Background: an optimization exercise with open tools, aiming at small area. Do not read the settings as production practice. At most, simulation tests tie the RTL to the original design; equivalence was not proved. Some runs may be left out. An edit can pass the tests and still lose a function that they never use. The RTL of runs 2 and 13 was laid out without a check of its function. The flow treats the clock pin as an ideal source, which a real chip does not have. No activity file was given, so power comes from the tool's default toggle rates.

--- flow/design.v ---
module SDR_tx_rx_ctr(
					input clk,                                   
					input rst,    			                     
					input [20:0] tod_h,					         
					input [10:0] tod_l,                   
					input TEST_EN,
					output reg tx_rx_switch,					 
					output reg[7:0] read_addr_0,                 
					input read_ram0_en,
					input [31:0] read_data_0,
					input [9:0] data_addr_in,
					input [9:0] freq_addr_in,
					output reg[9:0] data_addr_out,
					output reg[9:0] freq_addr_out,
					output reg [31:0]  Tl_r,                     
					output reg [15:0]  Tr,                        
					output reg PTT,                              
					output reg AD_SHDN,							 
					output reg led1								 
					);
parameter sdr_idle = 3'b001;          
parameter sdr_rx   = 3'b010;          
parameter sdr_tx   = 3'b100;          
reg [2:0] sdr_state;  
reg [31:0] Tx,Tl;                
reg [9:0] Tx_r;
reg [20:0] Tx_begin;             
reg [20:0] Tx_end;               
always@(posedge clk or posedge rst)
begin
	if(rst)
		begin
			read_addr_0 <= 8'd0;
		end
	else
		begin
			if(read_ram0_en)
				begin
					read_addr_0 <= read_addr_0 + 8'd1;
					if(read_addr_0 == 8'd10)
						begin
							read_addr_0 <= read_addr_0;
						end
				end
			else
				begin
					read_addr_0 <= 8'd0;
				end
		end
end
always@(posedge clk or posedge rst)
begin
	if(rst)
		begin
			Tx <= 32'd0;
			Tl <= 32'd0;
		end
	else
		begin
			if(TEST_EN)
				begin
					Tl <= 32'hFFFF0380;    
					Tx <= 32'h03800000;
				end
			else
				begin
					if(read_ram0_en)
						begin
							case(read_addr_0)
						9'd2:  Tl <= read_data_0;                        
						9'd5:  Tx <= read_data_0;		    
							endcase
						end
					else
						begin
							Tx <= Tx;
							Tl <= Tl;
						end
				end
		end
end
always@(posedge clk or posedge rst)
	begin
		if(rst)
			begin
				sdr_state <= sdr_idle;
				Tx_r <= 10'd0;
				Tl_r <= 32'd0;
				Tr   <= 16'd0;
				Tx_begin <= 21'd0;
				Tx_end <= 21'd0;				
			end
		else
			begin
				if((tod_h == 21'd975) && (tod_l == 11'd0))               
				    begin
					    Tx_r <= Tx[9:0];
						Tl_r <= Tl;
						Tr   <= Tx[31:16];
						if (Tx[9:0] == 10'd0)                                 
						    Tx_begin <= 21'd976;
						else
						    Tx_begin <= Tx[9:0] - 21'd1; 
						Tx_end <= Tx[9:0] + Tl[9:0];                     
					end
				else
				    begin 
					    Tx_r <= Tx_r;
						Tl_r <= Tl_r;
						Tr   <= Tr;
						Tx_begin <= Tx_begin;
						Tx_end <= Tx_end;
					end
				case(sdr_state)
			sdr_idle:
				begin
					if(Tl_r[31:16] == 16'hffff)       
						begin
							if(Tl_r[15:0] == 16'h0)  
								begin
									sdr_state <= sdr_rx;
								end
							else
								begin
									if((tod_h == 21'd976) && (tod_l < 11'd449))           
										begin
											sdr_state <= sdr_idle;         
										end
									else
										begin
											sdr_state <= sdr_tx;			 
										end
								end
						end
					else
						begin
							sdr_state <= sdr_idle;
						end				
				end
			sdr_rx:
				begin
					if(Tl_r[15:0] == 16'h0)			                           
						begin	
							sdr_state <= sdr_state;
                        end
					else
						if((tod_h == Tx_begin) && (tod_l == 11'd0))           
						    begin
							    sdr_state <= sdr_tx;
						    end
					    else
						    begin
							    sdr_state <= sdr_state;
						    end
				end
			sdr_tx:
				begin
					if((tod_h == Tx_end) && (tod_l == 11'd0))               
						begin
							sdr_state <= sdr_rx;
						end
					else
						begin
							sdr_state <= sdr_state;	
						end
				end
			default:
				begin
					sdr_state <= sdr_idle;	
				end
				endcase
			end
	end
always@(posedge clk or posedge rst)
	begin
		if(rst)
			begin
			    tx_rx_switch <= 1'b0;
				PTT <= 1'b0;
                AD_SHDN <= 1'b0;
				data_addr_out <= 10'd0;			
                freq_addr_out <= 10'd0;				
			end
		else 
			begin
			case(sdr_state)
		sdr_idle:
					begin
			            tx_rx_switch <= 1'b0;
				        PTT <= 1'b0;
                        AD_SHDN <= 1'b0;
				        data_addr_out <= data_addr_in;			
                        freq_addr_out <= freq_addr_in;							    
					end
		sdr_rx:		
					begin
			            tx_rx_switch <= 1'b0;
				        PTT <= 1'b0;
                        AD_SHDN <= 1'b0;
				        data_addr_out <= data_addr_in;			
                        freq_addr_out <= freq_addr_in;							
					end
		sdr_tx:
					begin
			            tx_rx_switch <= 1'b1;
				        PTT <= 1'b1;
                        AD_SHDN <= 1'b0;
				        data_addr_out <= data_addr_in - Tx_r;			
                        freq_addr_out <= freq_addr_in - Tx_r;							
					end
			endcase
			end
	end
reg [25:0] led_cnt;									 
always@(posedge clk or posedge rst)
	begin
		if(rst)
			begin
				led1 <= 1'b1;
				led_cnt <= 26'd0;
			end
		else 
			begin
			case(sdr_state)
		sdr_idle:
					begin
					if(led_cnt == 26'd20000000)
						begin
							led_cnt <= 26'd0;
							led1 <= ~led1;
						end
					else
						begin
							led_cnt <= led_cnt +26'd1;
						end
					end
		sdr_rx:		
					begin
						led_cnt <= 26'd0;
						led1 <= 1'b1;
					end
		sdr_tx:
					begin
						led_cnt <= 26'd0;
						led1 <= 1'b0;
					end
			endcase
			end
	end
endmodule 
--- flow/run.sh ---
#!/bin/bash
# synth_recipe.tcl (not shown) runs the flow's synth.tcl, then flattens the netlist and writes it again
# the make line also repeats each setting of config.mk as NAME=value (left out here)
make -C /OpenROAD-flow-scripts/flow DESIGN_CONFIG=/design/flow/config.mk WORK_HOME=/design/flow/orfs CLKGATE_MAP_FILE= SYNTH_SCRIPT=/design/flow/synth_recipe.tcl finish
--- flow/config.mk ---
export PLATFORM = sky130hd
export DESIGN_NAME = SDR_tx_rx_ctr
export DESIGN_NICKNAME = SDR_tx_rx_ctr
export VERILOG_FILES = /design/flow/design.v
export SDC_FILE = /design/flow/constraint.sdc
export NUM_CORES = 4
export LEC_CHECK = 0
export CAP_MARGIN = 20
export CORE_MARGIN = 2
export CORE_UTILIZATION = 40
export PLACE_DENSITY = 0.6
export SLEW_MARGIN = 20
--- flow/constraint.sdc ---
create_clock -name core_clock -period 10.0 [get_ports {clk}]
set_input_delay 2.0000 -clock core_clock [delete_from_list [all_inputs] [get_ports {clk}]]
set_output_delay 2.0000 -clock core_clock [all_outputs]
set_load 0.01 [all_outputs]
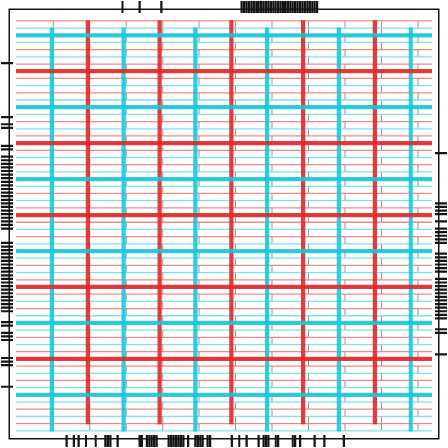
**Above:** run 1 (floorplan with the power grid).
Pins as bars on the die edge. Tap cells in grey.
VSS: marked cyan. VDD: marked red.
168 signal pins sit on the boundary. 11 straps on met4. 11 straps on met5.

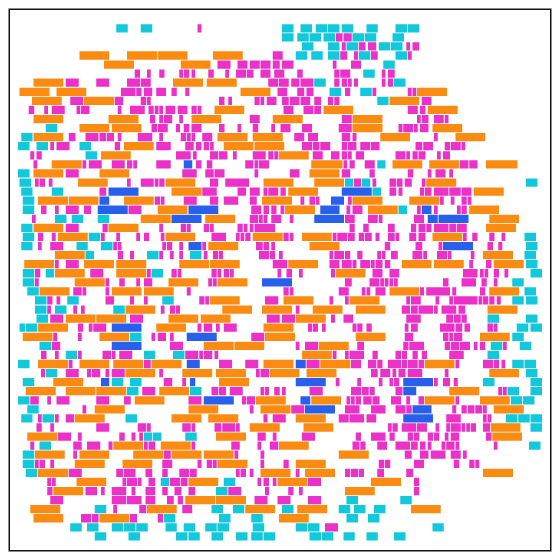
**Above:** run 1 (placement by cell class).
clock drivers and dummy loads: marked blue, cells 31, share of their area 4.7%. other buffers and delay cells: marked cyan, cells 176, share of their area 14%. all other logic: marked magenta, cells 773, share of their area 40%. flip-flops: marked orange, cells 197, share of their area 41%.

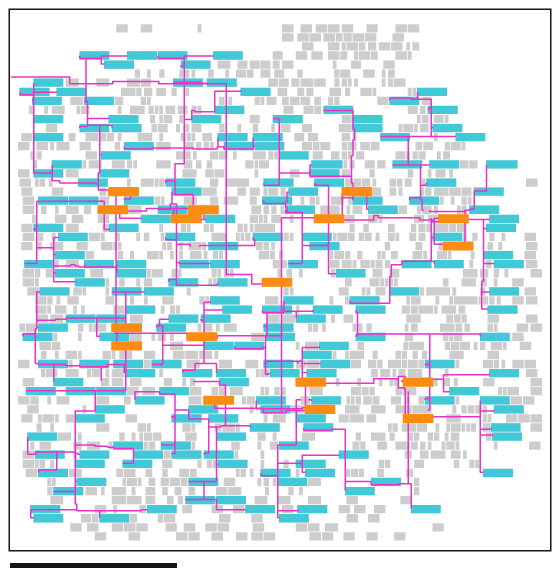
**Above:** run 1 (clock wires, drivers and flops).
Bar = 50 µm.
clock wires: marked magenta, length 2,450 µm. flip-flops: marked cyan, count 197. cells driving clock nets: marked orange, count 17.
Position of the flops: widely spread.

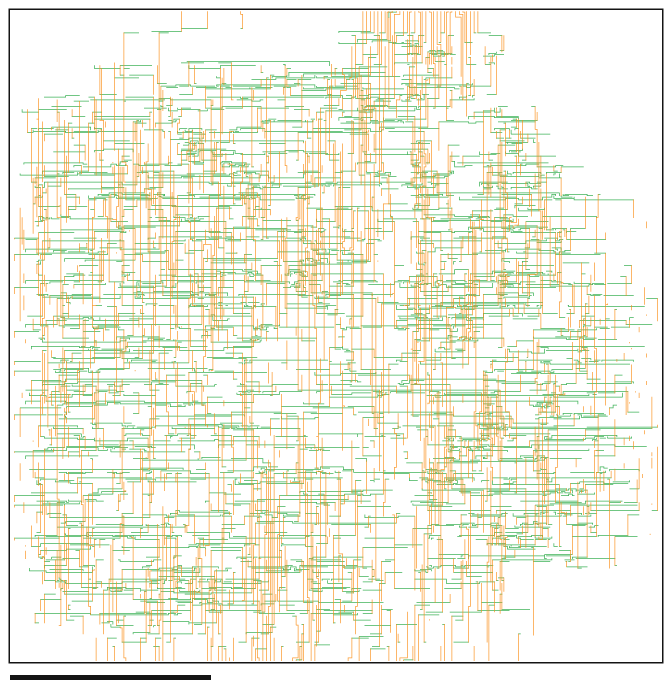
**Above:** run 1 (routed metal, one colour a layer).
Bar = 50 µm. Only two layers are drawn.
met2: marked orange, wire length 11,600 µm. met1: marked green, wire length 11,600 µm.

==> impl_metrics.toml, run 1 <==
[setup_path]
cp_num_cells = 8
path_class = "input pin to flip-flop"
reg2reg_slack_ns = 7.21
cp_data_arrival_time_ns = 4.95
required_ns = 10.28
cpPeakStageDelay_ns = 0.78
cp_cell_sequence = "clkdlybuf4s50_1 > or4_1 > nor2_2 > nand3_1 > or4_4 > buf_4 > a31o_4 > a2bb2oi_1"
reg2reg_to = "led_cnt[22]"
critPathTopFamily = "simple AND/OR/NAND/NOR gates"

[power]
ir_worst_vdd_uv = 90.9
power_mw = 1.64
p_int_mw = 1.22
power.leakage_nw = 5.39
power_switching_mw = 0.421
p_sw_frac = 0.257
p_per_area_mw_per_mm2 = 132

[cells_and_area]
finalNetCount = 1290
final_area_mm2 = 0.0125
stdcell_count = 1502
drive_above_1_share = 0.0943
nClkBuffers = 17
fillers = 2294
n_all_buffers = 176
inverters = 29
fin_util = 0.511

[detailed_routing]
first_iter_violations = 342
highest_layer = "met4"
drtAntennaViolNets = 0

[timing]
timing.final.crit_period_ns = 4.67
fmaxAchievable_mhz = 214
finalSetupViolCount = 0
timing.final.ws_setup_ns = 5.33
fin_tns_setup_ns = 0

[min_path]
hold-path-cell-count = 2

[clocking]
root_buffer = "clkbuf_16"
cts_max_level = 4
clk_pin_slew_ns = 0.07
cts_tree = "done"
cts_setup_buffers = 0

[floorplan]
taps = 324
die-area_mm2 = 0.0262
die_width_um = 162

[grt]
grt_usage = 0.194
gr-usage-met1 = 0.260
busiest_layer = "met2"
antenna_found_initial = 0
grt_pass1_vias = 7696

[status]
outcome = "complete, no violations"

[yosys]
synth-simple-area-share = 0.196
synthTopCellsByArea = "dfrtp_1, nand2_1, mux2_2"
yosys_warnings = 1
synth-compound-area-share = 0.0930
ys.flop_type = "dfrtp_1"
yosys.area.top_type = "dfrtp_1"
synth_xor_area_frac = 0.0676
muxShareOfSynthArea = 0.0654

[placed_design]
gp_congestion = 0.830
--- run 2 (changed files replaced; the others as in run 1) ---
removed: flow/run.sh
==> flow/design.v <==
module SDR_tx_rx_ctr(
	input clk,
	input rst,
	input [20:0] tod_h,
	input [10:0] tod_l,
	input TEST_EN,
	output tx_rx_switch,
	output [7:0] read_addr_0,
	input read_ram0_en,
	input [31:0] read_data_0,
	input [9:0] data_addr_in,
	input [9:0] freq_addr_in,
	output reg [9:0] data_addr_out,
	output reg [9:0] freq_addr_out,
	output reg [31:0] Tl_r,
	output reg [15:0] Tr,
	output PTT,
	output AD_SHDN,
	output reg led1
	);
reg [3:0] ra;
reg [31:0] Tl;
reg [15:0] Tx_hi;
reg [9:0] Tx_lo;
reg [9:0] Tx_r;
reg st_idle, st_tx;        
reg sw;
reg [24:0] lfsr;
assign read_addr_0 = {4'd0, ra};
assign tx_rx_switch = sw;
assign PTT = sw;
assign AD_SHDN = 1'b0;
always @(posedge clk or posedge rst)
	if (rst)
		ra <= 4'd0;
	else if (!read_ram0_en)
		ra <= 4'd0;
	else if (ra != 4'd10)
		ra <= ra + 4'd1;
always @(posedge clk or posedge rst)
	if (rst) begin
		Tl <= 32'd0;
		Tx_hi <= 16'd0;
		Tx_lo <= 10'd0;
	end else if (TEST_EN) begin
		Tl <= 32'hFFFF0380;
		Tx_hi <= 16'h0380;
		Tx_lo <= 10'd0;
	end else if (read_ram0_en) begin
		if (ra == 4'd2) Tl <= read_data_0;
		if (ra == 4'd5) begin
			Tx_hi <= read_data_0[31:16];
			Tx_lo <= read_data_0[9:0];
		end
	end
wire tod_l0 = (tod_l == 11'd0);
wire ev = (tod_h == 21'd975) && tod_l0;
always @(posedge clk or posedge rst)
	if (rst) begin
		Tl_r <= 32'd0;
		Tr <= 16'd0;
	end else if (ev) begin
		Tl_r <= Tl;
		Tr <= Tx_hi;
	end
always @(posedge clk)
	if (ev)
		Tx_r <= Tx_lo;
function [10:0] add10;           
	input [9:0] a, b;
	integer i;
	reg c;
	begin
		c = 1'b0;
		for (i = 0; i < 10; i = i + 1) begin
			add10[i] = a[i] ^ b[i] ^ c;
			c = (a[i] & b[i]) | (c & (a[i] ^ b[i]));
		end
		add10[10] = c;
	end
endfunction
function [9:0] sub10;            
	input [9:0] a, b;
	integer i;
	reg c;
	begin
		c = 1'b1;
		for (i = 0; i < 10; i = i + 1) begin
			sub10[i] = a[i] ^ ~b[i] ^ c;
			c = (a[i] & ~b[i]) | (c & (a[i] ^ ~b[i]));
		end
	end
endfunction
function [9:0] dec10;            
	input [9:0] a;
	integer i;
	reg z;
	begin
		z = 1'b1;
		for (i = 0; i < 10; i = i + 1) begin
			dec10[i] = a[i] ^ z;
			z = z & ~a[i];
		end
	end
endfunction
wire txr0 = (Tx_r == 10'd0);
wire [9:0] Tx_begin = txr0 ? 10'd976 : dec10(Tx_r);
wire [10:0] Tx_end = add10(Tx_r, Tl_r[9:0]);
wire tod_h_hi0 = (tod_h[20:11] == 10'd0);
wire begin_hit = tod_h_hi0 && !tod_h[10] && (tod_h[9:0] == Tx_begin) && tod_l0;
wire end_hit = tod_h_hi0 && (tod_h[10:0] == Tx_end) && tod_l0;
wire hi_ff = (Tl_r[31:16] == 16'hffff);
wire lo_0 = (Tl_r[15:0] == 16'h0);
wire hold976 = (tod_h == 21'd976) && (tod_l < 11'd449);
always @(posedge clk or posedge rst)
	if (rst) begin
		st_idle <= 1'b1;
		st_tx <= 1'b0;
	end else if (st_idle) begin
		if (hi_ff) begin
			if (lo_0) begin
				st_idle <= 1'b0;
			end else if (!hold976) begin
				st_idle <= 1'b0;
				st_tx <= 1'b1;
			end
		end
	end else if (st_tx) begin
		if (end_hit) st_tx <= 1'b0;
	end else begin
		if (!lo_0 && begin_hit) st_tx <= 1'b1;
	end
wire [9:0] off = st_tx ? Tx_r : 10'd0;
always @(posedge clk or posedge rst)
	if (rst) begin
		sw <= 1'b0;
		data_addr_out <= 10'd0;
		freq_addr_out <= 10'd0;
	end else begin
		sw <= st_tx;
		data_addr_out <= sub10(data_addr_in, off);
		freq_addr_out <= sub10(freq_addr_in, off);
	end
wire led_hit = (lfsr == 25'h0126024);
always @(posedge clk or posedge rst)
	if (rst) begin
		lfsr <= 25'h024c049;
		led1 <= 1'b1;
	end else begin
		lfsr <= {lfsr[23:0], lfsr[24] ^ lfsr[21] ^ led_hit};
		if (st_idle)
			led1 <= led1 ^ led_hit;
		else
			led1 <= !st_tx;
	end
endmodule
==> flow/flow/run.sh <==
#!/bin/bash
# Standard ORFS layout with area-oriented knobs: ports buffered with buf_1,
# clock tree without dummy loads, power/area recovery after global route.
set -euo pipefail
bash standard.sh \
  "BUFFER_PORTS_ARGS=-buffer_cell sky130_fd_sc_hd__buf_1" \
  "CTS_ARGS=-sink_clustering_enable -repair_clock_nets -dont_use_dummy_load" \
  RECOVER_POWER=100 \
  finish > flow_make.log 2>&1
==> flow/standard.sh <==
#!/bin/bash
# synth_recipe.tcl (not shown) runs the flow's synth.tcl, then flattens the netlist and writes it again
# the make line also repeats each setting of config.mk as NAME=value (left out here)
make -C /OpenROAD-flow-scripts/flow DESIGN_CONFIG=/design/flow/config.mk WORK_HOME=/design/flow/orfs CLKGATE_MAP_FILE= SYNTH_SCRIPT=/design/flow/synth_recipe.tcl "${@:-finish}"
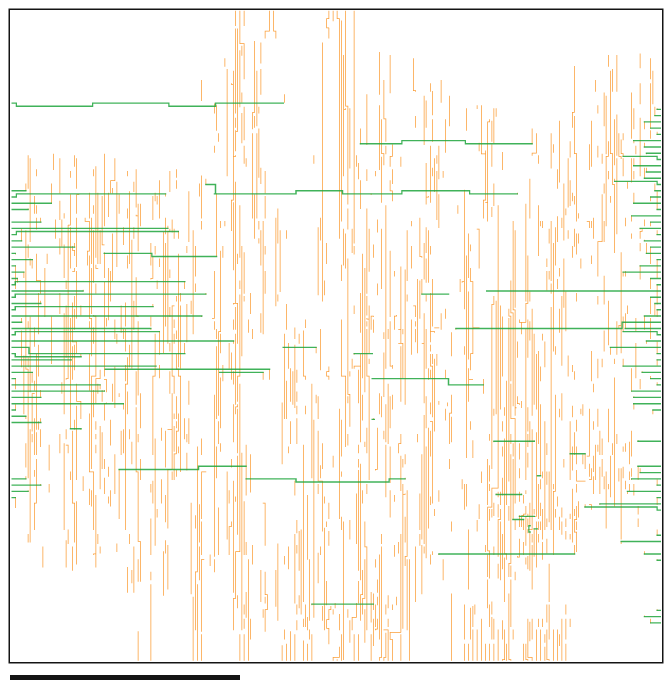
**Above:** run 2 (routed metal, one colour a layer).
Bar = 50 µm. Only two layers are drawn.
met2: marked orange, wire length 8,110 µm. met3: marked green, wire length 1,390 µm.

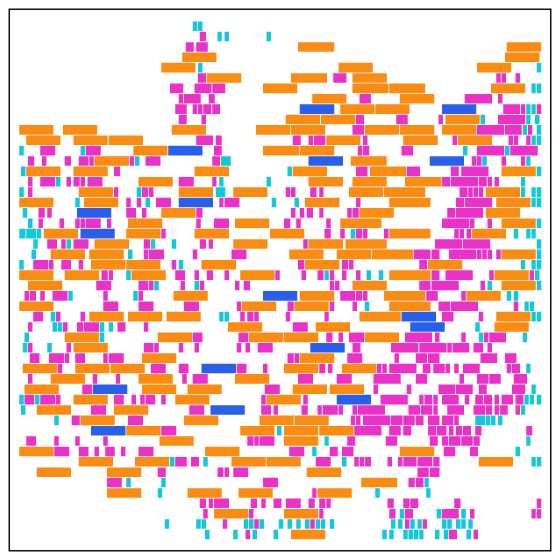
**Above:** run 2 (placement by cell class).
flip-flops: marked orange, cells 169, share of their area 51%. other buffers and delay cells: marked cyan, cells 168, share of their area 7.6%. all other logic: marked magenta, cells 453, share of their area 37%. cells driving clock nets: marked blue, cells 17, share of their area 5.0%.

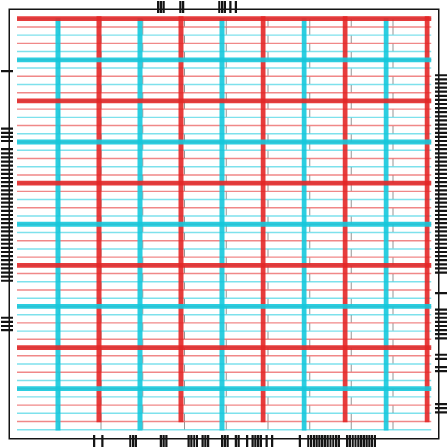
**Above:** run 2 (floorplan with the power grid).
Pins as bars on the die edge. Tap cells in grey.
VDD: marked red. VSS: marked cyan.
10 straps on met5. 10 straps on met4.

==> run 2 against run 1 <==
Against the previous run:
- register-to-register slack worse by 2.1 ns
- clock skew about the same
- via count down 32%
- die area down 23%
- non-clock buffer count down 8
- synthesized cell count down 36%
- the layout now fails its checks (capacitance limit, slew limit)
- power down 20%
- sequential share of layout area up 9.4 points
- sequential power down 14%
==> impl_metrics.toml, run 2 <==
[status]
outcome = "finished with violations"
so.violations = "capacitance limit, slew limit"

[detailed_routing]
wl_met1_um = 7660
routed_wl_um = 17300
first_iter_violations = 287
highest_layer = "met5"
drtAntennaViolNets = 0

[floorplan]
die_width_um = 142
taps = 234
die-area_mm2 = 0.0201
die_height_um = 142

[placed_design]
gp_congestion = 0.800
portBuffers = 162

[timing]
finalSetupViolCount = 0
fin_tns_setup_ns = 0
tightest_slew_ns = 4.02
timing.final.crit_period_ns = 5.58
drv_slew = 176
worst_clock_skew_ns = 0.0166
fmaxAchievable_mhz = 179
rsz0062_at_grt = "false"
timing.final.ws_setup_ns = 4.42
slew_headroom = -1.70

[setup_path]
cp_cell_sequence = "buf_1 > nor4_1 > nand3_1 > or4_1 > or4_2 > clkbuf_1 > inv_1"
critPathTopFamily = "buffers and inverters"
crit_buf_inv = 3
critPathMaxFanout = 49
reg2reg_to = "st_tx"
cp_data_arrival_time_ns = 5.63
required_ns = 10.05
path_class = "input pin to flip-flop"
cpPeakStageDelay_ns = 1.09
startpoint = "tod_h[14]"
endpoint = "Tx_r[9]"
cp_num_cells = 7
reg2reg_slack_ns = 5.11

[yosys]
synthAdderAreaFrac = 0.0892
synth-compound-area-share = 0.0438
yosys_warnings = 1
async_flop_share = 0.941
avgSynthCellArea_um2 = 11.7
synth_xor_area_frac = 0.0266
yosysMostFrequentCell = "dfrtp_1"
muxShareOfSynthArea = 0.0785
synth-simple-area-share = 0.143
ys.flop_type = "dfrtp_1"
yosys.area.top_type = "dfrtp_1"
synth_area_mm2 = 0.00757
synthTopCellsByArea = "dfrtp_1, fa_1, nand2_1"

[power]
power_switching_mw = 0.291
top_power_group = "registers"
power_mw = 1.31
sequentialPowerShare = 0.539
power.leakage_nw = 3.98
p_clk_frac = 0.403
p_int_mw = 1.02
p_per_area_mw_per_mm2 = 150
p_sw_frac = 0.222
ir_worst_vdd_uv = 128

[min_path]
hold-path-cell-count = 0
holdCritStartpoint = "lfsr[22]"
hold_end = "lfsr[23]"

[clocking]
cts_max_level = 4
postCtsHoldBufs = 0
cts_setup_buffers = 0
clk_pin_slew_ns = 0.07
cts_tree = "done"
root_buffer = "clkbuf_16"
numCtsBuffers = 17

[cells_and_area]
stdcell_count = 1042
final_common_cell = "buf_1"
n_all_buffers = 168
drive_above_1_share = 0.0843
finalNetCount = 936
multi_input_area_mm2 = 0.00287
syn2layout_area_growth_pct = 15.6
fillers = 1762
largestClassByArea = "flip-flops and latches"
final_area_mm2 = 0.00875
fin_util = 0.470
inverters = 61
nClkBuffers = 17
multi_input_area_share = 0.327
multi_input_gates = 392

[grt]
busiest_layer = "met2"
antenna_found_initial = 4
gr-usage-met1 = 0.243
grt_usage = 0.185
grt_pass1_vias = 5263
grt_max_degree = 93

[job]
drv_cap = 3
==> run 3: a larger rewrite; changed files in full <==
==> flow/design.v <==
module SDR_tx_rx_ctr(
	input clk,
	input rst,
	input [20:0] tod_h,
	input [10:0] tod_l,
	input TEST_EN,
	output tx_rx_switch,
	output [7:0] read_addr_0,
	input read_ram0_en,
	input [31:0] read_data_0,
	input [9:0] data_addr_in,
	input [9:0] freq_addr_in,
	output reg [9:0] data_addr_out,
	output reg [9:0] freq_addr_out,
	output reg [31:0] Tl_r,
	output reg [15:0] Tr,
	output PTT,
	output AD_SHDN,
	output reg led1
	);
reg [3:0] ra;
reg [31:0] Tl;
reg [15:0] Tx_hi;
reg [9:0] Tx_lo;
reg [9:0] Tx_rn;           
reg st_idle, st_tx;        
reg sw;
reg [24:0] lfsr;
assign read_addr_0 = {4'd0, ra};
assign tx_rx_switch = sw;
assign PTT = sw;
assign AD_SHDN = 1'b0;
function [10:0] addp1;
	input [9:0] a, b;
	integer i;
	reg c;
	begin
		c = 1'b1;
		for (i = 0; i < 10; i = i + 1) begin
			addp1[i] = a[i] ^ b[i] ^ c;
			c = (a[i] & b[i]) | (c & (a[i] ^ b[i]));
		end
		addp1[10] = c;
	end
endfunction
always @(posedge clk or posedge rst)
	if (rst)
		ra <= 4'd0;
	else if (!read_ram0_en)
		ra <= 4'd0;
	else if (ra != 4'd10)
		ra <= ra + 4'd1;
always @(posedge clk or posedge rst)
	if (rst) begin
		Tl <= 32'd0;
		Tx_hi <= 16'd0;
		Tx_lo <= 10'd0;
	end else if (TEST_EN) begin
		Tl <= 32'hFFFF0380;
		Tx_hi <= 16'h0380;
		Tx_lo <= 10'd0;
	end else if (read_ram0_en) begin
		if (ra == 4'd2) Tl <= read_data_0;
		if (ra == 4'd5) begin
			Tx_hi <= read_data_0[31:16];
			Tx_lo <= read_data_0[9:0];
		end
	end
wire tod_l0 = (tod_l == 11'd0);
wire ev = (tod_h == 21'd975) && tod_l0;
always @(posedge clk or posedge rst)
	if (rst) begin
		Tl_r <= 32'd0;
		Tr <= 16'd0;
	end else if (ev) begin
		Tl_r <= Tl;
		Tr <= Tx_hi;
	end
always @(posedge clk)
	if (ev)
		Tx_rn <= ~Tx_lo;
wire [10:0] s = addp1(tod_h[9:0], Tx_rn);
wire txr0 = (Tx_rn == 10'h3ff);
wire tod_h_hi0 = (tod_h[20:11] == 10'd0);
wire begin_hit = tod_h_hi0 && !tod_h[10] && tod_l0 &&
	(txr0 ? (s[9:0] == 10'd976) : (s[9:0] == 10'h3ff && !s[10]));
wire end_hit = tod_h_hi0 && tod_l0 && (s[9:0] == Tl_r[9:0]) && (s[10] != tod_h[10]);
wire hi_ff = (Tl_r[31:16] == 16'hffff);
wire lo_0 = (Tl_r[15:0] == 16'h0);
wire hold976 = (tod_h == 21'd976) && (tod_l < 11'd449);
always @(posedge clk or posedge rst)
	if (rst) begin
		st_idle <= 1'b1;
		st_tx <= 1'b0;
	end else if (st_idle) begin
		if (hi_ff) begin
			if (lo_0) begin
				st_idle <= 1'b0;
			end else if (!hold976) begin
				st_idle <= 1'b0;
				st_tx <= 1'b1;
			end
		end
	end else if (st_tx) begin
		if (end_hit) st_tx <= 1'b0;
	end else begin
		if (!lo_0 && begin_hit) st_tx <= 1'b1;
	end
wire [9:0] noff = Tx_rn | {10{!st_tx}};
wire [10:0] dsum = addp1(data_addr_in, noff);
wire [10:0] fsum = addp1(freq_addr_in, noff);
always @(posedge clk or posedge rst)
	if (rst) begin
		sw <= 1'b0;
		data_addr_out <= 10'd0;
		freq_addr_out <= 10'd0;
	end else begin
		sw <= st_tx;
		data_addr_out <= dsum[9:0];
		freq_addr_out <= fsum[9:0];
	end
wire led_hit = ((lfsr & 25'h1ffff9d) == (25'h0126024 & 25'h1ffff9d));
always @(posedge clk or posedge rst)
	if (rst) begin
		lfsr <= 25'h024c049;
		led1 <= 1'b1;
	end else begin
		lfsr <= {lfsr[23:0], lfsr[24] ^ lfsr[21] ^ led_hit};
		if (st_idle)
			led1 <= led1 ^ led_hit;
		else
			led1 <= !st_tx;
	end
endmodule
==> flow/flow/run.sh <==
#!/bin/bash
# Own layout flow, area-oriented:
#  1. standard synthesis (synth_recipe.tcl), with ABC_AREA=1, an area-oriented
#     ABC script (flow/abc_area.script) in a copy of ORFS's scripts folder,
#     no early "abc -fast" in yosys synth, and a few mux/oai cells kept out of
#     ABC's mapping only;
#  2. the standard layout, with ports buffered by buf_1 and a clock tree
#     of small buffers without dummy loads, leaf buffers upsized where the
#     flip-flop clock slew would be high (flow/post_cts.tcl).
set -euo pipefail
W=$PWD
mkdir -p $W/myscripts
cp -r $FLOW_HOME/scripts/. $W/myscripts/
cp $W/flow/abc_area.script $W/myscripts/abc_area.script
DU=$(make -s -C $FLOW_HOME DESIGN_CONFIG=$W/config.mk WORK_HOME=$W/orfs_q print-DONT_USE_CELLS | sed 's/^DONT_USE_CELLS = //')
rm -rf $W/orfs_q
XDU="sky130_fd_sc_hd__mux2_1 sky130_fd_sc_hd__mux2_2 sky130_fd_sc_hd__mux2i_1 sky130_fd_sc_hd__o22ai_1 sky130_fd_sc_hd__o221ai_1 sky130_fd_sc_hd__o21ai_0"
bash standard.sh SCRIPTS_DIR=$W/myscripts ABC_AREA=1 SYNTH_ARGS=-noabc "DONT_USE_CELLS=$DU $XDU" synth > $W/synth_make.log 2>&1
bash standard.sh \
  "BUFFER_PORTS_ARGS=-buffer_cell sky130_fd_sc_hd__buf_1" \
  "CTS_ARGS=-sink_clustering_enable -repair_clock_nets -dont_use_dummy_load -buf_list sky130_fd_sc_hd__clkbuf_4" \
  POST_CTS_TCL=$W/flow/post_cts.tcl \
  finish > $W/flow_make.log 2>&1
==> flow/flow/abc_area.script <==
strash
dc2
dch -f
amap
strash
dc2
dch -f
amap
topo
==> flow/flow/post_cts.tcl <==
estimate_parasitics -placement
array set worst {}
foreach pin [all_registers -clock_pins] {
  set net [get_nets -of_objects $pin]
  set drv [get_cells -of_objects [lindex [get_pins -of_objects $net -filter "direction==output"] 0]]
  set name [get_full_name $drv]
  set s [get_property $pin slew_max]
  if {![info exists worst($name)] || $s > $worst($name)} { set worst($name) $s }
}
set changed 0
foreach name [array names worst] {
  set ref [get_property [get_cells $name] ref_name]
  if {$worst($name) > 0.112 && $ref eq "sky130_fd_sc_hd__clkbuf_4"} {
    puts "post_cts: $name ($ref) worst sink slew $worst($name) -> clkbuf_8"
    replace_cell [get_cells $name] sky130_fd_sc_hd__clkbuf_8
    incr changed
  }
}
if {$changed} {
  detailed_placement
  check_placement -verbose
  estimate_parasitics -placement
}
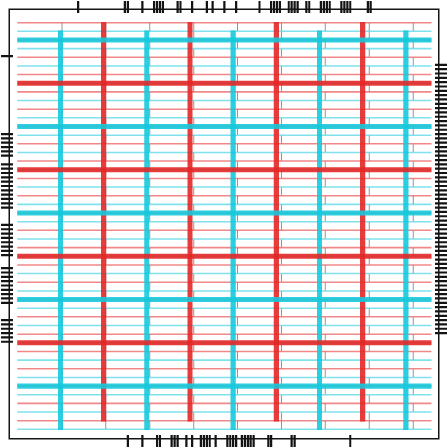
**Above:** run 3 (floorplan with the power grid).
Pins as bars on the die edge. Tap cells in grey.
VSS: marked cyan. VDD: marked red.
48 met1 rails follow the rows. 168 signal pins sit on the boundary.

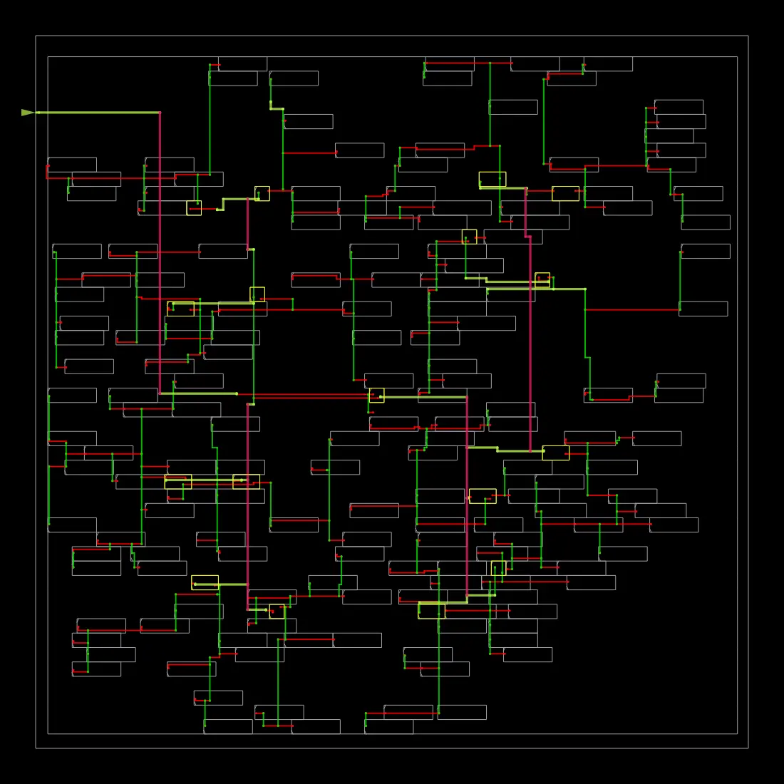
**Above:** run 3 (clock nets).
CTS sink cnt: 169
clock-net power: 0.319 mW

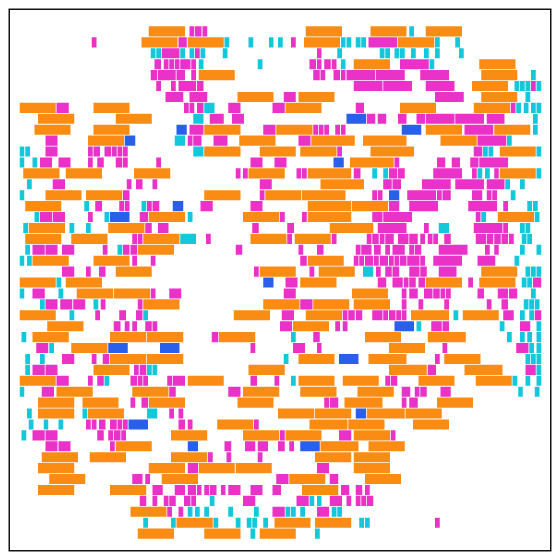
**Above:** run 3 (placement by cell class).
other buffers and delay cells: marked cyan, cells 170, share of their area 8.8%. cells driving clock nets: marked blue, cells 17, share of their area 2.4%. flip-flops: marked orange, cells 169, share of their area 56%. all other logic: marked magenta, cells 389, share of their area 33%.

==> run 3 against run 2 <==
Against the previous run:
- now clean on timing, DRC and antenna
- critical endpoint is now st_tx
- fmax is 16% lower
- critical path type unchanged
- global-route usage is 0.37 points higher
- register-to-register slack got worse by 0.70 ns
- final cell count decreased by 7.3%
- largest power group unchanged
- sequential share of layout area rose by 4.9 points
- combinational power rose by 5.5%
- via count shrank 4.5%
- clock power is about 40% lower
- largest cell class unchanged
==> impl_metrics.toml, run 3 <==
[yosys]
synthTopCellsByArea = "dfrtp_1, fa_1, a22o_1"
synth_xor_area_frac = 0
synth-compound-area-share = 0.136
synthAdderAreaFrac = 0.0844
yosysMostFrequentCell = "dfrtp_1"
synth_area_mm2 = 0.00682
muxShareOfSynthArea = 0
yosys.area.top_type = "dfrtp_1"
synth-seq-cells = 169
synth-simple-area-share = 0.103
yosys_warnings = 1
ys.flop_type = "dfrtp_1"
avgSynthCellArea_um2 = 12.2
synth_edf_count = 10
async_flop_share = 0.941

[cells_and_area]
final_area_mm2 = 0.00795
final_common_cell = "buf_1"
fin_util = 0.478
inverters = 73
multi_input_area_share = 0.283
finalNetCount = 866
fillers = 1544
multi_input_gates = 316
multi_input_area_mm2 = 0.00225
drive_above_1_share = 0.0537
nClkBuffers = 17
largestClassByArea = "flip-flops and latches"
n_all_buffers = 170
stdcell_count = 966
syn2layout_area_growth_pct = 16.6

[detailed_routing]
routed_wl_um = 16200
viasPerCell = 5.08
first_iter_violations = 287
wl_met1_um = 6900
highest_layer = "met4"
drtAntennaViolNets = 0

[grt]
grt_pass1_vias = 5136
gr-usage-met1 = 0.240
antenna_found_initial = 1
grt_usage = 0.188
grt_max_degree = 85
busiest_layer = "met2"

[timing]
timing.final.crit_period_ns = 6.64
timing.final.crit_share = 0.664
fin_tns_setup_ns = 0
finalSetupViolCount = 0
rsz0062_at_grt = "false"
timing.final.ws_setup_ns = 3.36
tightest_slew_ns = 0.748
fmaxAchievable_mhz = 151
drv_slew = 0
worst_clock_skew_ns = 0.0319
slew_headroom = 0.501

[power]
p_int_mw = 0.841
power.leakage_nw = 3.17
ir_worst_vdd_uv = 63.3
top_power_group = "registers"
p_clk_frac = 0.289
p_sw_frac = 0.238
power_switching_mw = 0.263
sequentialPowerShare = 0.639
power_mw = 1.10
p_per_area_mw_per_mm2 = 139

[setup_path]
crit_buf_inv = 4
reg2reg_to = "st_tx"
cpPeakStageDelay_ns = 0.49
critPathMaxFanout = 2
required_ns = 10.46
cp_num_cells = 19
endpoint = "st_tx"
path_class = "input pin to flip-flop"
cpMostUsedCell = "fa_1"
startpoint = "tod_h[0]"
reg2reg_slack_ns = 4.41
cp_data_arrival_time_ns = 7.09
cp_cell_sequence = "buf_1 > clkinv_1 > ha_1 > clkinv_1 > fa_1 > fa_1 > fa_1 > fa_1 > fa_1 > fa_1 > fa_1 > fa_1 > fa_1 > clkinv_1 > a22oi_1 > a2111oi_0 > o211ai_1 > nor4_1 > a21oi_1"
critPathTopFamily = "adder cells"
worstRegToRegCells = 18

[floorplan]
die-area_mm2 = 0.0181
die_width_um = 135
taps = 220
die_height_um = 135

[placed_design]
hpwl_um = 11800
preCtsSetupSlack_ns = 2.92
gp_congestion = 0.942
portBuffers = 162

[status]
outcome = "complete, no violations"

[min_path]
hold-path-cell-count = 0
hold_end = "lfsr[15]"
holdCritStartpoint = "lfsr[14]"

[clocking]
clk_pin_slew_ns = 0.09
cts_tree = "done"

[job]
drv_cap = 0
==> run 3 -> run 4 <==
--- a/flow/design.v
+++ b/flow/design.v
@@ -120,5 +120,5 @@
 		freq_addr_out <= fsum[9:0];
 	end
-wire led_hit = ((lfsr & 25'h1ffff9d) == (25'h0126024 & 25'h1ffff9d));
+wire led_hit = (lfsr == 25'h0126024);
 always @(posedge clk or posedge rst)
 	if (rst) begin
==> flow/flow/abc_area.script (replaced) <==
strash
dc2
dch -f
amap
topo
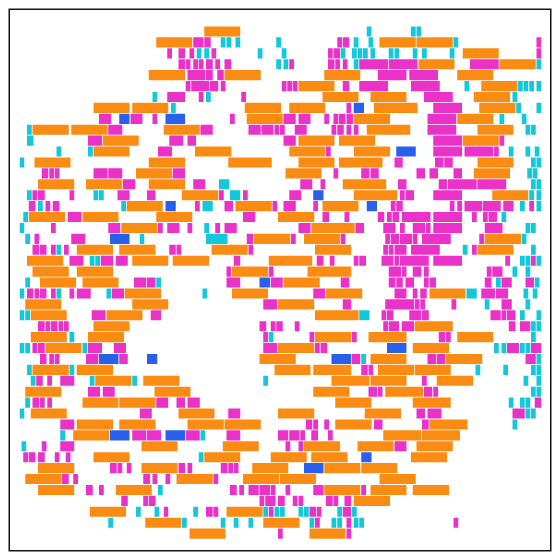
**Above:** run 4 (placement by cell class).
flip-flops: marked orange, cells 169, share of their area 56%. all other logic: marked magenta, cells 378, share of their area 33%. other buffers and delay cells: marked cyan, cells 168, share of their area 8.7%. cells driving clock nets: marked blue, cells 17, share of their area 2.4%.

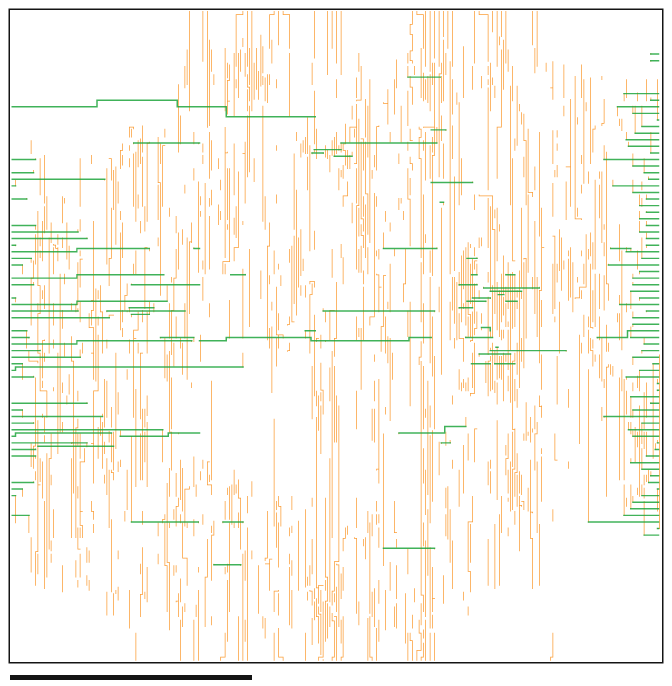
**Above:** run 4 (routed metal, one colour a layer).
Bar = 50 µm. Only two layers are drawn.
met2: marked orange, wire length 7,580 µm. met3: marked green, wire length 1,200 µm.

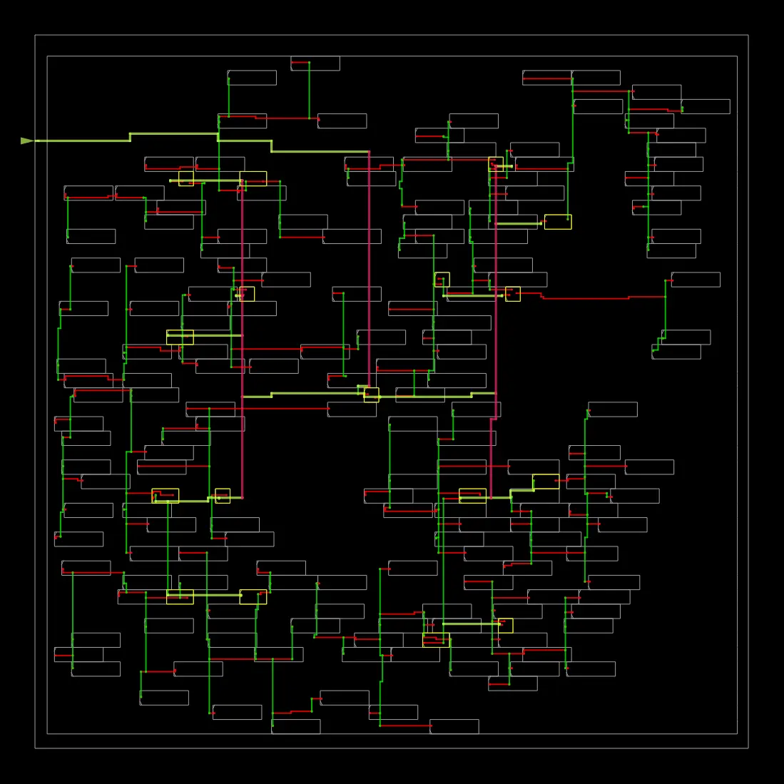
**Above:** run 4 (clock nets).
seq_cells: 169
Setup Skew: 0.0405 ns
clock-net power: 0.318 mW
CLK BUF: 17
Clk Latency, worst-skew pair: 0.59 ns

==> run 4 against run 3 <==
Against the previous run:
- register-to-register slack improved by 0.05 ns
- clock power barely moved
- sequential cell count did not move
==> impl_metrics.toml, run 4 <==
[power]
power_switching_mw = 0.269
p_per_area_mw_per_mm2 = 141
power.leakage_nw = 3.11
p_int_mw = 0.851
p_clk_frac = 0.284
ir_worst_vdd_uv = 64.8

[yosys]
synth_xor_area_frac = 0.00257
synthAdderAreaFrac = 0.0844
synthTopCellsByArea = "dfrtp_1, fa_1, edfxtp_1"
muxShareOfSynthArea = 0
yosysMostFrequentCell = "dfrtp_1"
synth-seq-cells = 169
synth-simple-area-share = 0.100
yosys_warnings = 1
yosys.area.top_type = "dfrtp_1"
synth_area_mm2 = 0.00682

[setup_path]
cpMostUsedCell = "fa_1"
crit_buf_inv = 3
critPathTopFamily = "adder cells"
startpoint = "tod_h[0]"
reg2reg_slack_ns = 4.46
cp_cell_sequence = "buf_1 > clkinv_1 > ha_1 > clkinv_1 > fa_1 > fa_1 > fa_1 > fa_1 > fa_1 > fa_1 > fa_1 > fa_1 > fa_1 > nor2_1 > a21oi_1 > a211o_1 > nor4b_1 > a32oi_1"
worstRegToRegCells = 17
path_class = "input pin to flip-flop"
required_ns = 10.41
reg2reg_to = "st_tx"

[clocking]
clock_sinks = 169

[cells_and_area]
largestClassByArea = "flip-flops and latches"
fillers = 1546
inverters = 66
multi_input_gates = 312
syn2layout_area_growth_pct = 16.1
stdcell_count = 952
multi_input_area_share = 0.285
multi_input_area_mm2 = 0.00225
finalNetCount = 853
final_area_mm2 = 0.00792

[status]
outcome = "complete, no violations"

[placed_design]
preCtsSetupSlack_ns = 2.88
gp_congestion = 0.856
portBuffers = 162

[timing]
finalSetupViolCount = 0
timing.final.ws_setup_ns = 3.38
fmaxAchievable_mhz = 151
slew_headroom = 0.369
rsz0062_at_grt = "false"
tightest_slew_ns = 0.946
timing.final.crit_period_ns = 6.62
drv_slew = 0
fin_tns_setup_ns = 0

[detailed_routing]
drtAntennaViolNets = 0
first_iter_violations = 328
highest_layer = "met5"
routed_wl_um = 16100
viasPerCell = 5.16
wl_met1_um = 7060

[min_path]
holdCritStartpoint = "lfsr[8]"
hold-path-cell-count = 0

[grt]
antenna_found_initial = 1
grt_max_degree = 88
grt_usage = 0.186

[floorplan]
die_width_um = 135
die-area_mm2 = 0.0181
==> run 4 -> run 5 <==
--- a/flow/design.v
+++ b/flow/design.v
@@ -120,5 +120,5 @@
 		freq_addr_out <= fsum[9:0];
 	end
-wire led_hit = (lfsr == 25'h0126024);
+wire led_hit = ((lfsr & 25'h1ffff9d) == (25'h0126024 & 25'h1ffff9d));
 always @(posedge clk or posedge rst)
 	if (rst) begin
--- a/flow/flow/run.sh
+++ b/flow/flow/run.sh
@@ -15,5 +15,5 @@
 DU=$(make -s -C $FLOW_HOME DESIGN_CONFIG=$W/config.mk WORK_HOME=$W/orfs_q print-DONT_USE_CELLS | sed 's/^DONT_USE_CELLS = //')
 rm -rf $W/orfs_q
-XDU="sky130_fd_sc_hd__mux2_1 sky130_fd_sc_hd__mux2_2 sky130_fd_sc_hd__mux2i_1 sky130_fd_sc_hd__o22ai_1 sky130_fd_sc_hd__o221ai_1 sky130_fd_sc_hd__o21ai_0"
+XDU="sky130_fd_sc_hd__mux2_1 sky130_fd_sc_hd__mux2_2 sky130_fd_sc_hd__mux2i_1 sky130_fd_sc_hd__o22ai_1 sky130_fd_sc_hd__o221ai_1 sky130_fd_sc_hd__o21ai_0 sky130_fd_sc_hd__o21ai_1 sky130_fd_sc_hd__o32ai_1"
 bash standard.sh SCRIPTS_DIR=$W/myscripts ABC_AREA=1 SYNTH_ARGS=-noabc "DONT_USE_CELLS=$DU $XDU" synth > $W/synth_make.log 2>&1
 bash standard.sh \
==> flow/flow/abc_area.script (replaced) <==
strash
dc2
dch -f
amap
strash
dc2
dch -f
amap
topo
--- a/flow/config.mk
+++ b/flow/config.mk
@@ -8,5 +8,5 @@
 export CAP_MARGIN = 20
 export CORE_MARGIN = 2
-export CORE_UTILIZATION = 40
-export PLACE_DENSITY = 0.6
+export CORE_UTILIZATION = 70
+export PLACE_DENSITY = 0.8
 export SLEW_MARGIN = 20
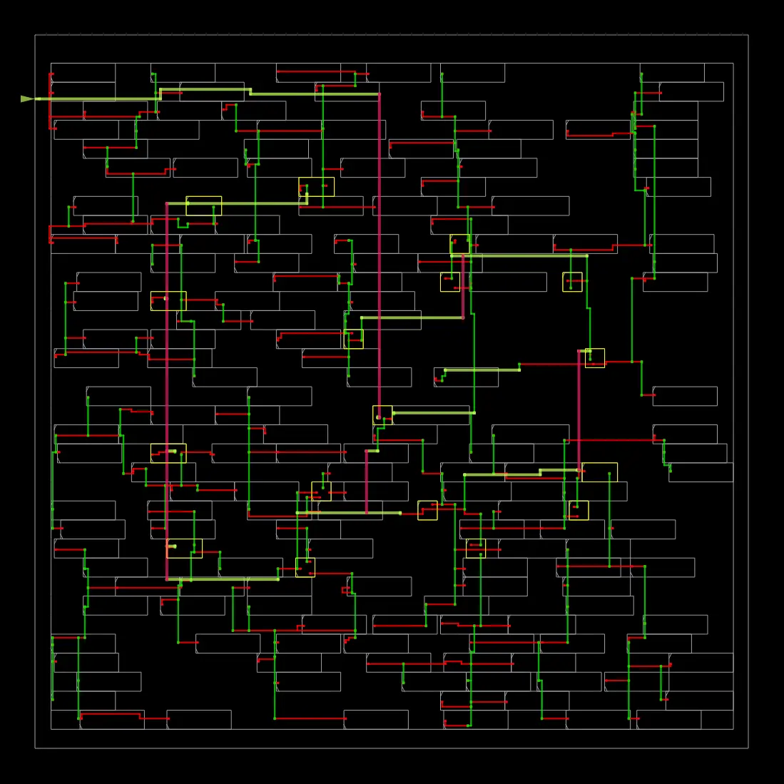
**Above:** run 5 (clock nets).
Clk Latency, worst-skew pair: 0.56 ns
Setup Skew: 0.0286 ns
clock-net power: 0.299 mW

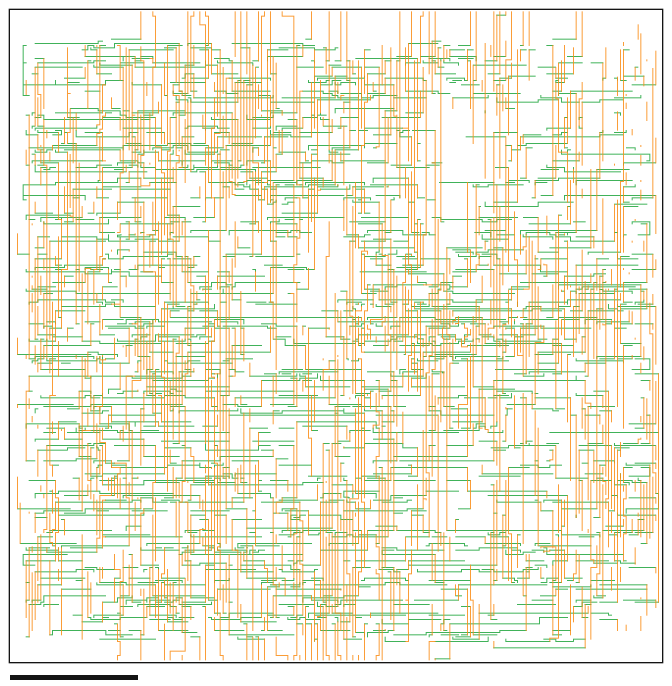
**Above:** run 5 (routed metal, one colour a layer).
Bar = 20 µm. Only two layers are drawn.
met1: marked green, wire length 6,100 µm. met2: marked orange, wire length 7,710 µm.

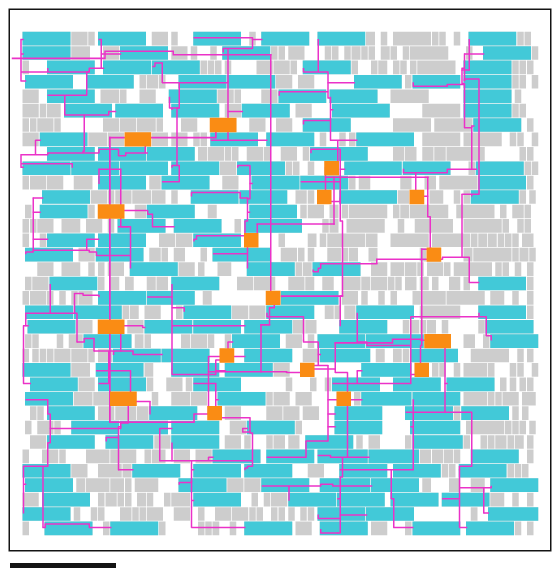
**Above:** run 5 (clock wires, drivers and flops).
Bar = 20 µm.
clock wires: marked magenta, length 1,670 µm. cells driving clock nets: marked orange, count 17. flip-flops: marked cyan, count 169.
Position of the flops: widely spread.

==> run 5 against run 4 <==
Against the previous run:
- core utilization rose by 36 points
- cell area fell by 2.6%
- clock skew fell by 0.012 ns
- global-route usage rose by 13 points
- worst setup slack improved by 0.29 ns
- sequential cell count did not move
- first-iteration DRC count fell by 27%
- via count fell by 1.1%
- critical path type unchanged
- largest power group unchanged
==> impl_metrics.toml, run 5 <==
[setup_path]
worstRegToRegCells = 18
cp_cell_sequence = "buf_1 > clkinv_1 > ha_1 > clkinv_1 > fa_1 > fa_1 > fa_1 > fa_1 > fa_1 > fa_1 > fa_1 > fa_1 > fa_1 > nor3_1 > a31oi_1 > a21oi_1 > a41o_1 > a31oi_1 > a41oi_1"
required_ns = 10.45
crit_buf_inv = 3
reg2reg_slack_ns = 4.79
path_class = "input pin to flip-flop"
critPathTopFamily = "adder cells"
reg2reg_to = "st_tx"
startpoint = "tod_h[0]"
cp-end-kind = "flip-flop"
cpMostUsedCell = "fa_1"

[power]
p_per_area_mw_per_mm2 = 149
power_switching_mw = 0.291
p_comb_mw = 0.118
p_int_mw = 0.859
p_clk_frac = 0.260
power.leakage_nw = 3.17
ir_worst_vdd_uv = 134

[yosys]
synthAdderAreaFrac = 0.0857
synthTopCellsByArea = "dfrtp_1, a22o_1, fa_1"
avgSynthCellArea_um2 = 13.7
yosysMostFrequentCell = "dfrtp_1"
muxShareOfSynthArea = 0
synth-seq-cells = 169
yosys.area.top_type = "dfrtp_1"
synth_area_mm2 = 0.00672
yosys_warnings = 1
synth-simple-area-share = 0.0769
synth_xor_area_frac = 0.00130
netlist-cell-type-count = 34

[cells_and_area]
inverters = 49
finalNetCount = 794
multi_input_gates = 270
stdcell_count = 802
fillers = 554
flops_and_latches = 169
largestClassByArea = "flip-flops and latches"
syn2layout_area_growth_pct = 14.8
multi_input_area_share = 0.292
nClkBuffers = 17
seq_area_mm2 = 0.00429
final_area_mm2 = 0.00771
multi_input_area_mm2 = 0.00225
fin_util = 0.831

[timing]
fmaxAchievable_mhz = 158
timing.final.crit_period_ns = 6.33
fin_tns_setup_ns = 0
slew_headroom = 0.458
tightest_slew_ns = 0.806
drv_slew = 0
finalSetupViolCount = 0
timing.final.ws_setup_ns = 3.67
rsz0062_at_grt = "false"

[min_path]
hold-path-cell-count = 0
holdCritStartpoint = "lfsr[5]"
hold_path_class = "flip-flop to flip-flop"

[detailed_routing]
wl_met1_um = 6100
routed_wl_um = 15400
viasPerCell = 6.06
first_iter_violations = 241
drtAntennaViolNets = 0
highest_layer = "met4"

[floorplan]
die-area_mm2 = 0.0104
die_width_um = 102
taps = 129

[status]
outcome = "complete, no violations"

[grt]
grt_max_degree = 84
grt_usage = 0.315
busiest_layer = "met2"
antenna_found_initial = 0
overflow = 0

[placed_design]
gp_congestion = 0.883
preCtsSetupSlack_ns = 3.16
place_area_mm2 = 0.00753
hpwl_um = 11000
dp.cells = 785
portBuffers = 162

[clocking]
clock_sinks = 169
==> run 5 -> run 6 <==
--- a/flow/config.mk
+++ b/flow/config.mk
@@ -6,7 +6,7 @@
 export NUM_CORES = 4
 export LEC_CHECK = 0
-export CAP_MARGIN = 20
+export CAP_MARGIN = 5
 export CORE_MARGIN = 2
-export CORE_UTILIZATION = 70
-export PLACE_DENSITY = 0.8
-export SLEW_MARGIN = 20
+export CORE_UTILIZATION = 85
+export PLACE_DENSITY = 0.9
+export SLEW_MARGIN = 5
==> run 6 against run 5 <==
Against the previous run:
- area after synthesis unchanged
- the flow now stops in detailed placement
- synthesized cell count is the same
==> impl_metrics.toml, run 6 <==
[status]
outcome = "did not finish"
haltStage = "detailed placement"
error = "[ERROR DPL-0033] detailed placement checks failed during check placement."

[yosys]
synth_xor_area_frac = 0.00130
muxShareOfSynthArea = 0
yosys_warnings = 1
synthTopCellsByArea = "dfrtp_1, a22o_1, fa_1"
netlist-cell-type-count = 34
ys.flop_type = "dfrtp_1"
synth-seq-cells = 169
synth_top_cell_area_share = 0.559
synth_top_family_by_area = "compound AO/OA/AOI/OAI gates"
synth-compound-area-share = 0.163
yosysMostFrequentCell = "dfrtp_1"
yosysSeqAreaShare = 0.639
yosys-top-cells-count = "dfrtp_1, a22o_1, clkinv_1, nor2_1, fa_1"
synth_edf_count = 10
avgSynthCellArea_um2 = 13.7
synthAdderAreaFrac = 0.0857
synth_area_mm2 = 0.00672
async_flop_share = 0.941
yosys.area.top_type = "dfrtp_1"
synthCells = 490
synth-simple-area-share = 0.0769

[floorplan]
ios = 168
die_width_um = 92.9
die_height_um = 92.9
initial_utilization = 0.874
num_rows = 32

[placed_design]
hpwl_um = 17700
gp_congestion = 0.918
portBuffers = 162
==> run 6 -> run 7 <==
--- a/flow/config.mk
+++ b/flow/config.mk
@@ -8,5 +8,5 @@
 export CAP_MARGIN = 5
 export CORE_MARGIN = 2
-export CORE_UTILIZATION = 85
-export PLACE_DENSITY = 0.9
+export CORE_UTILIZATION = 75
+export PLACE_DENSITY = 0.85
 export SLEW_MARGIN = 5
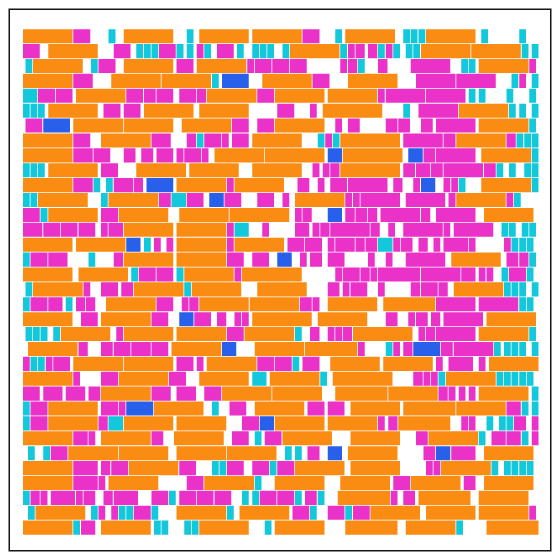
**Above:** run 7 (placement by cell class).
all other logic: marked magenta, cells 319, share of their area 32%. other buffers and delay cells: marked cyan, cells 168, share of their area 8.7%. cells driving clock nets: marked blue, cells 17, share of their area 2.1%. flip-flops: marked orange, cells 169, share of their area 57%.

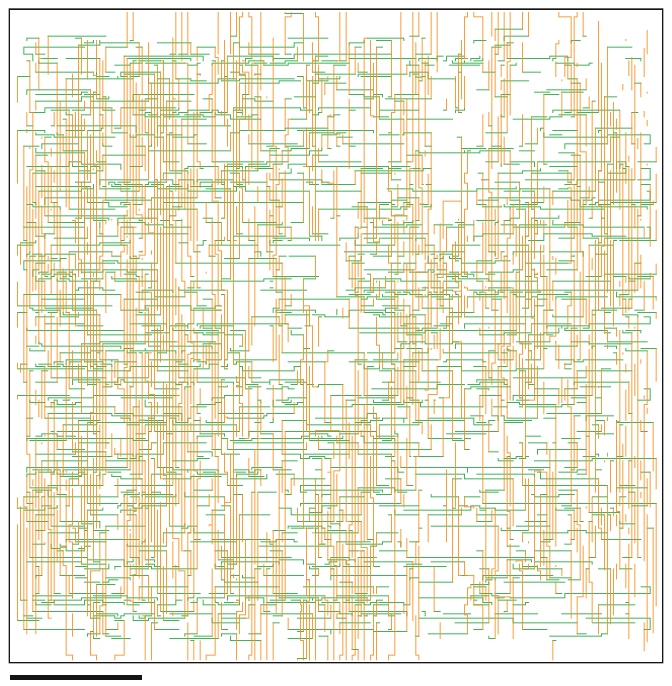
**Above:** run 7 (routed metal, one colour a layer).
Bar = 20 µm. Only two layers are drawn.
met1: marked green, wire length 5,980 µm. met2: marked orange, wire length 8,690 µm.

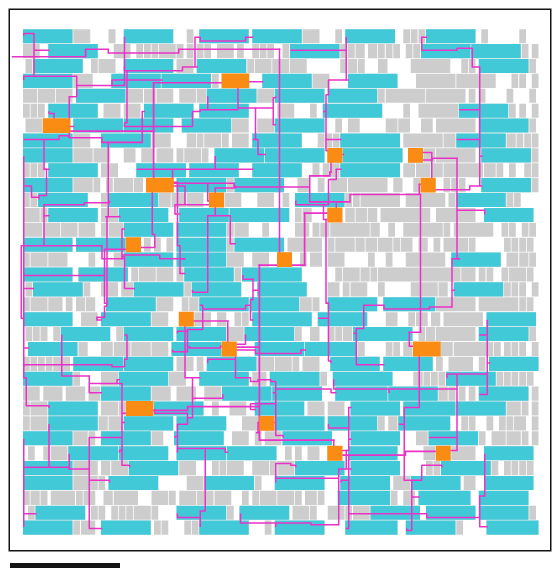
**Above:** run 7 (clock wires, drivers and flops).
Bar = 20 µm.
flip-flops: marked cyan, count 169. clock wires: marked magenta, length 1,750 µm. cells driving clock nets: marked orange, count 17.
There are 18 routed clock nets. Position of the flops: widely spread.

==> run 7 against run 6 <==
Against the previous run:
- the run now finishes clean
- synthesized cell count is the same
- area after synthesis is the same
==> impl_metrics.toml, run 7 <==
[status]
outcome = "complete, no violations"

[detailed_routing]
drtAntennaViolNets = 0
first_iter_violations = 361
routed-wl-met3_um = 1520
met2_wirelength_um = 8690

[cells_and_area]
inverters = 49
buf_share = 0.0852
mostFrequentLayoutCells = "buf_1, dfrtp_1, a22o_1, clkinv_1, nor2_1"
flops_and_latches = 169
final_area_mm2 = 0.00766
final_common_cell = "buf_1"
drive_above_1_share = 0.0550

[power]
power_switching_mw = 0.304
powerClk_mw = 0.303

[floorplan]
die_width_um = 98.6
num_rows = 34
die_height_um = 98.6
initial_utilization = 0.770
ios = 168
core_area_mm2 = 0.00872

[yosys]
synth_top_family_by_area = "compound AO/OA/AOI/OAI gates"
synth-simple-area-share = 0.0769
synth-seq-cells = 169
ys.flop_type = "dfrtp_1"
yosys_warnings = 1
synthAdderAreaFrac = 0.0857
yosys.area.top_type = "dfrtp_1"
yosys-top-cells-count = "dfrtp_1, a22o_1, clkinv_1, nor2_1, fa_1"
synth_area_mm2 = 0.00672
async_flop_share = 0.941
synth-compound-area-share = 0.163
synthTopCellsByArea = "dfrtp_1, a22o_1, fa_1"
synth_top_cell_area_share = 0.559
synth_xor_area_frac = 0.00130
synth_edf_count = 10
yosysMostFrequentCell = "dfrtp_1"
synthCells = 490
muxShareOfSynthArea = 0
avgSynthCellArea_um2 = 13.7
netlist-cell-type-count = 34
yosysSeqAreaShare = 0.639

[min_path]
hold_end = "lfsr[2]"
hold-path-cell-count = 0

[setup_path]
critPathLaunchType = "input pin"
startpoint = "tod_h[0]"
endpoint = "st_tx"
cpPeakStageDelay_ns = 0.44
reg2reg_to = "st_tx"
reg2reg_slack_ns = 4.66

[placed_design]
gp_congestion = 0.922
hpwl_um = 11400
dp.cells = 764
place_area_mm2 = 0.00751
portBuffers = 162

[timing]
worst_clock_skew_ns = 0.0450
timing.final.ws_setup_ns = 3.57
tightest_slew_ns = 1.27
drv_slew = 0
finalSetupViolCount = 0

[grt]
grt_pass1_vias = 5144
grt_usage = 0.366

[clocking]
cts_tree = "done"
==> run 7 -> run 8 <==
--- a/flow/config.mk
+++ b/flow/config.mk
@@ -6,7 +6,7 @@
 export NUM_CORES = 4
 export LEC_CHECK = 0
-export CAP_MARGIN = 5
+export CAP_MARGIN = 20
 export CORE_MARGIN = 2
-export CORE_UTILIZATION = 75
-export PLACE_DENSITY = 0.85
-export SLEW_MARGIN = 5
+export CORE_UTILIZATION = 40
+export PLACE_DENSITY = 0.6
+export SLEW_MARGIN = 20
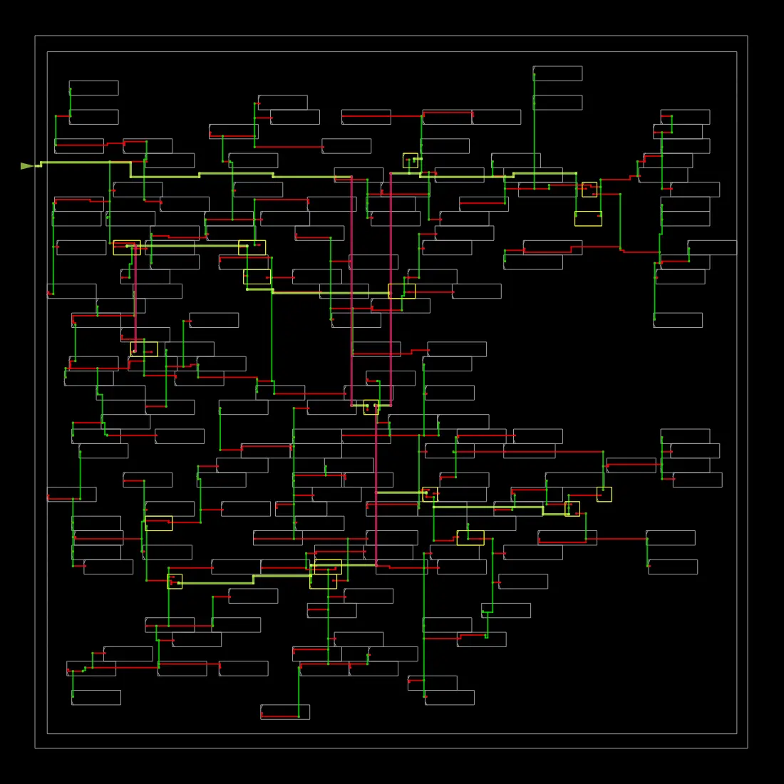
**Above:** run 8 (clock nets).
clock-net power: 0.326 mW
Setup Skew: 0.0381 ns
Clk Latency, worst-skew pair: 0.58 ns

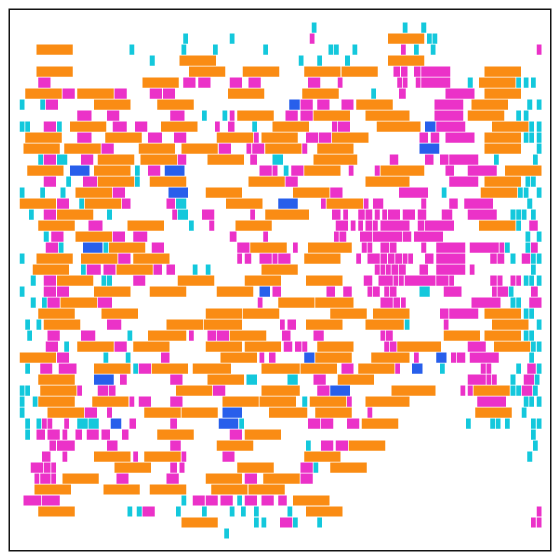
**Above:** run 8 (placement by cell class).
flip-flops: marked orange, cells 169, share of their area 57%. all other logic: marked magenta, cells 319, share of their area 32%. other buffers and delay cells: marked cyan, cells 171, share of their area 8.9%. cells driving clock nets: marked blue, cells 17, share of their area 2.5%.

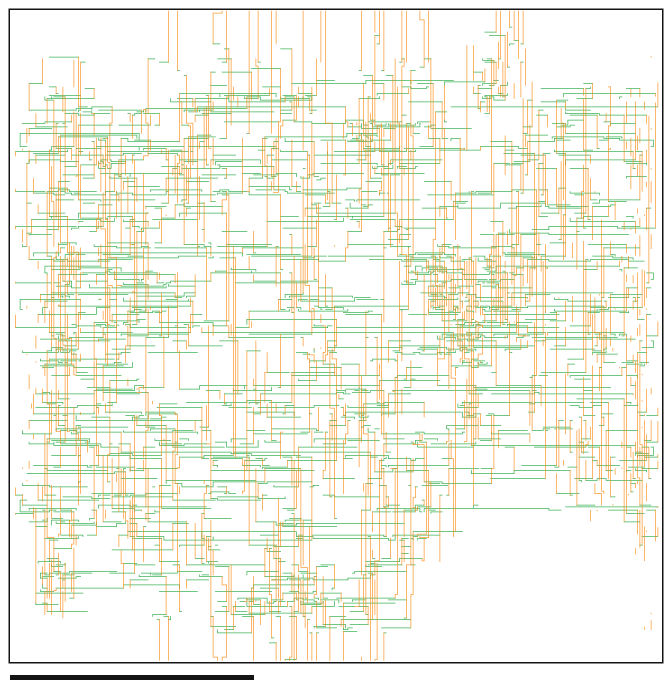
**Above:** run 8 (routed metal, one colour a layer).
Bar = 50 µm. Only two layers are drawn.
met2: marked orange, wire length 7,600 µm. met1: marked green, wire length 7,200 µm.

==> run 8 against run 7 <==
Against the previous run:
- global-route usage decreased by 17 points
- clock power rose by 7.6%
- synthesized cell count unchanged
- clock-buffer cell count stayed put
- critical path type unchanged
- wire length is 1.1% lower
- cell area rose by 2.5%
- highest routed layer unchanged
- worst hold slack got worse by 0.014 ns
- register-to-register slack improved by 0.06 ns
- core utilization shrank 40 points
- largest cell class unchanged
==> impl_metrics.toml, run 8 <==
[status]
outcome = "complete, no violations"

[cells_and_area]
stdcell_count = 896
final_common_cell = "buf_1"
flops_and_latches = 169
multi_input_area_mm2 = 0.00224
final_area_mm2 = 0.00786
n_antenna_cell = 0
inverters = 49
drive_above_1_share = 0.0592
multi_input_area_share = 0.285
mostFrequentLayoutCells = "buf_1, dfrtp_1, a22o_1, clkinv_1, nor2_1"
fillers = 1553
largestClassByArea = "flip-flops and latches"
buf_share = 0.0860
multi_input_gates = 270
fin_util = 0.476

[detailed_routing]
drtAntennaViolNets = 0
wl_per_cell_um = 18.3
first_iter_violations = 227
viasPerCell = 5.25
routed-wl-met3_um = 1320
vias = 4708
met2_wirelength_um = 7600

[setup_path]
cp_num_cells = 19
cpPeakStageDelay_ns = 0.42
critPathMaxFanout = 3
reg2reg_from = "Tx_rn[0]"
cp_data_arrival_time_ns = 6.91
startpoint = "tod_h[0]"
cpMostUsedCell = "fa_1"
critPathSlowestCell = "fa_1"
endpoint = "st_tx"
crit_buf_inv = 3
critPathLaunchType = "input pin"
reg2reg_slack_ns = 4.72
cp-end-kind = "flip-flop"
reg2reg_to = "st_tx"

[floorplan]
initial_utilization = 0.406
num_rows = 47
die_width_um = 134
core_area_mm2 = 0.0165
die_height_um = 134
ios = 168
die-area_mm2 = 0.0178

[yosys]
yosysSeqAreaShare = 0.639
synthTopCellsByArea = "dfrtp_1, a22o_1, fa_1"
synthAdderAreaFrac = 0.0857
synth_xor_area_frac = 0.00130
synth_top_family_by_area = "compound AO/OA/AOI/OAI gates"
ys.flop_type = "dfrtp_1"
synth-simple-area-share = 0.0769
synth_edf_count = 10
yosys-top-cells-count = "dfrtp_1, a22o_1, clkinv_1, nor2_1, fa_1"
avgSynthCellArea_um2 = 13.7
yosys_warnings = 1
synth-seq-cells = 169
async_flop_share = 0.941
muxShareOfSynthArea = 0
synth-compound-area-share = 0.163
synthCells = 490
yosysMostFrequentCell = "dfrtp_1"
synth_area_mm2 = 0.00672
yosys.area.top_type = "dfrtp_1"
netlist-cell-type-count = 34
synth_top_cell_area_share = 0.559

[grt]
antenna_found_initial = 0
grt_pass1_vias = 5063
grt_max_degree = 108
grt_pass1_wl_um = 26400
overflow = 0
grt_usage = 0.193

[placed_design]
hpwl_um = 11600
gp_congestion = 0.869
dp.cells = 879
portBuffers = 162
place_area_mm2 = 0.00767

[timing]
tightest_slew_ns = 0.944
hold_viol = 0
fmaxAchievable_mhz = 156
timing.final.crit_share = 0.641
finalSetupViolCount = 0
whs_ns = 0.352
drv_slew = 0
rsz0062_at_grt = "false"
timing.final.ws_setup_ns = 3.59
timing.final.crit_period_ns = 6.41

[power]
power_switching_mw = 0.302
ir_worst_vdd_uv = 113
p_clk_frac = 0.276
power.leakage_nw = 3.19
p_per_area_mw_per_mm2 = 150
p_int_mw = 0.877

[min_path]
hold_end = "lfsr[2]"
hold-path-cell-count = 0

[clocking]
cts_tree = "done"
==> run 8 -> run 9 <==
--- a/flow/design.v
+++ b/flow/design.v
@@ -44,4 +44,7 @@
 	end
 endfunction
+wire ra_10 = ra[3] & ra[1];
+wire ld_tl = (ra == 4'd2);
+wire ld_tx = ra[2] & !ra[1] & ra[0];
 always @(posedge clk or posedge rst)
 	if (rst)
@@ -49,6 +52,6 @@
 	else if (!read_ram0_en)
 		ra <= 4'd0;
-	else if (ra != 4'd10)
-		ra <= ra + 4'd1;
+	else if (!ra_10)
+		ra <= {ra[3] | (ra[2] & ra[1] & ra[0]), ra[2] ^ (ra[1] & ra[0]), ra[1] ^ ra[0], !ra[0]};
 always @(posedge clk or posedge rst)
 	if (rst) begin
@@ -61,6 +64,6 @@
 		Tx_lo <= 10'd0;
 	end else if (read_ram0_en) begin
-		if (ra == 4'd2) Tl <= read_data_0;
-		if (ra == 4'd5) begin
+		if (ld_tl) Tl <= read_data_0;
+		if (ld_tx) begin
 			Tx_hi <= read_data_0[31:16];
 			Tx_lo <= read_data_0[9:0];
==> flow/flow/run.sh (replaced) <==
#!/bin/bash
# Own layout flow, area-oriented.
#  1. Synthesis: the standard synthesis script (synth_recipe.tcl) with
#     ABC_AREA=1, SYNTH_ARGS=-noabc (no early "abc -fast" inside yosys synth,
#     so the ripple adders keep their polarity when full adders are
#     extracted), and ABC's area script replaced by one of flow/abc_*.script,
#     with a few cells kept out of ABC's mapping only (mux2 and some o*ai
#     cells, which ABC tends to pair with extra inverters). Each recipe
#     (script x cell set) is tried in a scratch folder and the one giving the
#     smallest synthesised area is then run for real through standard.sh.
#  2. the standard layout (standard.sh finish), with ports buffered by
#     buf_1 and a clock tree of clkbuf_4 without dummy loads; leaf buffers
#     whose flip-flop clock slew would be high are upsized (flow/post_cts.tcl).
# Each tool run's output goes to a log file in this folder.
set -euo pipefail
W=$PWD
DU=$(make -s -C $FLOW_HOME DESIGN_CONFIG=$W/config.mk WORK_HOME=$W/orfs_q print-DONT_USE_CELLS | sed 's/^DONT_USE_CELLS = //')
rm -rf $W/orfs_q
X2="sky130_fd_sc_hd__mux2_1 sky130_fd_sc_hd__mux2_2 sky130_fd_sc_hd__mux2i_1 sky130_fd_sc_hd__o22ai_1 sky130_fd_sc_hd__o221ai_1 sky130_fd_sc_hd__o21ai_0"
X3="$X2 sky130_fd_sc_hd__o21ai_1 sky130_fd_sc_hd__o32ai_1"
for s in $W/flow/abc_*.script; do
  n=$(basename $s .script)
  mkdir -p $W/scripts_$n
  cp -r $FLOW_HOME/scripts/. $W/scripts_$n/
  cp $s $W/scripts_$n/abc_area.script
done
# the make command of standard.sh, in a scratch WORK_HOME
grep '^make ' standard.sh > $W/make_line.txt
try() { # name scriptdir xdu
  sed "s|WORK_HOME=[^ ]*|WORK_HOME=$W/try_$1|" $W/make_line.txt > $W/try_$1.sh
  set +e
  bash -c "set -euo pipefail; $(cat $W/try_$1.sh)" _ SCRIPTS_DIR=$2 ABC_AREA=1 SYNTH_ARGS=-noabc "DONT_USE_CELLS=$DU $3" synth > $W/try_$1.log 2>&1
  set -e
}
recipes=()
for s in $W/flow/abc_*.script; do
  n=$(basename $s .script)
  recipes+=("${n}_x2|$W/scripts_$n|$X2" "${n}_x3|$W/scripts_$n|$X3")
done
i=0
for r in "${recipes[@]}"; do
  IFS='|' read -r name dir xdu <<< "$r"
  try $name $dir "$xdu" &
  i=$((i+1))
  if (( i % ${NUM_CORES:-4} == 0 )); then wait; fi
done
wait
best=""; bestarea=""
for r in "${recipes[@]}"; do
  IFS='|' read -r name dir xdu <<< "$r"
  a=$(grep -h "Chip area" $W/try_$name/reports/*/SDR_tx_rx_ctr/base/synth_stat.txt 2>/dev/null | awk '{print $NF}' || true)
  echo "recipe $name area ${a:-failed}" >> $W/recipes.log
  if [[ -n "$a" ]] && { [[ -z "$bestarea" ]] || awk "BEGIN{exit !($a < $bestarea)}"; }; then best=$r; bestarea=$a; fi
done
echo "best $best $bestarea" >> $W/recipes.log
IFS='|' read -r name dir xdu <<< "$best"
rm -rf $W/try_*/objects $W/try_*/results
bash standard.sh SCRIPTS_DIR=$dir ABC_AREA=1 SYNTH_ARGS=-noabc "DONT_USE_CELLS=$DU $xdu" synth > $W/synth_make.log 2>&1
grep -h "Chip area" $W/orfs/reports/*/SDR_tx_rx_ctr/base/synth_stat.txt >> $W/recipes.log
bash standard.sh \
  "BUFFER_PORTS_ARGS=-buffer_cell sky130_fd_sc_hd__buf_1" \
  "CTS_ARGS=-sink_clustering_enable -repair_clock_nets -dont_use_dummy_load -buf_list sky130_fd_sc_hd__clkbuf_4" \
  POST_CTS_TCL=$W/flow/post_cts.tcl \
  finish > $W/flow_make.log 2>&1
==> flow/flow/abc_b3.script (new file) <==
strash
dc2
dch -f
amap
topo
==> flow/flow/abc_c5.script (new file) <==
strash
dc2
dch -f
amap -F 4 -A 4
topo
==> flow/flow/abc_d1.script (new file) <==
strash
dc2
dch -f
amap
strash
dc2
dch -f
amap
topo
==> flow/flow/abc_d7.script (new file) <==
strash
dc2
dch -f
amap
strash
dch -f
amap
strash
dch -f
amap
topo
--- a/flow/flow/post_cts.tcl
+++ b/flow/flow/post_cts.tcl
@@ -11,5 +11,5 @@
 foreach name [array names worst] {
   set ref [get_property [get_cells $name] ref_name]
-  if {$worst($name) > 0.112 && $ref eq "sky130_fd_sc_hd__clkbuf_4"} {
+  if {$worst($name) > 0.095 && $ref eq "sky130_fd_sc_hd__clkbuf_4"} {
     puts "post_cts: $name ($ref) worst sink slew $worst($name) -> clkbuf_8"
     replace_cell [get_cells $name] sky130_fd_sc_hd__clkbuf_8
--- a/flow/config.mk
+++ b/flow/config.mk
@@ -6,7 +6,7 @@
 export NUM_CORES = 4
 export LEC_CHECK = 0
-export CAP_MARGIN = 20
+export CAP_MARGIN = 10
 export CORE_MARGIN = 2
-export CORE_UTILIZATION = 40
-export PLACE_DENSITY = 0.6
-export SLEW_MARGIN = 20
+export CORE_UTILIZATION = 75
+export PLACE_DENSITY = 0.85
+export SLEW_MARGIN = 10
removed: flow/flow/abc_area.script
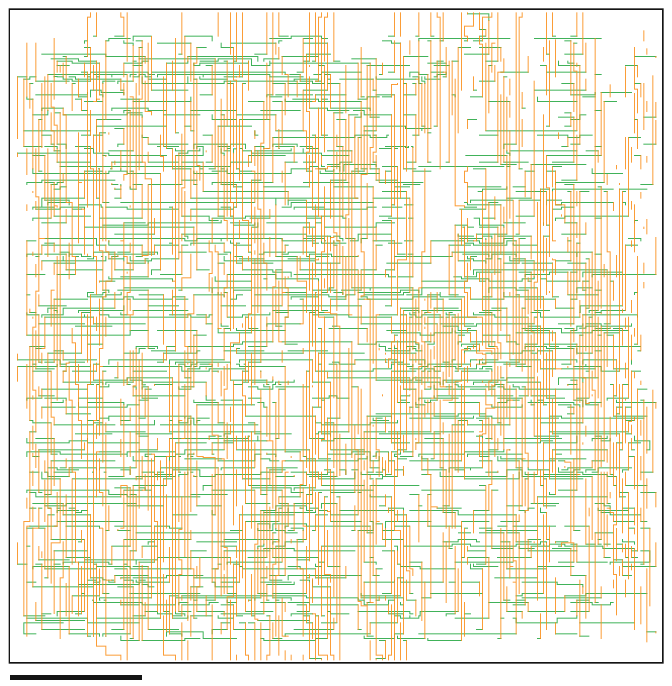
**Above:** run 9 (routed metal, one colour a layer).
Bar = 20 µm. Only two layers are drawn.
met1: marked green, wire length 6,060 µm. met2: marked orange, wire length 8,590 µm.

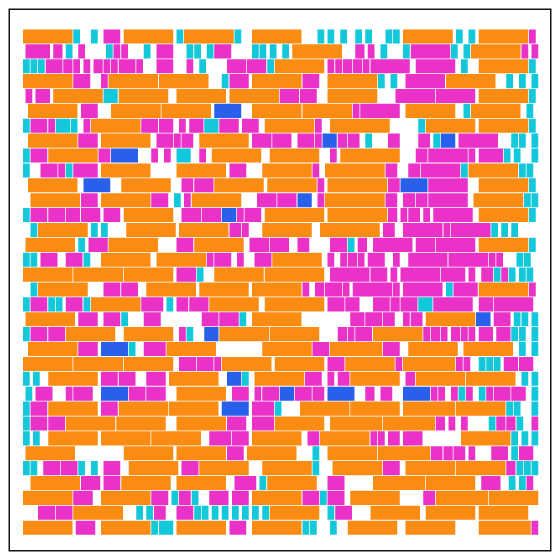
**Above:** run 9 (placement by cell class).
flip-flops: marked orange, cells 169, share of their area 57%. cells driving clock nets: marked blue, cells 17, share of their area 2.4%. all other logic: marked magenta, cells 302, share of their area 32%. other buffers and delay cells: marked cyan, cells 168, share of their area 8.7%.

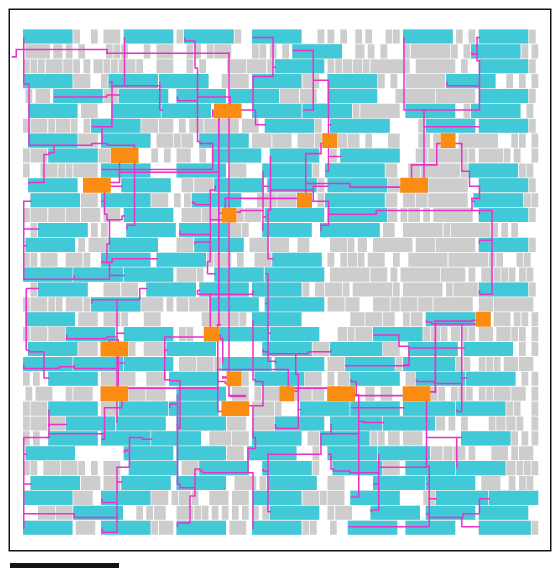
**Above:** run 9 (clock wires, drivers and flops).
Bar = 20 µm.
flip-flops: marked cyan, count 169. cells driving clock nets: marked orange, count 17. clock wires: marked magenta, length 1,610 µm.
Position of the flops: widely spread. There are 18 routed clock nets.

==> run 9 against run 8 <==
Against the previous run:
- area after synthesis hardly changed
- cell area is 2.3% lower
- global-route usage is 18 points higher
- core utilization is 41 points higher
- sequential power is 3.4% lower
- die area is 45% lower
- first-iteration DRC count is 89% higher
- clock power is 4% lower
- sequential cell count stayed put
- sequential share of layout area is 1.3 points higher
- combinational power is 35% lower
- clock-buffer cell count stayed put
- critical path type unchanged
- critical endpoint unchanged
- largest cell class unchanged
==> impl_metrics.toml, run 9 <==
[status]
outcome = "complete, no violations"

[yosys]
synth_edf_count = 10
synth-compound-area-share = 0.171
muxShareOfSynthArea = 0
synth_area_mm2 = 0.00672
yosysSeqAreaShare = 0.638
synth_xor_area_frac = 0.00391
synth_top_family_by_area = "compound AO/OA/AOI/OAI gates"
synthCells = 473
synth-simple-area-share = 0.0683
yosysMostFrequentCell = "dfrtp_1"

[timing]
timing.final.crit_period_ns = 6.66
worst_clock_skew_ns = 0.0357
whs_ns = 0.332
drv_slew = 0
tightest_slew_ns = 1.15
hold_viol = 0
fmaxAchievable_mhz = 150
timing.final.ws_setup_ns = 3.34
rsz0062_at_grt = "false"

[setup_path]
cpMostUsedCell = "fa_1"
cp_num_cells = 17
reg2reg_to = "st_tx"
endpoint = "st_tx"
startpoint = "tod_h[0]"
critPathLaunchType = "input pin"
cp_data_arrival_time_ns = 7.15
reg2reg_from = "Tx_rn[0]"

[detailed_routing]
met2_wirelength_um = 8590
viasPerCell = 6.55

[grt]
grt_max_degree = 103
antenna_found_initial = 1

[placed_design]
gp_congestion = 0.894
portBuffers = 162
hpwl_um = 11100
dp.cells = 747

[power]
p_clk_frac = 0.285
p_per_area_mw_per_mm2 = 143
p_int_mw = 0.842

[cells_and_area]
final_common_cell = "buf_1"
multi_input_area_mm2 = 0.00222
stdcell_count = 765
mostFrequentLayoutCells = "buf_1, dfrtp_1, a22o_1, clkinv_1, fa_1"
fin_util = 0.881
flops_and_latches = 169
final_area_mm2 = 0.00768

[min_path]
hold-path-cell-count = 0

[floorplan]
die-area_mm2 = 0.00974
num_rows = 34
die_height_um = 98.7

[clocking]
cts_tree = "done"
==> run 9 -> run 10 <==
--- a/flow/flow/run.sh
+++ b/flow/flow/run.sh
@@ -11,5 +11,6 @@
 #  2. the standard layout (standard.sh finish), with ports buffered by
 #     buf_1 and a clock tree of clkbuf_4 without dummy loads; leaf buffers
-#     whose flip-flop clock slew would be high are upsized (flow/post_cts.tcl).
+#     whose flip-flop clock slew would be high are upsized (flow/post_cts.tcl);
+#     one tie cell drives all constant outputs.
 # Each tool run's output goes to a log file in this folder.
 set -euo pipefail
@@ -62,3 +63,4 @@
   "CTS_ARGS=-sink_clustering_enable -repair_clock_nets -dont_use_dummy_load -buf_list sky130_fd_sc_hd__clkbuf_4" \
   POST_CTS_TCL=$W/flow/post_cts.tcl \
+  SKIP_REPAIR_TIE_FANOUT=1 \
   finish > $W/flow_make.log 2>&1
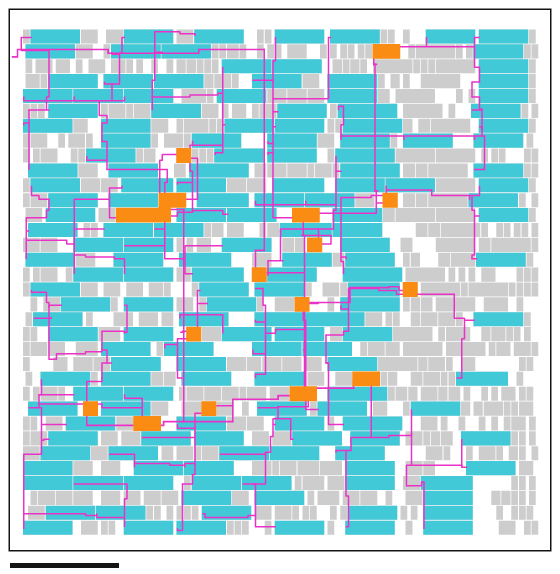
**Above:** run 10 (clock wires, drivers and flops).
Bar = 20 µm.
cells driving clock nets: marked orange, count 17. flip-flops: marked cyan, count 169. clock wires: marked magenta, length 1,520 µm.
There are 18 routed clock nets. Position of the flops: widely spread.

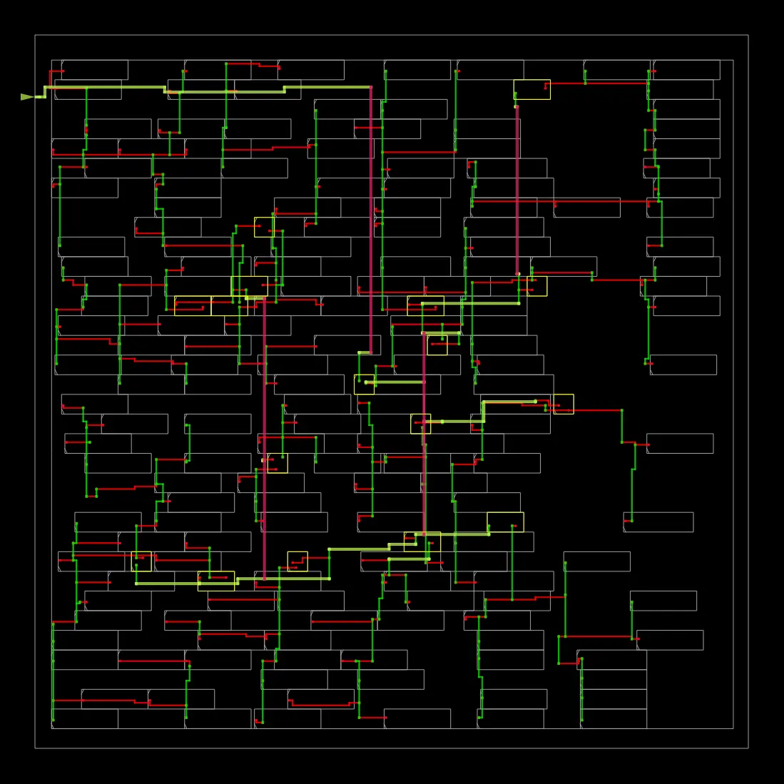
**Above:** run 10 (clock nets).
Clk Latency, worst-skew pair: 0.54 ns
clock-net power: 0.305 mW
Setup Skew: 0.0304 ns

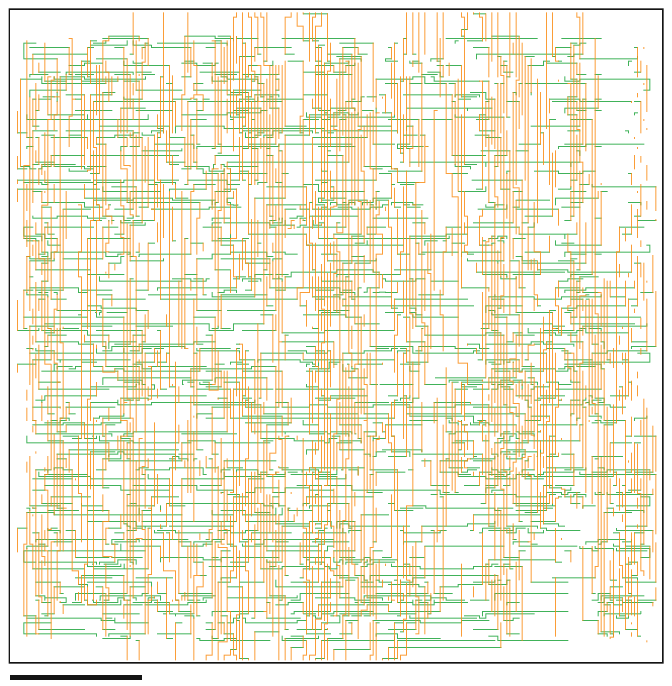
**Above:** run 10 (routed metal, one colour a layer).
Bar = 20 µm. Only two layers are drawn.
met1: marked green, wire length 5,920 µm. met2: marked orange, wire length 8,500 µm.

==> run 10 against run 9 <==
Against the previous run:
- register-to-register slack gained 0.08 ns
- fmax is 1.3% higher
- non-clock buffer count rose by 1
- clock skew shrank 0.0053 ns
- die area did not move
- critical endpoint unchanged
==> impl_metrics.toml, run 10 <==
[grt]
busiest_layer = "met2"
grt_max_degree = 89
grt_use_met3 = 0.0823
grt_usage = 0.347
antenna_found_initial = 0

[placed_design]
hpwl_um = 11600
gp_congestion = 0.900
portBuffers = 162
dp.cells = 744

[cells_and_area]
multi_input_gates = 248
flops_and_latches = 169
top_regs = "Tl (32), Tl_r (32), lfsr (25)"
fin_util = 0.879
final_area_mm2 = 0.00766
seq_area_mm2 = 0.00429
final_common_cell = "buf_1"
final-clk-cell-share = 0.0232
n_all_buffers = 169
finalNetCount = 773
buf_share = 0.0862
largestClassByArea = "flip-flops and latches"
stdcell_count = 761
multi_input_area_mm2 = 0.00221
mostFrequentLayoutCells = "buf_1, dfrtp_1, a22o_1, clkinv_1, fa_1"

[yosys]
muxShareOfSynthArea = 0
yosysSeqAreaShare = 0.638
synth_area_mm2 = 0.00672
yosysMostFrequentCell = "dfrtp_1"
synthCells = 473
synth_edf_count = 10
synth-simple-area-share = 0.0683
yosys-top-cells-count = "dfrtp_1, a22o_1, clkinv_1, fa_1, nor2_1"
synth_xor_area_frac = 0.00391
synth-compound-area-share = 0.171
netlist-cell-type-count = 38
synth_top_family_by_area = "compound AO/OA/AOI/OAI gates"

[timing]
timing.final.crit_period_ns = 6.57
whs_ns = 0.357
hold_viol = 0
rsz0062_at_grt = "false"
fmaxAchievable_mhz = 152
timing.final.ws_setup_ns = 3.43
tightest_slew_ns = 1.25
drv_slew = 0

[setup_path]
startpoint = "tod_h[0]"
required_ns = 10.40
critPathLaunchType = "input pin"
critPathMaxFanout = 3
worstRegToRegCells = 18
path_class = "input pin to flip-flop"
cp_data_arrival_time_ns = 6.97
endpoint = "st_tx"
cp_num_cells = 19
reg2reg_to = "st_tx"
cpMostUsedCell = "fa_1"
reg2reg_from = "Tx_rn[0]"

[floorplan]
die-area_mm2 = 0.00974
die_height_um = 98.7
initial_utilization = 0.771
num_rows = 34

[clocking]
clock_sinks = 169
cts_tree = "done"

[power]
p_clk_frac = 0.280
power_frac_comb = 0.071
p_per_area_mw_per_mm2 = 142
p_int_mw = 0.838

[status]
outcome = "complete, no violations"

[detailed_routing]
wl_met1_um = 5920
drc_errors = 0
highest_layer = "met4"
viasPerCell = 6.57
wl_per_cell_um = 21.3
met2_wirelength_um = 8500

[min_path]
hold-path-cell-count = 0
hold_path_class = "flip-flop to flip-flop"
==> run 10 -> run 11 <==
--- a/flow/flow/post_cts.tcl
+++ b/flow/flow/post_cts.tcl
@@ -11,5 +11,5 @@
 foreach name [array names worst] {
   set ref [get_property [get_cells $name] ref_name]
-  if {$worst($name) > 0.095 && $ref eq "sky130_fd_sc_hd__clkbuf_4"} {
+  if {$worst($name) > 0.10 && $ref eq "sky130_fd_sc_hd__clkbuf_4"} {
     puts "post_cts: $name ($ref) worst sink slew $worst($name) -> clkbuf_8"
     replace_cell [get_cells $name] sky130_fd_sc_hd__clkbuf_8
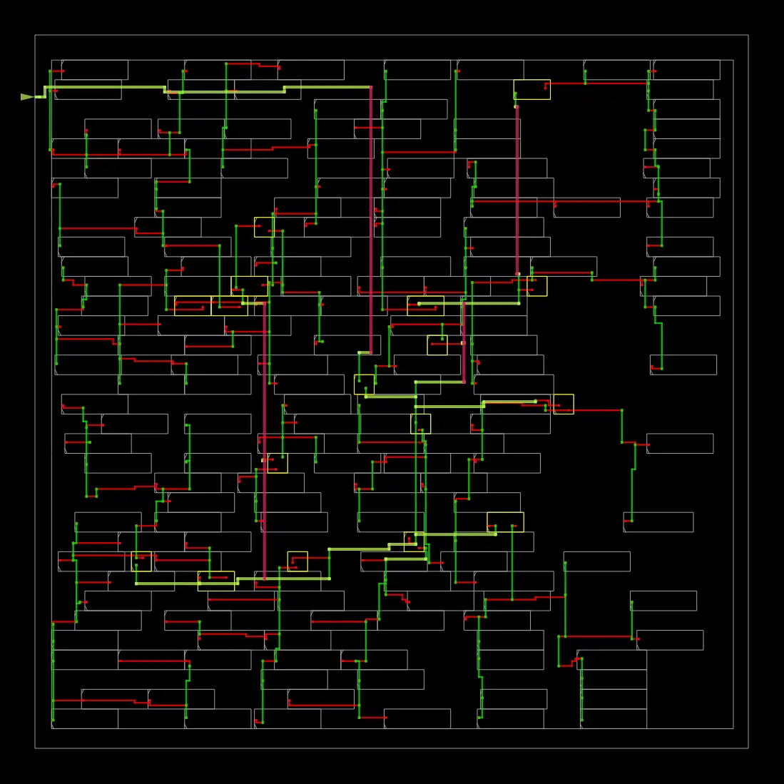
**Above:** run 11 (clock nets).
Setup Skew: 0.0281 ns
Clk Latency, worst-skew pair: 0.53 ns
clock-net power: 0.300 mW

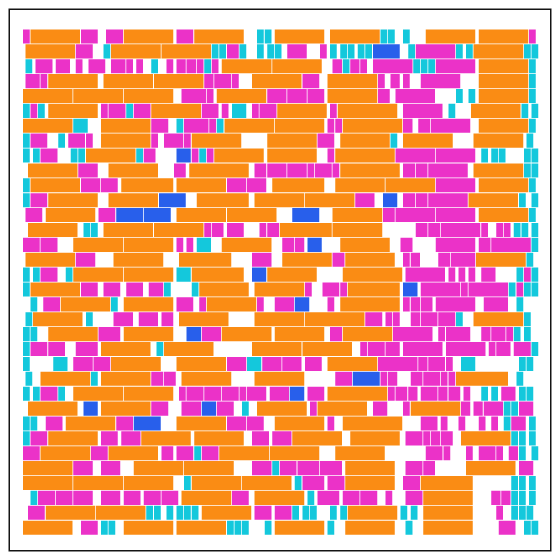
**Above:** run 11 (placement by cell class).
flip-flops: marked orange, cells 169, share of their area 57%. cells driving clock nets: marked blue, cells 17, share of their area 2.3%. other buffers and delay cells: marked cyan, cells 169, share of their area 8.8%. all other logic: marked magenta, cells 298, share of their area 32%.

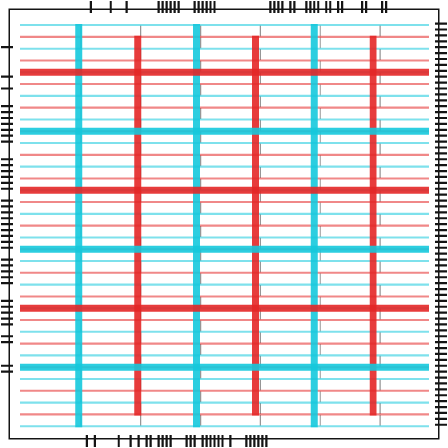
**Above:** run 11 (floorplan with the power grid).
Pins as bars on the die edge. Tap cells in grey.
VDD: marked red. VSS: marked cyan.
108 tap cells. 6 straps on met5. The core has 34 rows.

==> run 11 against run 10 <==
Against the previous run:
- global-route usage stayed put
- combinational power hardly changed
- critical path depth did not move
- synthesized cell count unchanged
- register-to-register slack barely moved
- cell area barely moved
- clock power fell by 2%
- critical endpoint unchanged
- clock-buffer cell count is the same
- highest routed layer unchanged
- core utilization shrank 0.072 points
- worst setup slack lost 0.014 ns
==> impl_metrics.toml, run 11 <==
[status]
outcome = "complete, no violations"

[detailed_routing]
met2_wirelength_um = 8450
wl_met1_um = 5900
wl_per_cell_um = 21.2
viasPerCell = 6.61

[setup_path]
path_class = "input pin to flip-flop"
endpoint = "st_tx"
reg2reg_from = "Tx_rn[0]"
critPathLaunchType = "input pin"
cp_data_arrival_time_ns = 6.97
cpMostUsedCell = "fa_1"
critPathMaxFanout = 3
worstRegToRegCells = 18
cp_num_cells = 19
required_ns = 10.38
reg2reg_to = "st_tx"
startpoint = "tod_h[0]"

[grt]
antenna_found_initial = 0
grt_use_met3 = 0.0823
busiest_layer = "met2"
grt_max_degree = 89

[yosys]
synth_top_family_by_area = "compound AO/OA/AOI/OAI gates"
netlist-cell-type-count = 38
synth_edf_count = 10
synth-compound-area-share = 0.171
synth_area_mm2 = 0.00672
yosysSeqAreaShare = 0.638
yosys-top-cells-count = "dfrtp_1, a22o_1, clkinv_1, fa_1, nor2_1"
synthCells = 473
synth_xor_area_frac = 0.00391

[cells_and_area]
final-clk-cell-share = 0.0224
final_area_mm2 = 0.00766
final_common_cell = "buf_1"
multi_input_gates = 248
seq_area_mm2 = 0.00429
multi_input_area_share = 0.288
finalNetCount = 773
flops_and_latches = 169
buf_share = 0.0863
mostFrequentLayoutCells = "buf_1, dfrtp_1, a22o_1, clkinv_1, fa_1"
top_regs = "Tl (32), Tl_r (32), lfsr (25)"
largestClassByArea = "flip-flops and latches"
fin_util = 0.878
multi_input_area_mm2 = 0.00221
n_all_buffers = 169

[floorplan]
num_rows = 34
die_height_um = 98.7
initial_utilization = 0.771

[timing]
fmaxAchievable_mhz = 152
drv_slew = 0
timing.final.ws_setup_ns = 3.41
rsz0062_at_grt = "false"
whs_ns = 0.357

[placed_design]
gp_congestion = 0.900
dp.cells = 744
portBuffers = 162

[min_path]
hold-path-cell-count = 0
hold_path_class = "flip-flop to flip-flop"

[clocking]
cts_tree = "done"
clock_sinks = 169

[power]
power_frac_comb = 0.071
p_per_area_mw_per_mm2 = 142
==> run 11 -> run 12 <==
--- a/flow/config.mk
+++ b/flow/config.mk
@@ -8,5 +8,5 @@
 export CAP_MARGIN = 10
 export CORE_MARGIN = 2
-export CORE_UTILIZATION = 75
-export PLACE_DENSITY = 0.85
+export CORE_UTILIZATION = 80
+export PLACE_DENSITY = 0.88
 export SLEW_MARGIN = 10
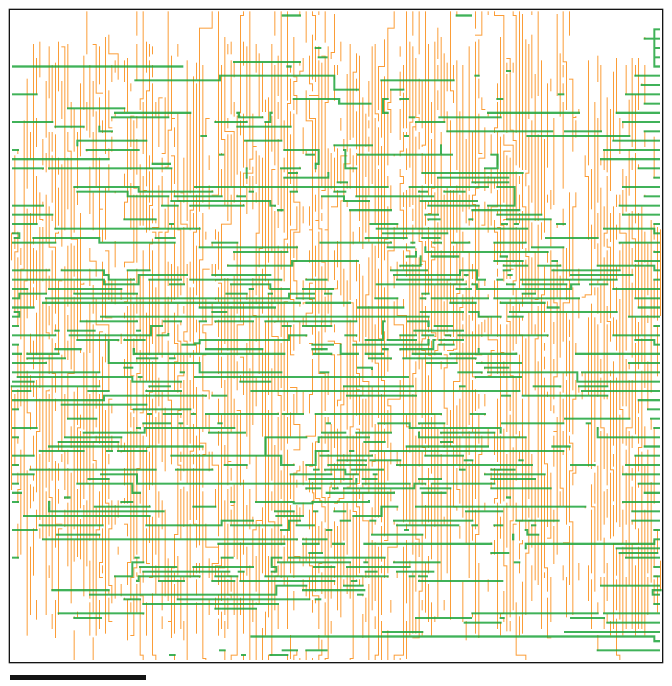
**Above:** run 12 (routed metal, one colour a layer).
Bar = 20 µm. Only two layers are drawn.
met2: marked orange, wire length 10,600 µm. met3: marked green, wire length 3,380 µm.

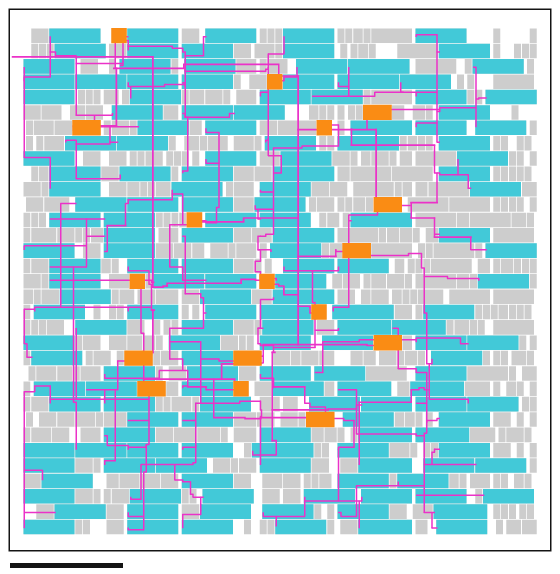
**Above:** run 12 (clock wires, drivers and flops).
Bar = 20 µm.
flip-flops: marked cyan, count 169. clock wires: marked magenta, length 1,840 µm. cells driving clock nets: marked orange, count 17.
Position of the flops: widely spread.

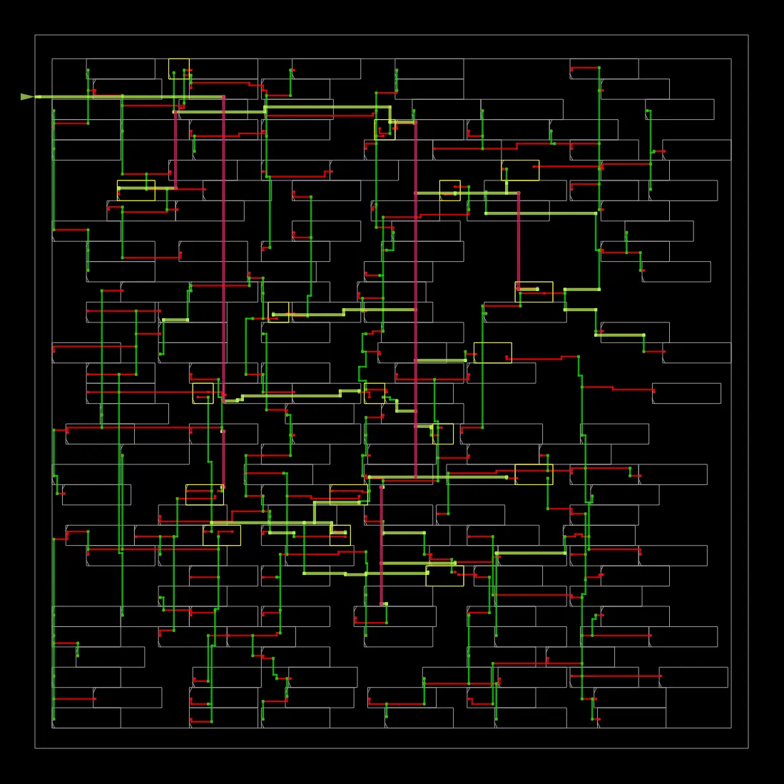
**Above:** run 12 (clock nets).
Clk Latency, worst-skew pair: 0.59 ns
Setup Skew: 0.0427 ns
clock-net power: 0.336 mW

==> run 12 against run 11 <==
Against the previous run:
- fmax down 13%
- global-route usage up 21 points
- non-clock buffer count down 1
- die area down 6.0%
- cell area about the same
- clock-buffer cell count unchanged
- area after synthesis unchanged
- worst hold slack about the same
- sequential share of layout area about the same
==> impl_metrics.toml, run 12 <==
[status]
outcome = "complete, no violations"

[setup_path]
cp_data_arrival_time_ns = 7.95
reg2reg_to = "st_tx"
worstRegToRegCells = 18
critPathMaxFanout = 3
startpoint = "tod_h[0]"
endpoint = "st_tx"
path_class = "input pin to flip-flop"
required_ns = 10.37
cpMostUsedCell = "fa_1"
cp_num_cells = 19

[detailed_routing]
wl_per_cell_um = 30.3
wl_met1_um = 6620

[cells_and_area]
multi_input_gates = 248
top_regs = "Tl (32), Tl_r (32), lfsr (25)"
mostFrequentLayoutCells = "buf_1, dfrtp_1, a22o_1, clkinv_1, fa_1"
flops_and_latches = 169
finalNetCount = 772
n_all_buffers = 168
final_common_cell = "buf_1"
multi_input_area_mm2 = 0.00221
multi_input_area_share = 0.288
final-clk-cell-share = 0.0240
largestClassByArea = "flip-flops and latches"
seq_area_mm2 = 0.00429
buf_share = 0.0853

[timing]
finalSetupViolCount = 0
fmaxAchievable_mhz = 132
rsz0062_at_grt = "false"
drv_slew = 0
whs_ns = 0.357

[placed_design]
gp_congestion = 0.941
portBuffers = 162

[power]
power_frac_comb = 0.075
p_per_area_mw_per_mm2 = 148
top_power_group = "registers"

[floorplan]
initial_utilization = 0.822
num_rows = 33
die_height_um = 95.7

[yosys]
synth-compound-area-share = 0.171
synth_top_family_by_area = "compound AO/OA/AOI/OAI gates"
synthTopCellsByArea = "dfrtp_1, a22o_1, fa_1"
yosysSeqAreaShare = 0.638
netlist-cell-type-count = 38
yosys-top-cells-count = "dfrtp_1, a22o_1, clkinv_1, fa_1, nor2_1"
synth_xor_area_frac = 0.00391
synthCells = 473
synth_area_mm2 = 0.00672

[job]
drv_cap = 0

[clocking]
cts_tree = "done"

[min_path]
hold-path-cell-count = 0
==> run 12 -> run 13 <==
--- a/flow/design.v
+++ b/flow/design.v
@@ -22,5 +22,5 @@
 reg [31:0] Tl;
 reg [15:0] Tx_hi;
-reg [9:0] Tx_lo;
+reg [9:0] Tx_lon;          
 reg [9:0] Tx_rn;           
 reg st_idle, st_tx;        
@@ -58,14 +58,14 @@
 		Tl <= 32'd0;
 		Tx_hi <= 16'd0;
-		Tx_lo <= 10'd0;
+		Tx_lon <= 10'h3ff;
 	end else if (TEST_EN) begin
 		Tl <= 32'hFFFF0380;
 		Tx_hi <= 16'h0380;
-		Tx_lo <= 10'd0;
+		Tx_lon <= 10'h3ff;
 	end else if (read_ram0_en) begin
 		if (ld_tl) Tl <= read_data_0;
 		if (ld_tx) begin
 			Tx_hi <= read_data_0[31:16];
-			Tx_lo <= read_data_0[9:0];
+			Tx_lon <= ~read_data_0[9:0];
 		end
 	end
@@ -82,5 +82,5 @@
 always @(posedge clk)
 	if (ev)
-		Tx_rn <= ~Tx_lo;
+		Tx_rn <= Tx_lon;
 wire [10:0] s = addp1(tod_h[9:0], Tx_rn);
 wire txr0 = (Tx_rn == 10'h3ff);
--- a/flow/flow/run.sh
+++ b/flow/flow/run.sh
@@ -11,6 +11,5 @@
 #  2. the standard layout (standard.sh finish), with ports buffered by
 #     buf_1 and a clock tree of clkbuf_4 without dummy loads; leaf buffers
-#     whose flip-flop clock slew would be high are upsized (flow/post_cts.tcl);
-#     one tie cell drives all constant outputs.
+#     whose flip-flop clock slew would be high are upsized (flow/post_cts.tcl).
 # Each tool run's output goes to a log file in this folder.
 set -euo pipefail
@@ -63,4 +62,3 @@
   "CTS_ARGS=-sink_clustering_enable -repair_clock_nets -dont_use_dummy_load -buf_list sky130_fd_sc_hd__clkbuf_4" \
   POST_CTS_TCL=$W/flow/post_cts.tcl \
-  SKIP_REPAIR_TIE_FANOUT=1 \
   finish > $W/flow_make.log 2>&1
==> flow/flow/abc_e1.script (new file) <==
strash
dc2
dch -f
amap -m
topo
==> flow/flow/abc_e7.script (new file) <==
strash
ifraig
dc2
dch -f
amap
topo
--- a/flow/flow/post_cts.tcl
+++ b/flow/flow/post_cts.tcl
@@ -11,5 +11,5 @@
 foreach name [array names worst] {
   set ref [get_property [get_cells $name] ref_name]
-  if {$worst($name) > 0.10 && $ref eq "sky130_fd_sc_hd__clkbuf_4"} {
+  if {$worst($name) > 0.095 && $ref eq "sky130_fd_sc_hd__clkbuf_4"} {
     puts "post_cts: $name ($ref) worst sink slew $worst($name) -> clkbuf_8"
     replace_cell [get_cells $name] sky130_fd_sc_hd__clkbuf_8
--- a/flow/config.mk
+++ b/flow/config.mk
@@ -8,5 +8,5 @@
 export CAP_MARGIN = 10
 export CORE_MARGIN = 2
-export CORE_UTILIZATION = 80
-export PLACE_DENSITY = 0.88
+export CORE_UTILIZATION = 75
+export PLACE_DENSITY = 0.85
 export SLEW_MARGIN = 10
removed: flow/flow/abc_d1.script
removed: flow/flow/abc_d7.script
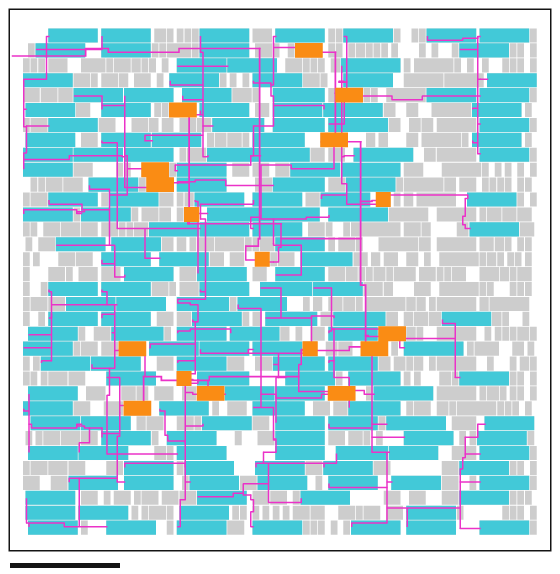
**Above:** run 13 (clock wires, drivers and flops).
Bar = 20 µm.
clock wires: marked magenta, length 1,670 µm. cells driving clock nets: marked orange, count 17. flip-flops: marked cyan, count 169.
Position of the flops: widely spread. There are 18 routed clock nets.

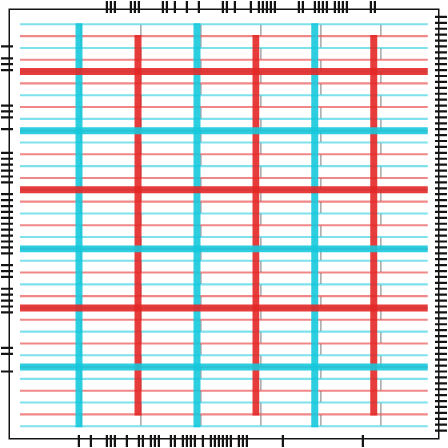
**Above:** run 13 (floorplan with the power grid).
Pins as bars on the die edge. Tap cells in grey.
VSS: marked cyan. VDD: marked red.
35 met1 rails follow the rows. The core has 34 rows.

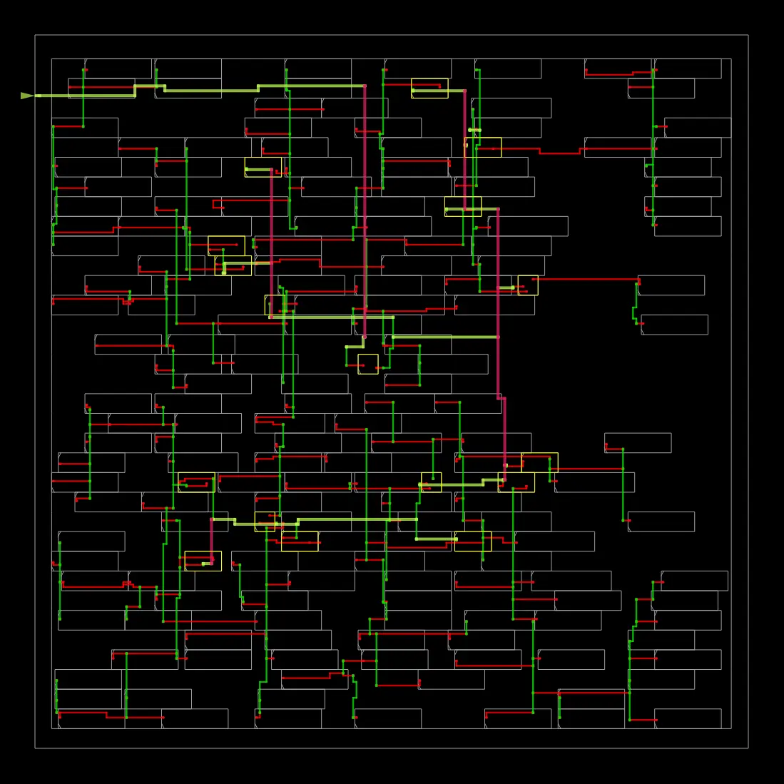
**Above:** run 13 (clock nets).
clock-net power: 0.335 mW
Setup Skew: 0.0322 ns
Clk Latency, worst-skew pair: 0.56 ns

==> run 13 against run 12 <==
Against the previous run:
- still clean on timing, DRC and antenna
- sequential share of layout area is essentially flat
- clock-buffer cell count is the same
- final cell count grew 1.2%
- fmax grew 15%
- combinational power shrank 9.5%
- non-clock buffer count is the same
- clock skew shrank 0.011 ns
- wire length shrank 25%
- register-to-register slack gained 1.1 ns
- area after synthesis shrank 0.39%
- cell area grew 0.26%
- sequential cell count is the same
- critical path type unchanged
- largest power group unchanged
==> impl_metrics.toml, run 13 <==
[cells_and_area]
final-clk-cell-share = 0.0264
finalNetCount = 779
nClkBuffers = 17
multi_input_area_mm2 = 0.00221
mostFrequentLayoutCells = "buf_1, dfrtp_1, a22o_1, clkinv_1, nor2_1"
multi_input_area_share = 0.288
buf_share = 0.0860
drive_above_1_share = 0.0698
top_regs = "Tl (32), Tl_r (32), lfsr (25)"
stdcell_count = 767
inverters = 43
fillers = 399
seq_area_mm2 = 0.00430
final_common_cell = "buf_1"
flops_and_latches = 169
largestClassByArea = "flip-flops and latches"
n_all_buffers = 168
multi_input_gates = 262

[job]
drv_cap = 0

[setup_path]
path_class = "input pin to flip-flop"
reg2reg_from = "Tx_rn[0]"
cp_data_arrival_time_ns = 7.05
required_ns = 10.47
cpMostUsedCell = "fa_1"
startpoint = "tod_h[0]"
cp_num_cells = 16
endpoint = "st_tx"
crit_buf_inv = 3
critPathTopFamily = "adder cells"
worstRegToRegCells = 15
reg2reg_to = "st_tx"
critPathMaxFanout = 3
cpPeakStageDelay_ns = 0.57
reg2reg_slack_ns = 4.53

[power]
sequentialPowerShare = 0.632
power_switching_mw = 0.266
power_frac_comb = 0.069
ir_worst_vdd_uv = 106
power.leakage_nw = 3.10
power_mw = 1.12
p_clk_frac = 0.300
p_sw_frac = 0.238
top_power_group = "registers"
p_int_mw = 0.851
seq-power_mw = 0.705
p_per_area_mw_per_mm2 = 145
p_comb_mw = 0.0766

[grt]
gr-usage-met1 = 0.479
grt_use_met3 = 0.0752
grt_max_degree = 83
grt_usage = 0.368
antenna_found_initial = 0

[yosys]
yosys.area.top_type = "dfrtp_1"
synth-compound-area-share = 0.164
synth_edf_count = 10
synthTopCellsByArea = "dfrtp_1, a22o_1, fa_1"
synth_xor_area_frac = 0
yosysSeqAreaShare = 0.643
yosysMostFrequentCell = "dfrtp_1"
synth_area_mm2 = 0.00670
yosys_warnings = 1
ys.flop_type = "dfrtp_1"
synthCells = 476
yosys-top-cells-count = "dfrtp_1, a22o_1, clkinv_1, nor2_1, fa_1"
synth_top_family_by_area = "compound AO/OA/AOI/OAI gates"
netlist-cell-type-count = 31

[timing]
whs_ns = 0.343
drv_slew = 0
hold_viol = 0
fmaxAchievable_mhz = 152
tightest_slew_ns = 1.24
finalSetupViolCount = 0
rsz0062_at_grt = "false"
timing.final.crit_period_ns = 6.57
timing.final.crit_share = 0.657

[placed_design]
portBuffers = 162
dp.cells = 749
gp_congestion = 1.03

[detailed_routing]
wl_per_cell_um = 22.6
wl_met1_um = 6200
vias = 5107
routed-wl-met3_um = 1500

[min_path]
hold_end = "lfsr[15]"
hold-path-cell-count = 0

[floorplan]
initial_utilization = 0.772
num_rows = 34
die-area_mm2 = 0.00970
core_area_mm2 = 0.00868
taps = 108
die_height_um = 98.5

[status]
outcome = "complete, no violations"

[clocking]
cts_tree = "done"

==> layout pictures side by side <==
Routed metal, one colour a layer.
image #1
Bar = 50 µm. Only two layers are drawn.
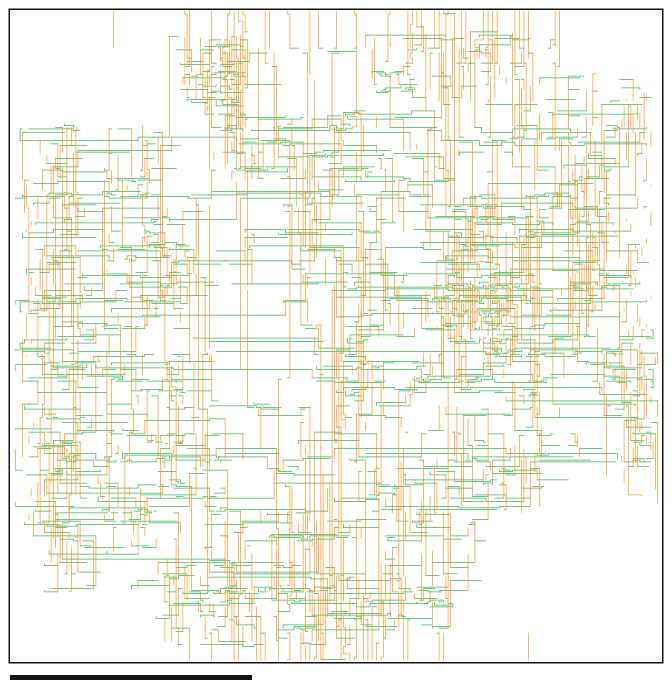
image #2
Bar = 20 µm. Only two layers are drawn.
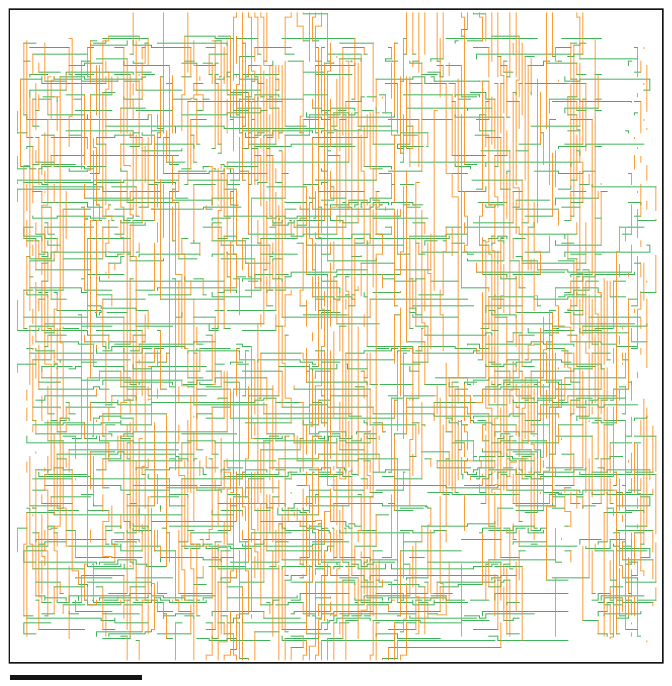
image #3
Bar = 20 µm. Only two layers are drawn.
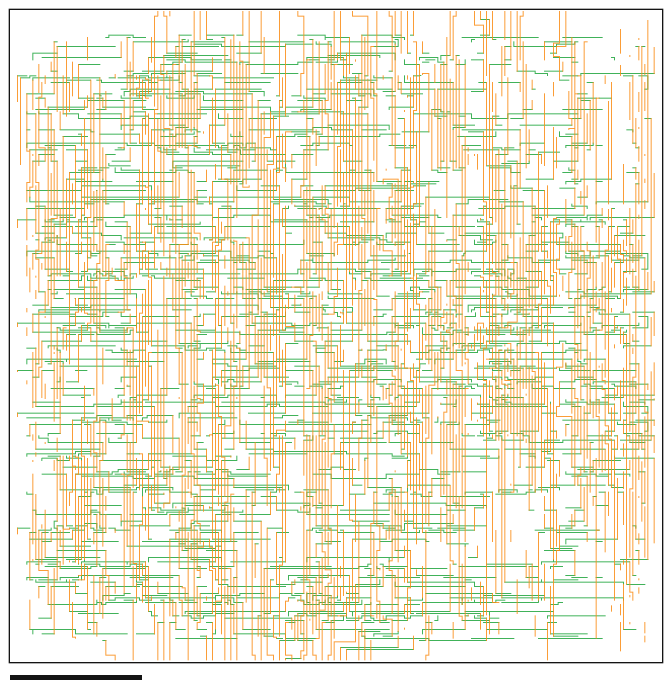
run 3 -> image #1
run 11 -> image #2
run 13 -> image #3
The one with the largest die is image #1.

Key to image #1:
met2: marked orange, wire length 7,830 µm. met1: marked green, wire length 6,900 µm.


## Gallery

Clock nets.
picture 1
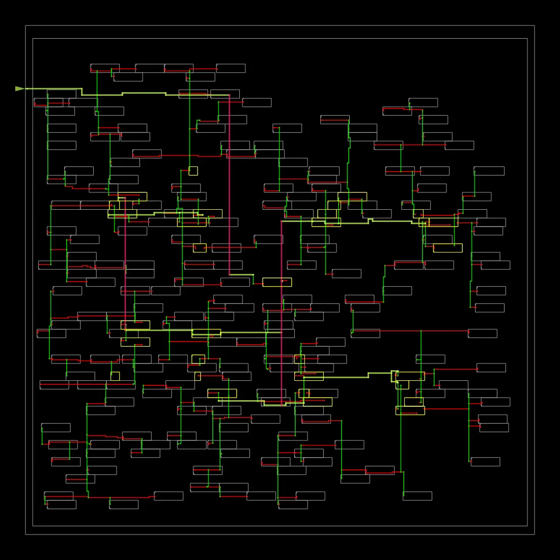
picture 2
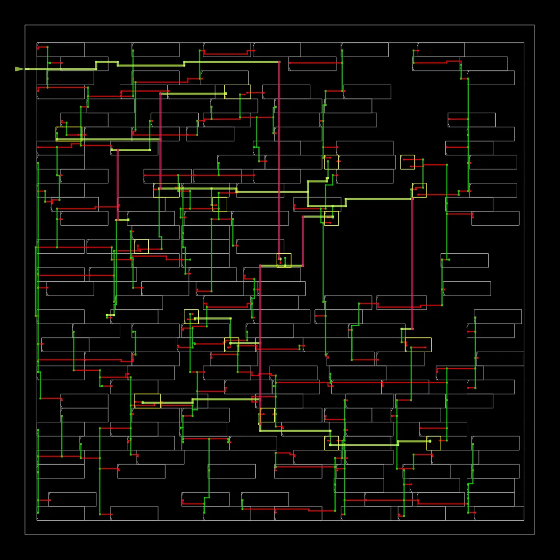
picture 3
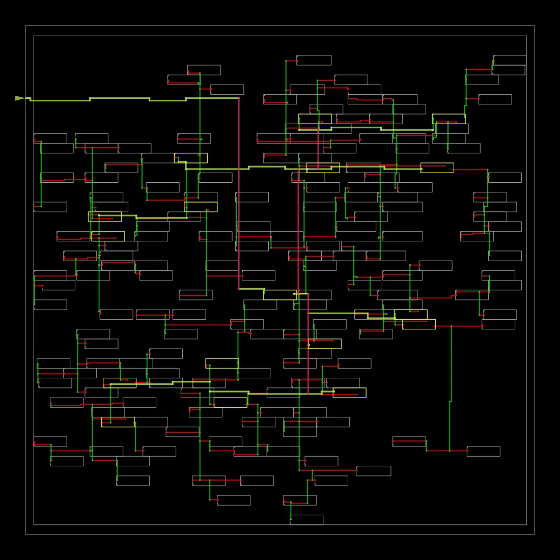
picture 4
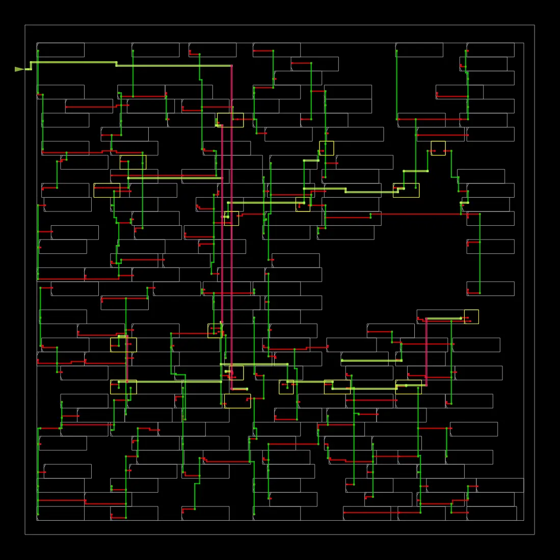
| picture | from |
|---|---|
| picture 1 | run 1 |
| picture 3 | run 2 |
| picture 4 | run 9 |
| picture 2 | run 7 |
Of these, most sequential cells: picture 1

-- what the ideal ports hide --
The flow's constraints put no driver on any port. The routed layouts listed below were extracted and timed again, unchanged, in two steps. Step 1 (the two cells are an assumption about what drives the block):
set clk [get_ports {clk}]
set_driving_cell -lib_cell sky130_fd_sc_hd__clkbuf_16 $clk
set_driving_cell -lib_cell sky130_fd_sc_hd__buf_2 [delete_from_list [all_inputs] $clk]
Step 2 times the ports against the registers' clock, not the clock port: input delays grow and output delays shrink by t, the midpoint of the rising clock arrivals with the driver on. Three values: ideal, step 1, step 2; two values: the first two.
run | t, ns | slack for setup (ns) | hold slack, ns
run 1 | 0.480 | 5.334 / 5.358 / 4.878 | 0.478 / 0.478 / 0.478
run 2 | 0.457 | 4.419 / 4.435 / 3.978 | 0.368 / 0.368 / 0.368
run 3 | 0.597 | 3.365 / 3.378 / 2.781 | 0.343 / 0.343 / 0.343
run 4 | 0.599 | 3.380 / 3.394 / 2.795 | 0.364 / 0.364 / 0.364
run 5 | 0.571 | 3.673 / 3.683 / 3.112 | 0.360 / 0.360 / 0.360
run 7 | 0.589 | 3.566 / 3.576 / 2.987 | 0.366 / 0.366 / 0.366
run 8 | 0.597 | 3.589 / 3.605 / 3.008 | 0.352 / 0.352 / 0.352
run 9 | 0.579 | 3.341 / 3.353 / 2.774 | 0.332 / 0.332 / 0.332
run 10 | 0.560 | 3.427 / 3.439 / 2.879 | 0.357 / 0.357 / 0.357
run 11 | 0.549 | 3.413 / 3.424 / 2.875 | 0.357 / 0.357 / 0.357
run 12 | 0.603 | 2.417 / 2.424 / 1.822 | 0.357 / 0.357 / 0.357
run 13 | 0.580 | 3.425 / 3.438 / 2.858 | 0.343 / 0.343 / 0.343
The setup slack of run 12, which loses most, moves by +0.007 ns with the drivers and by -0.595 ns with both steps.
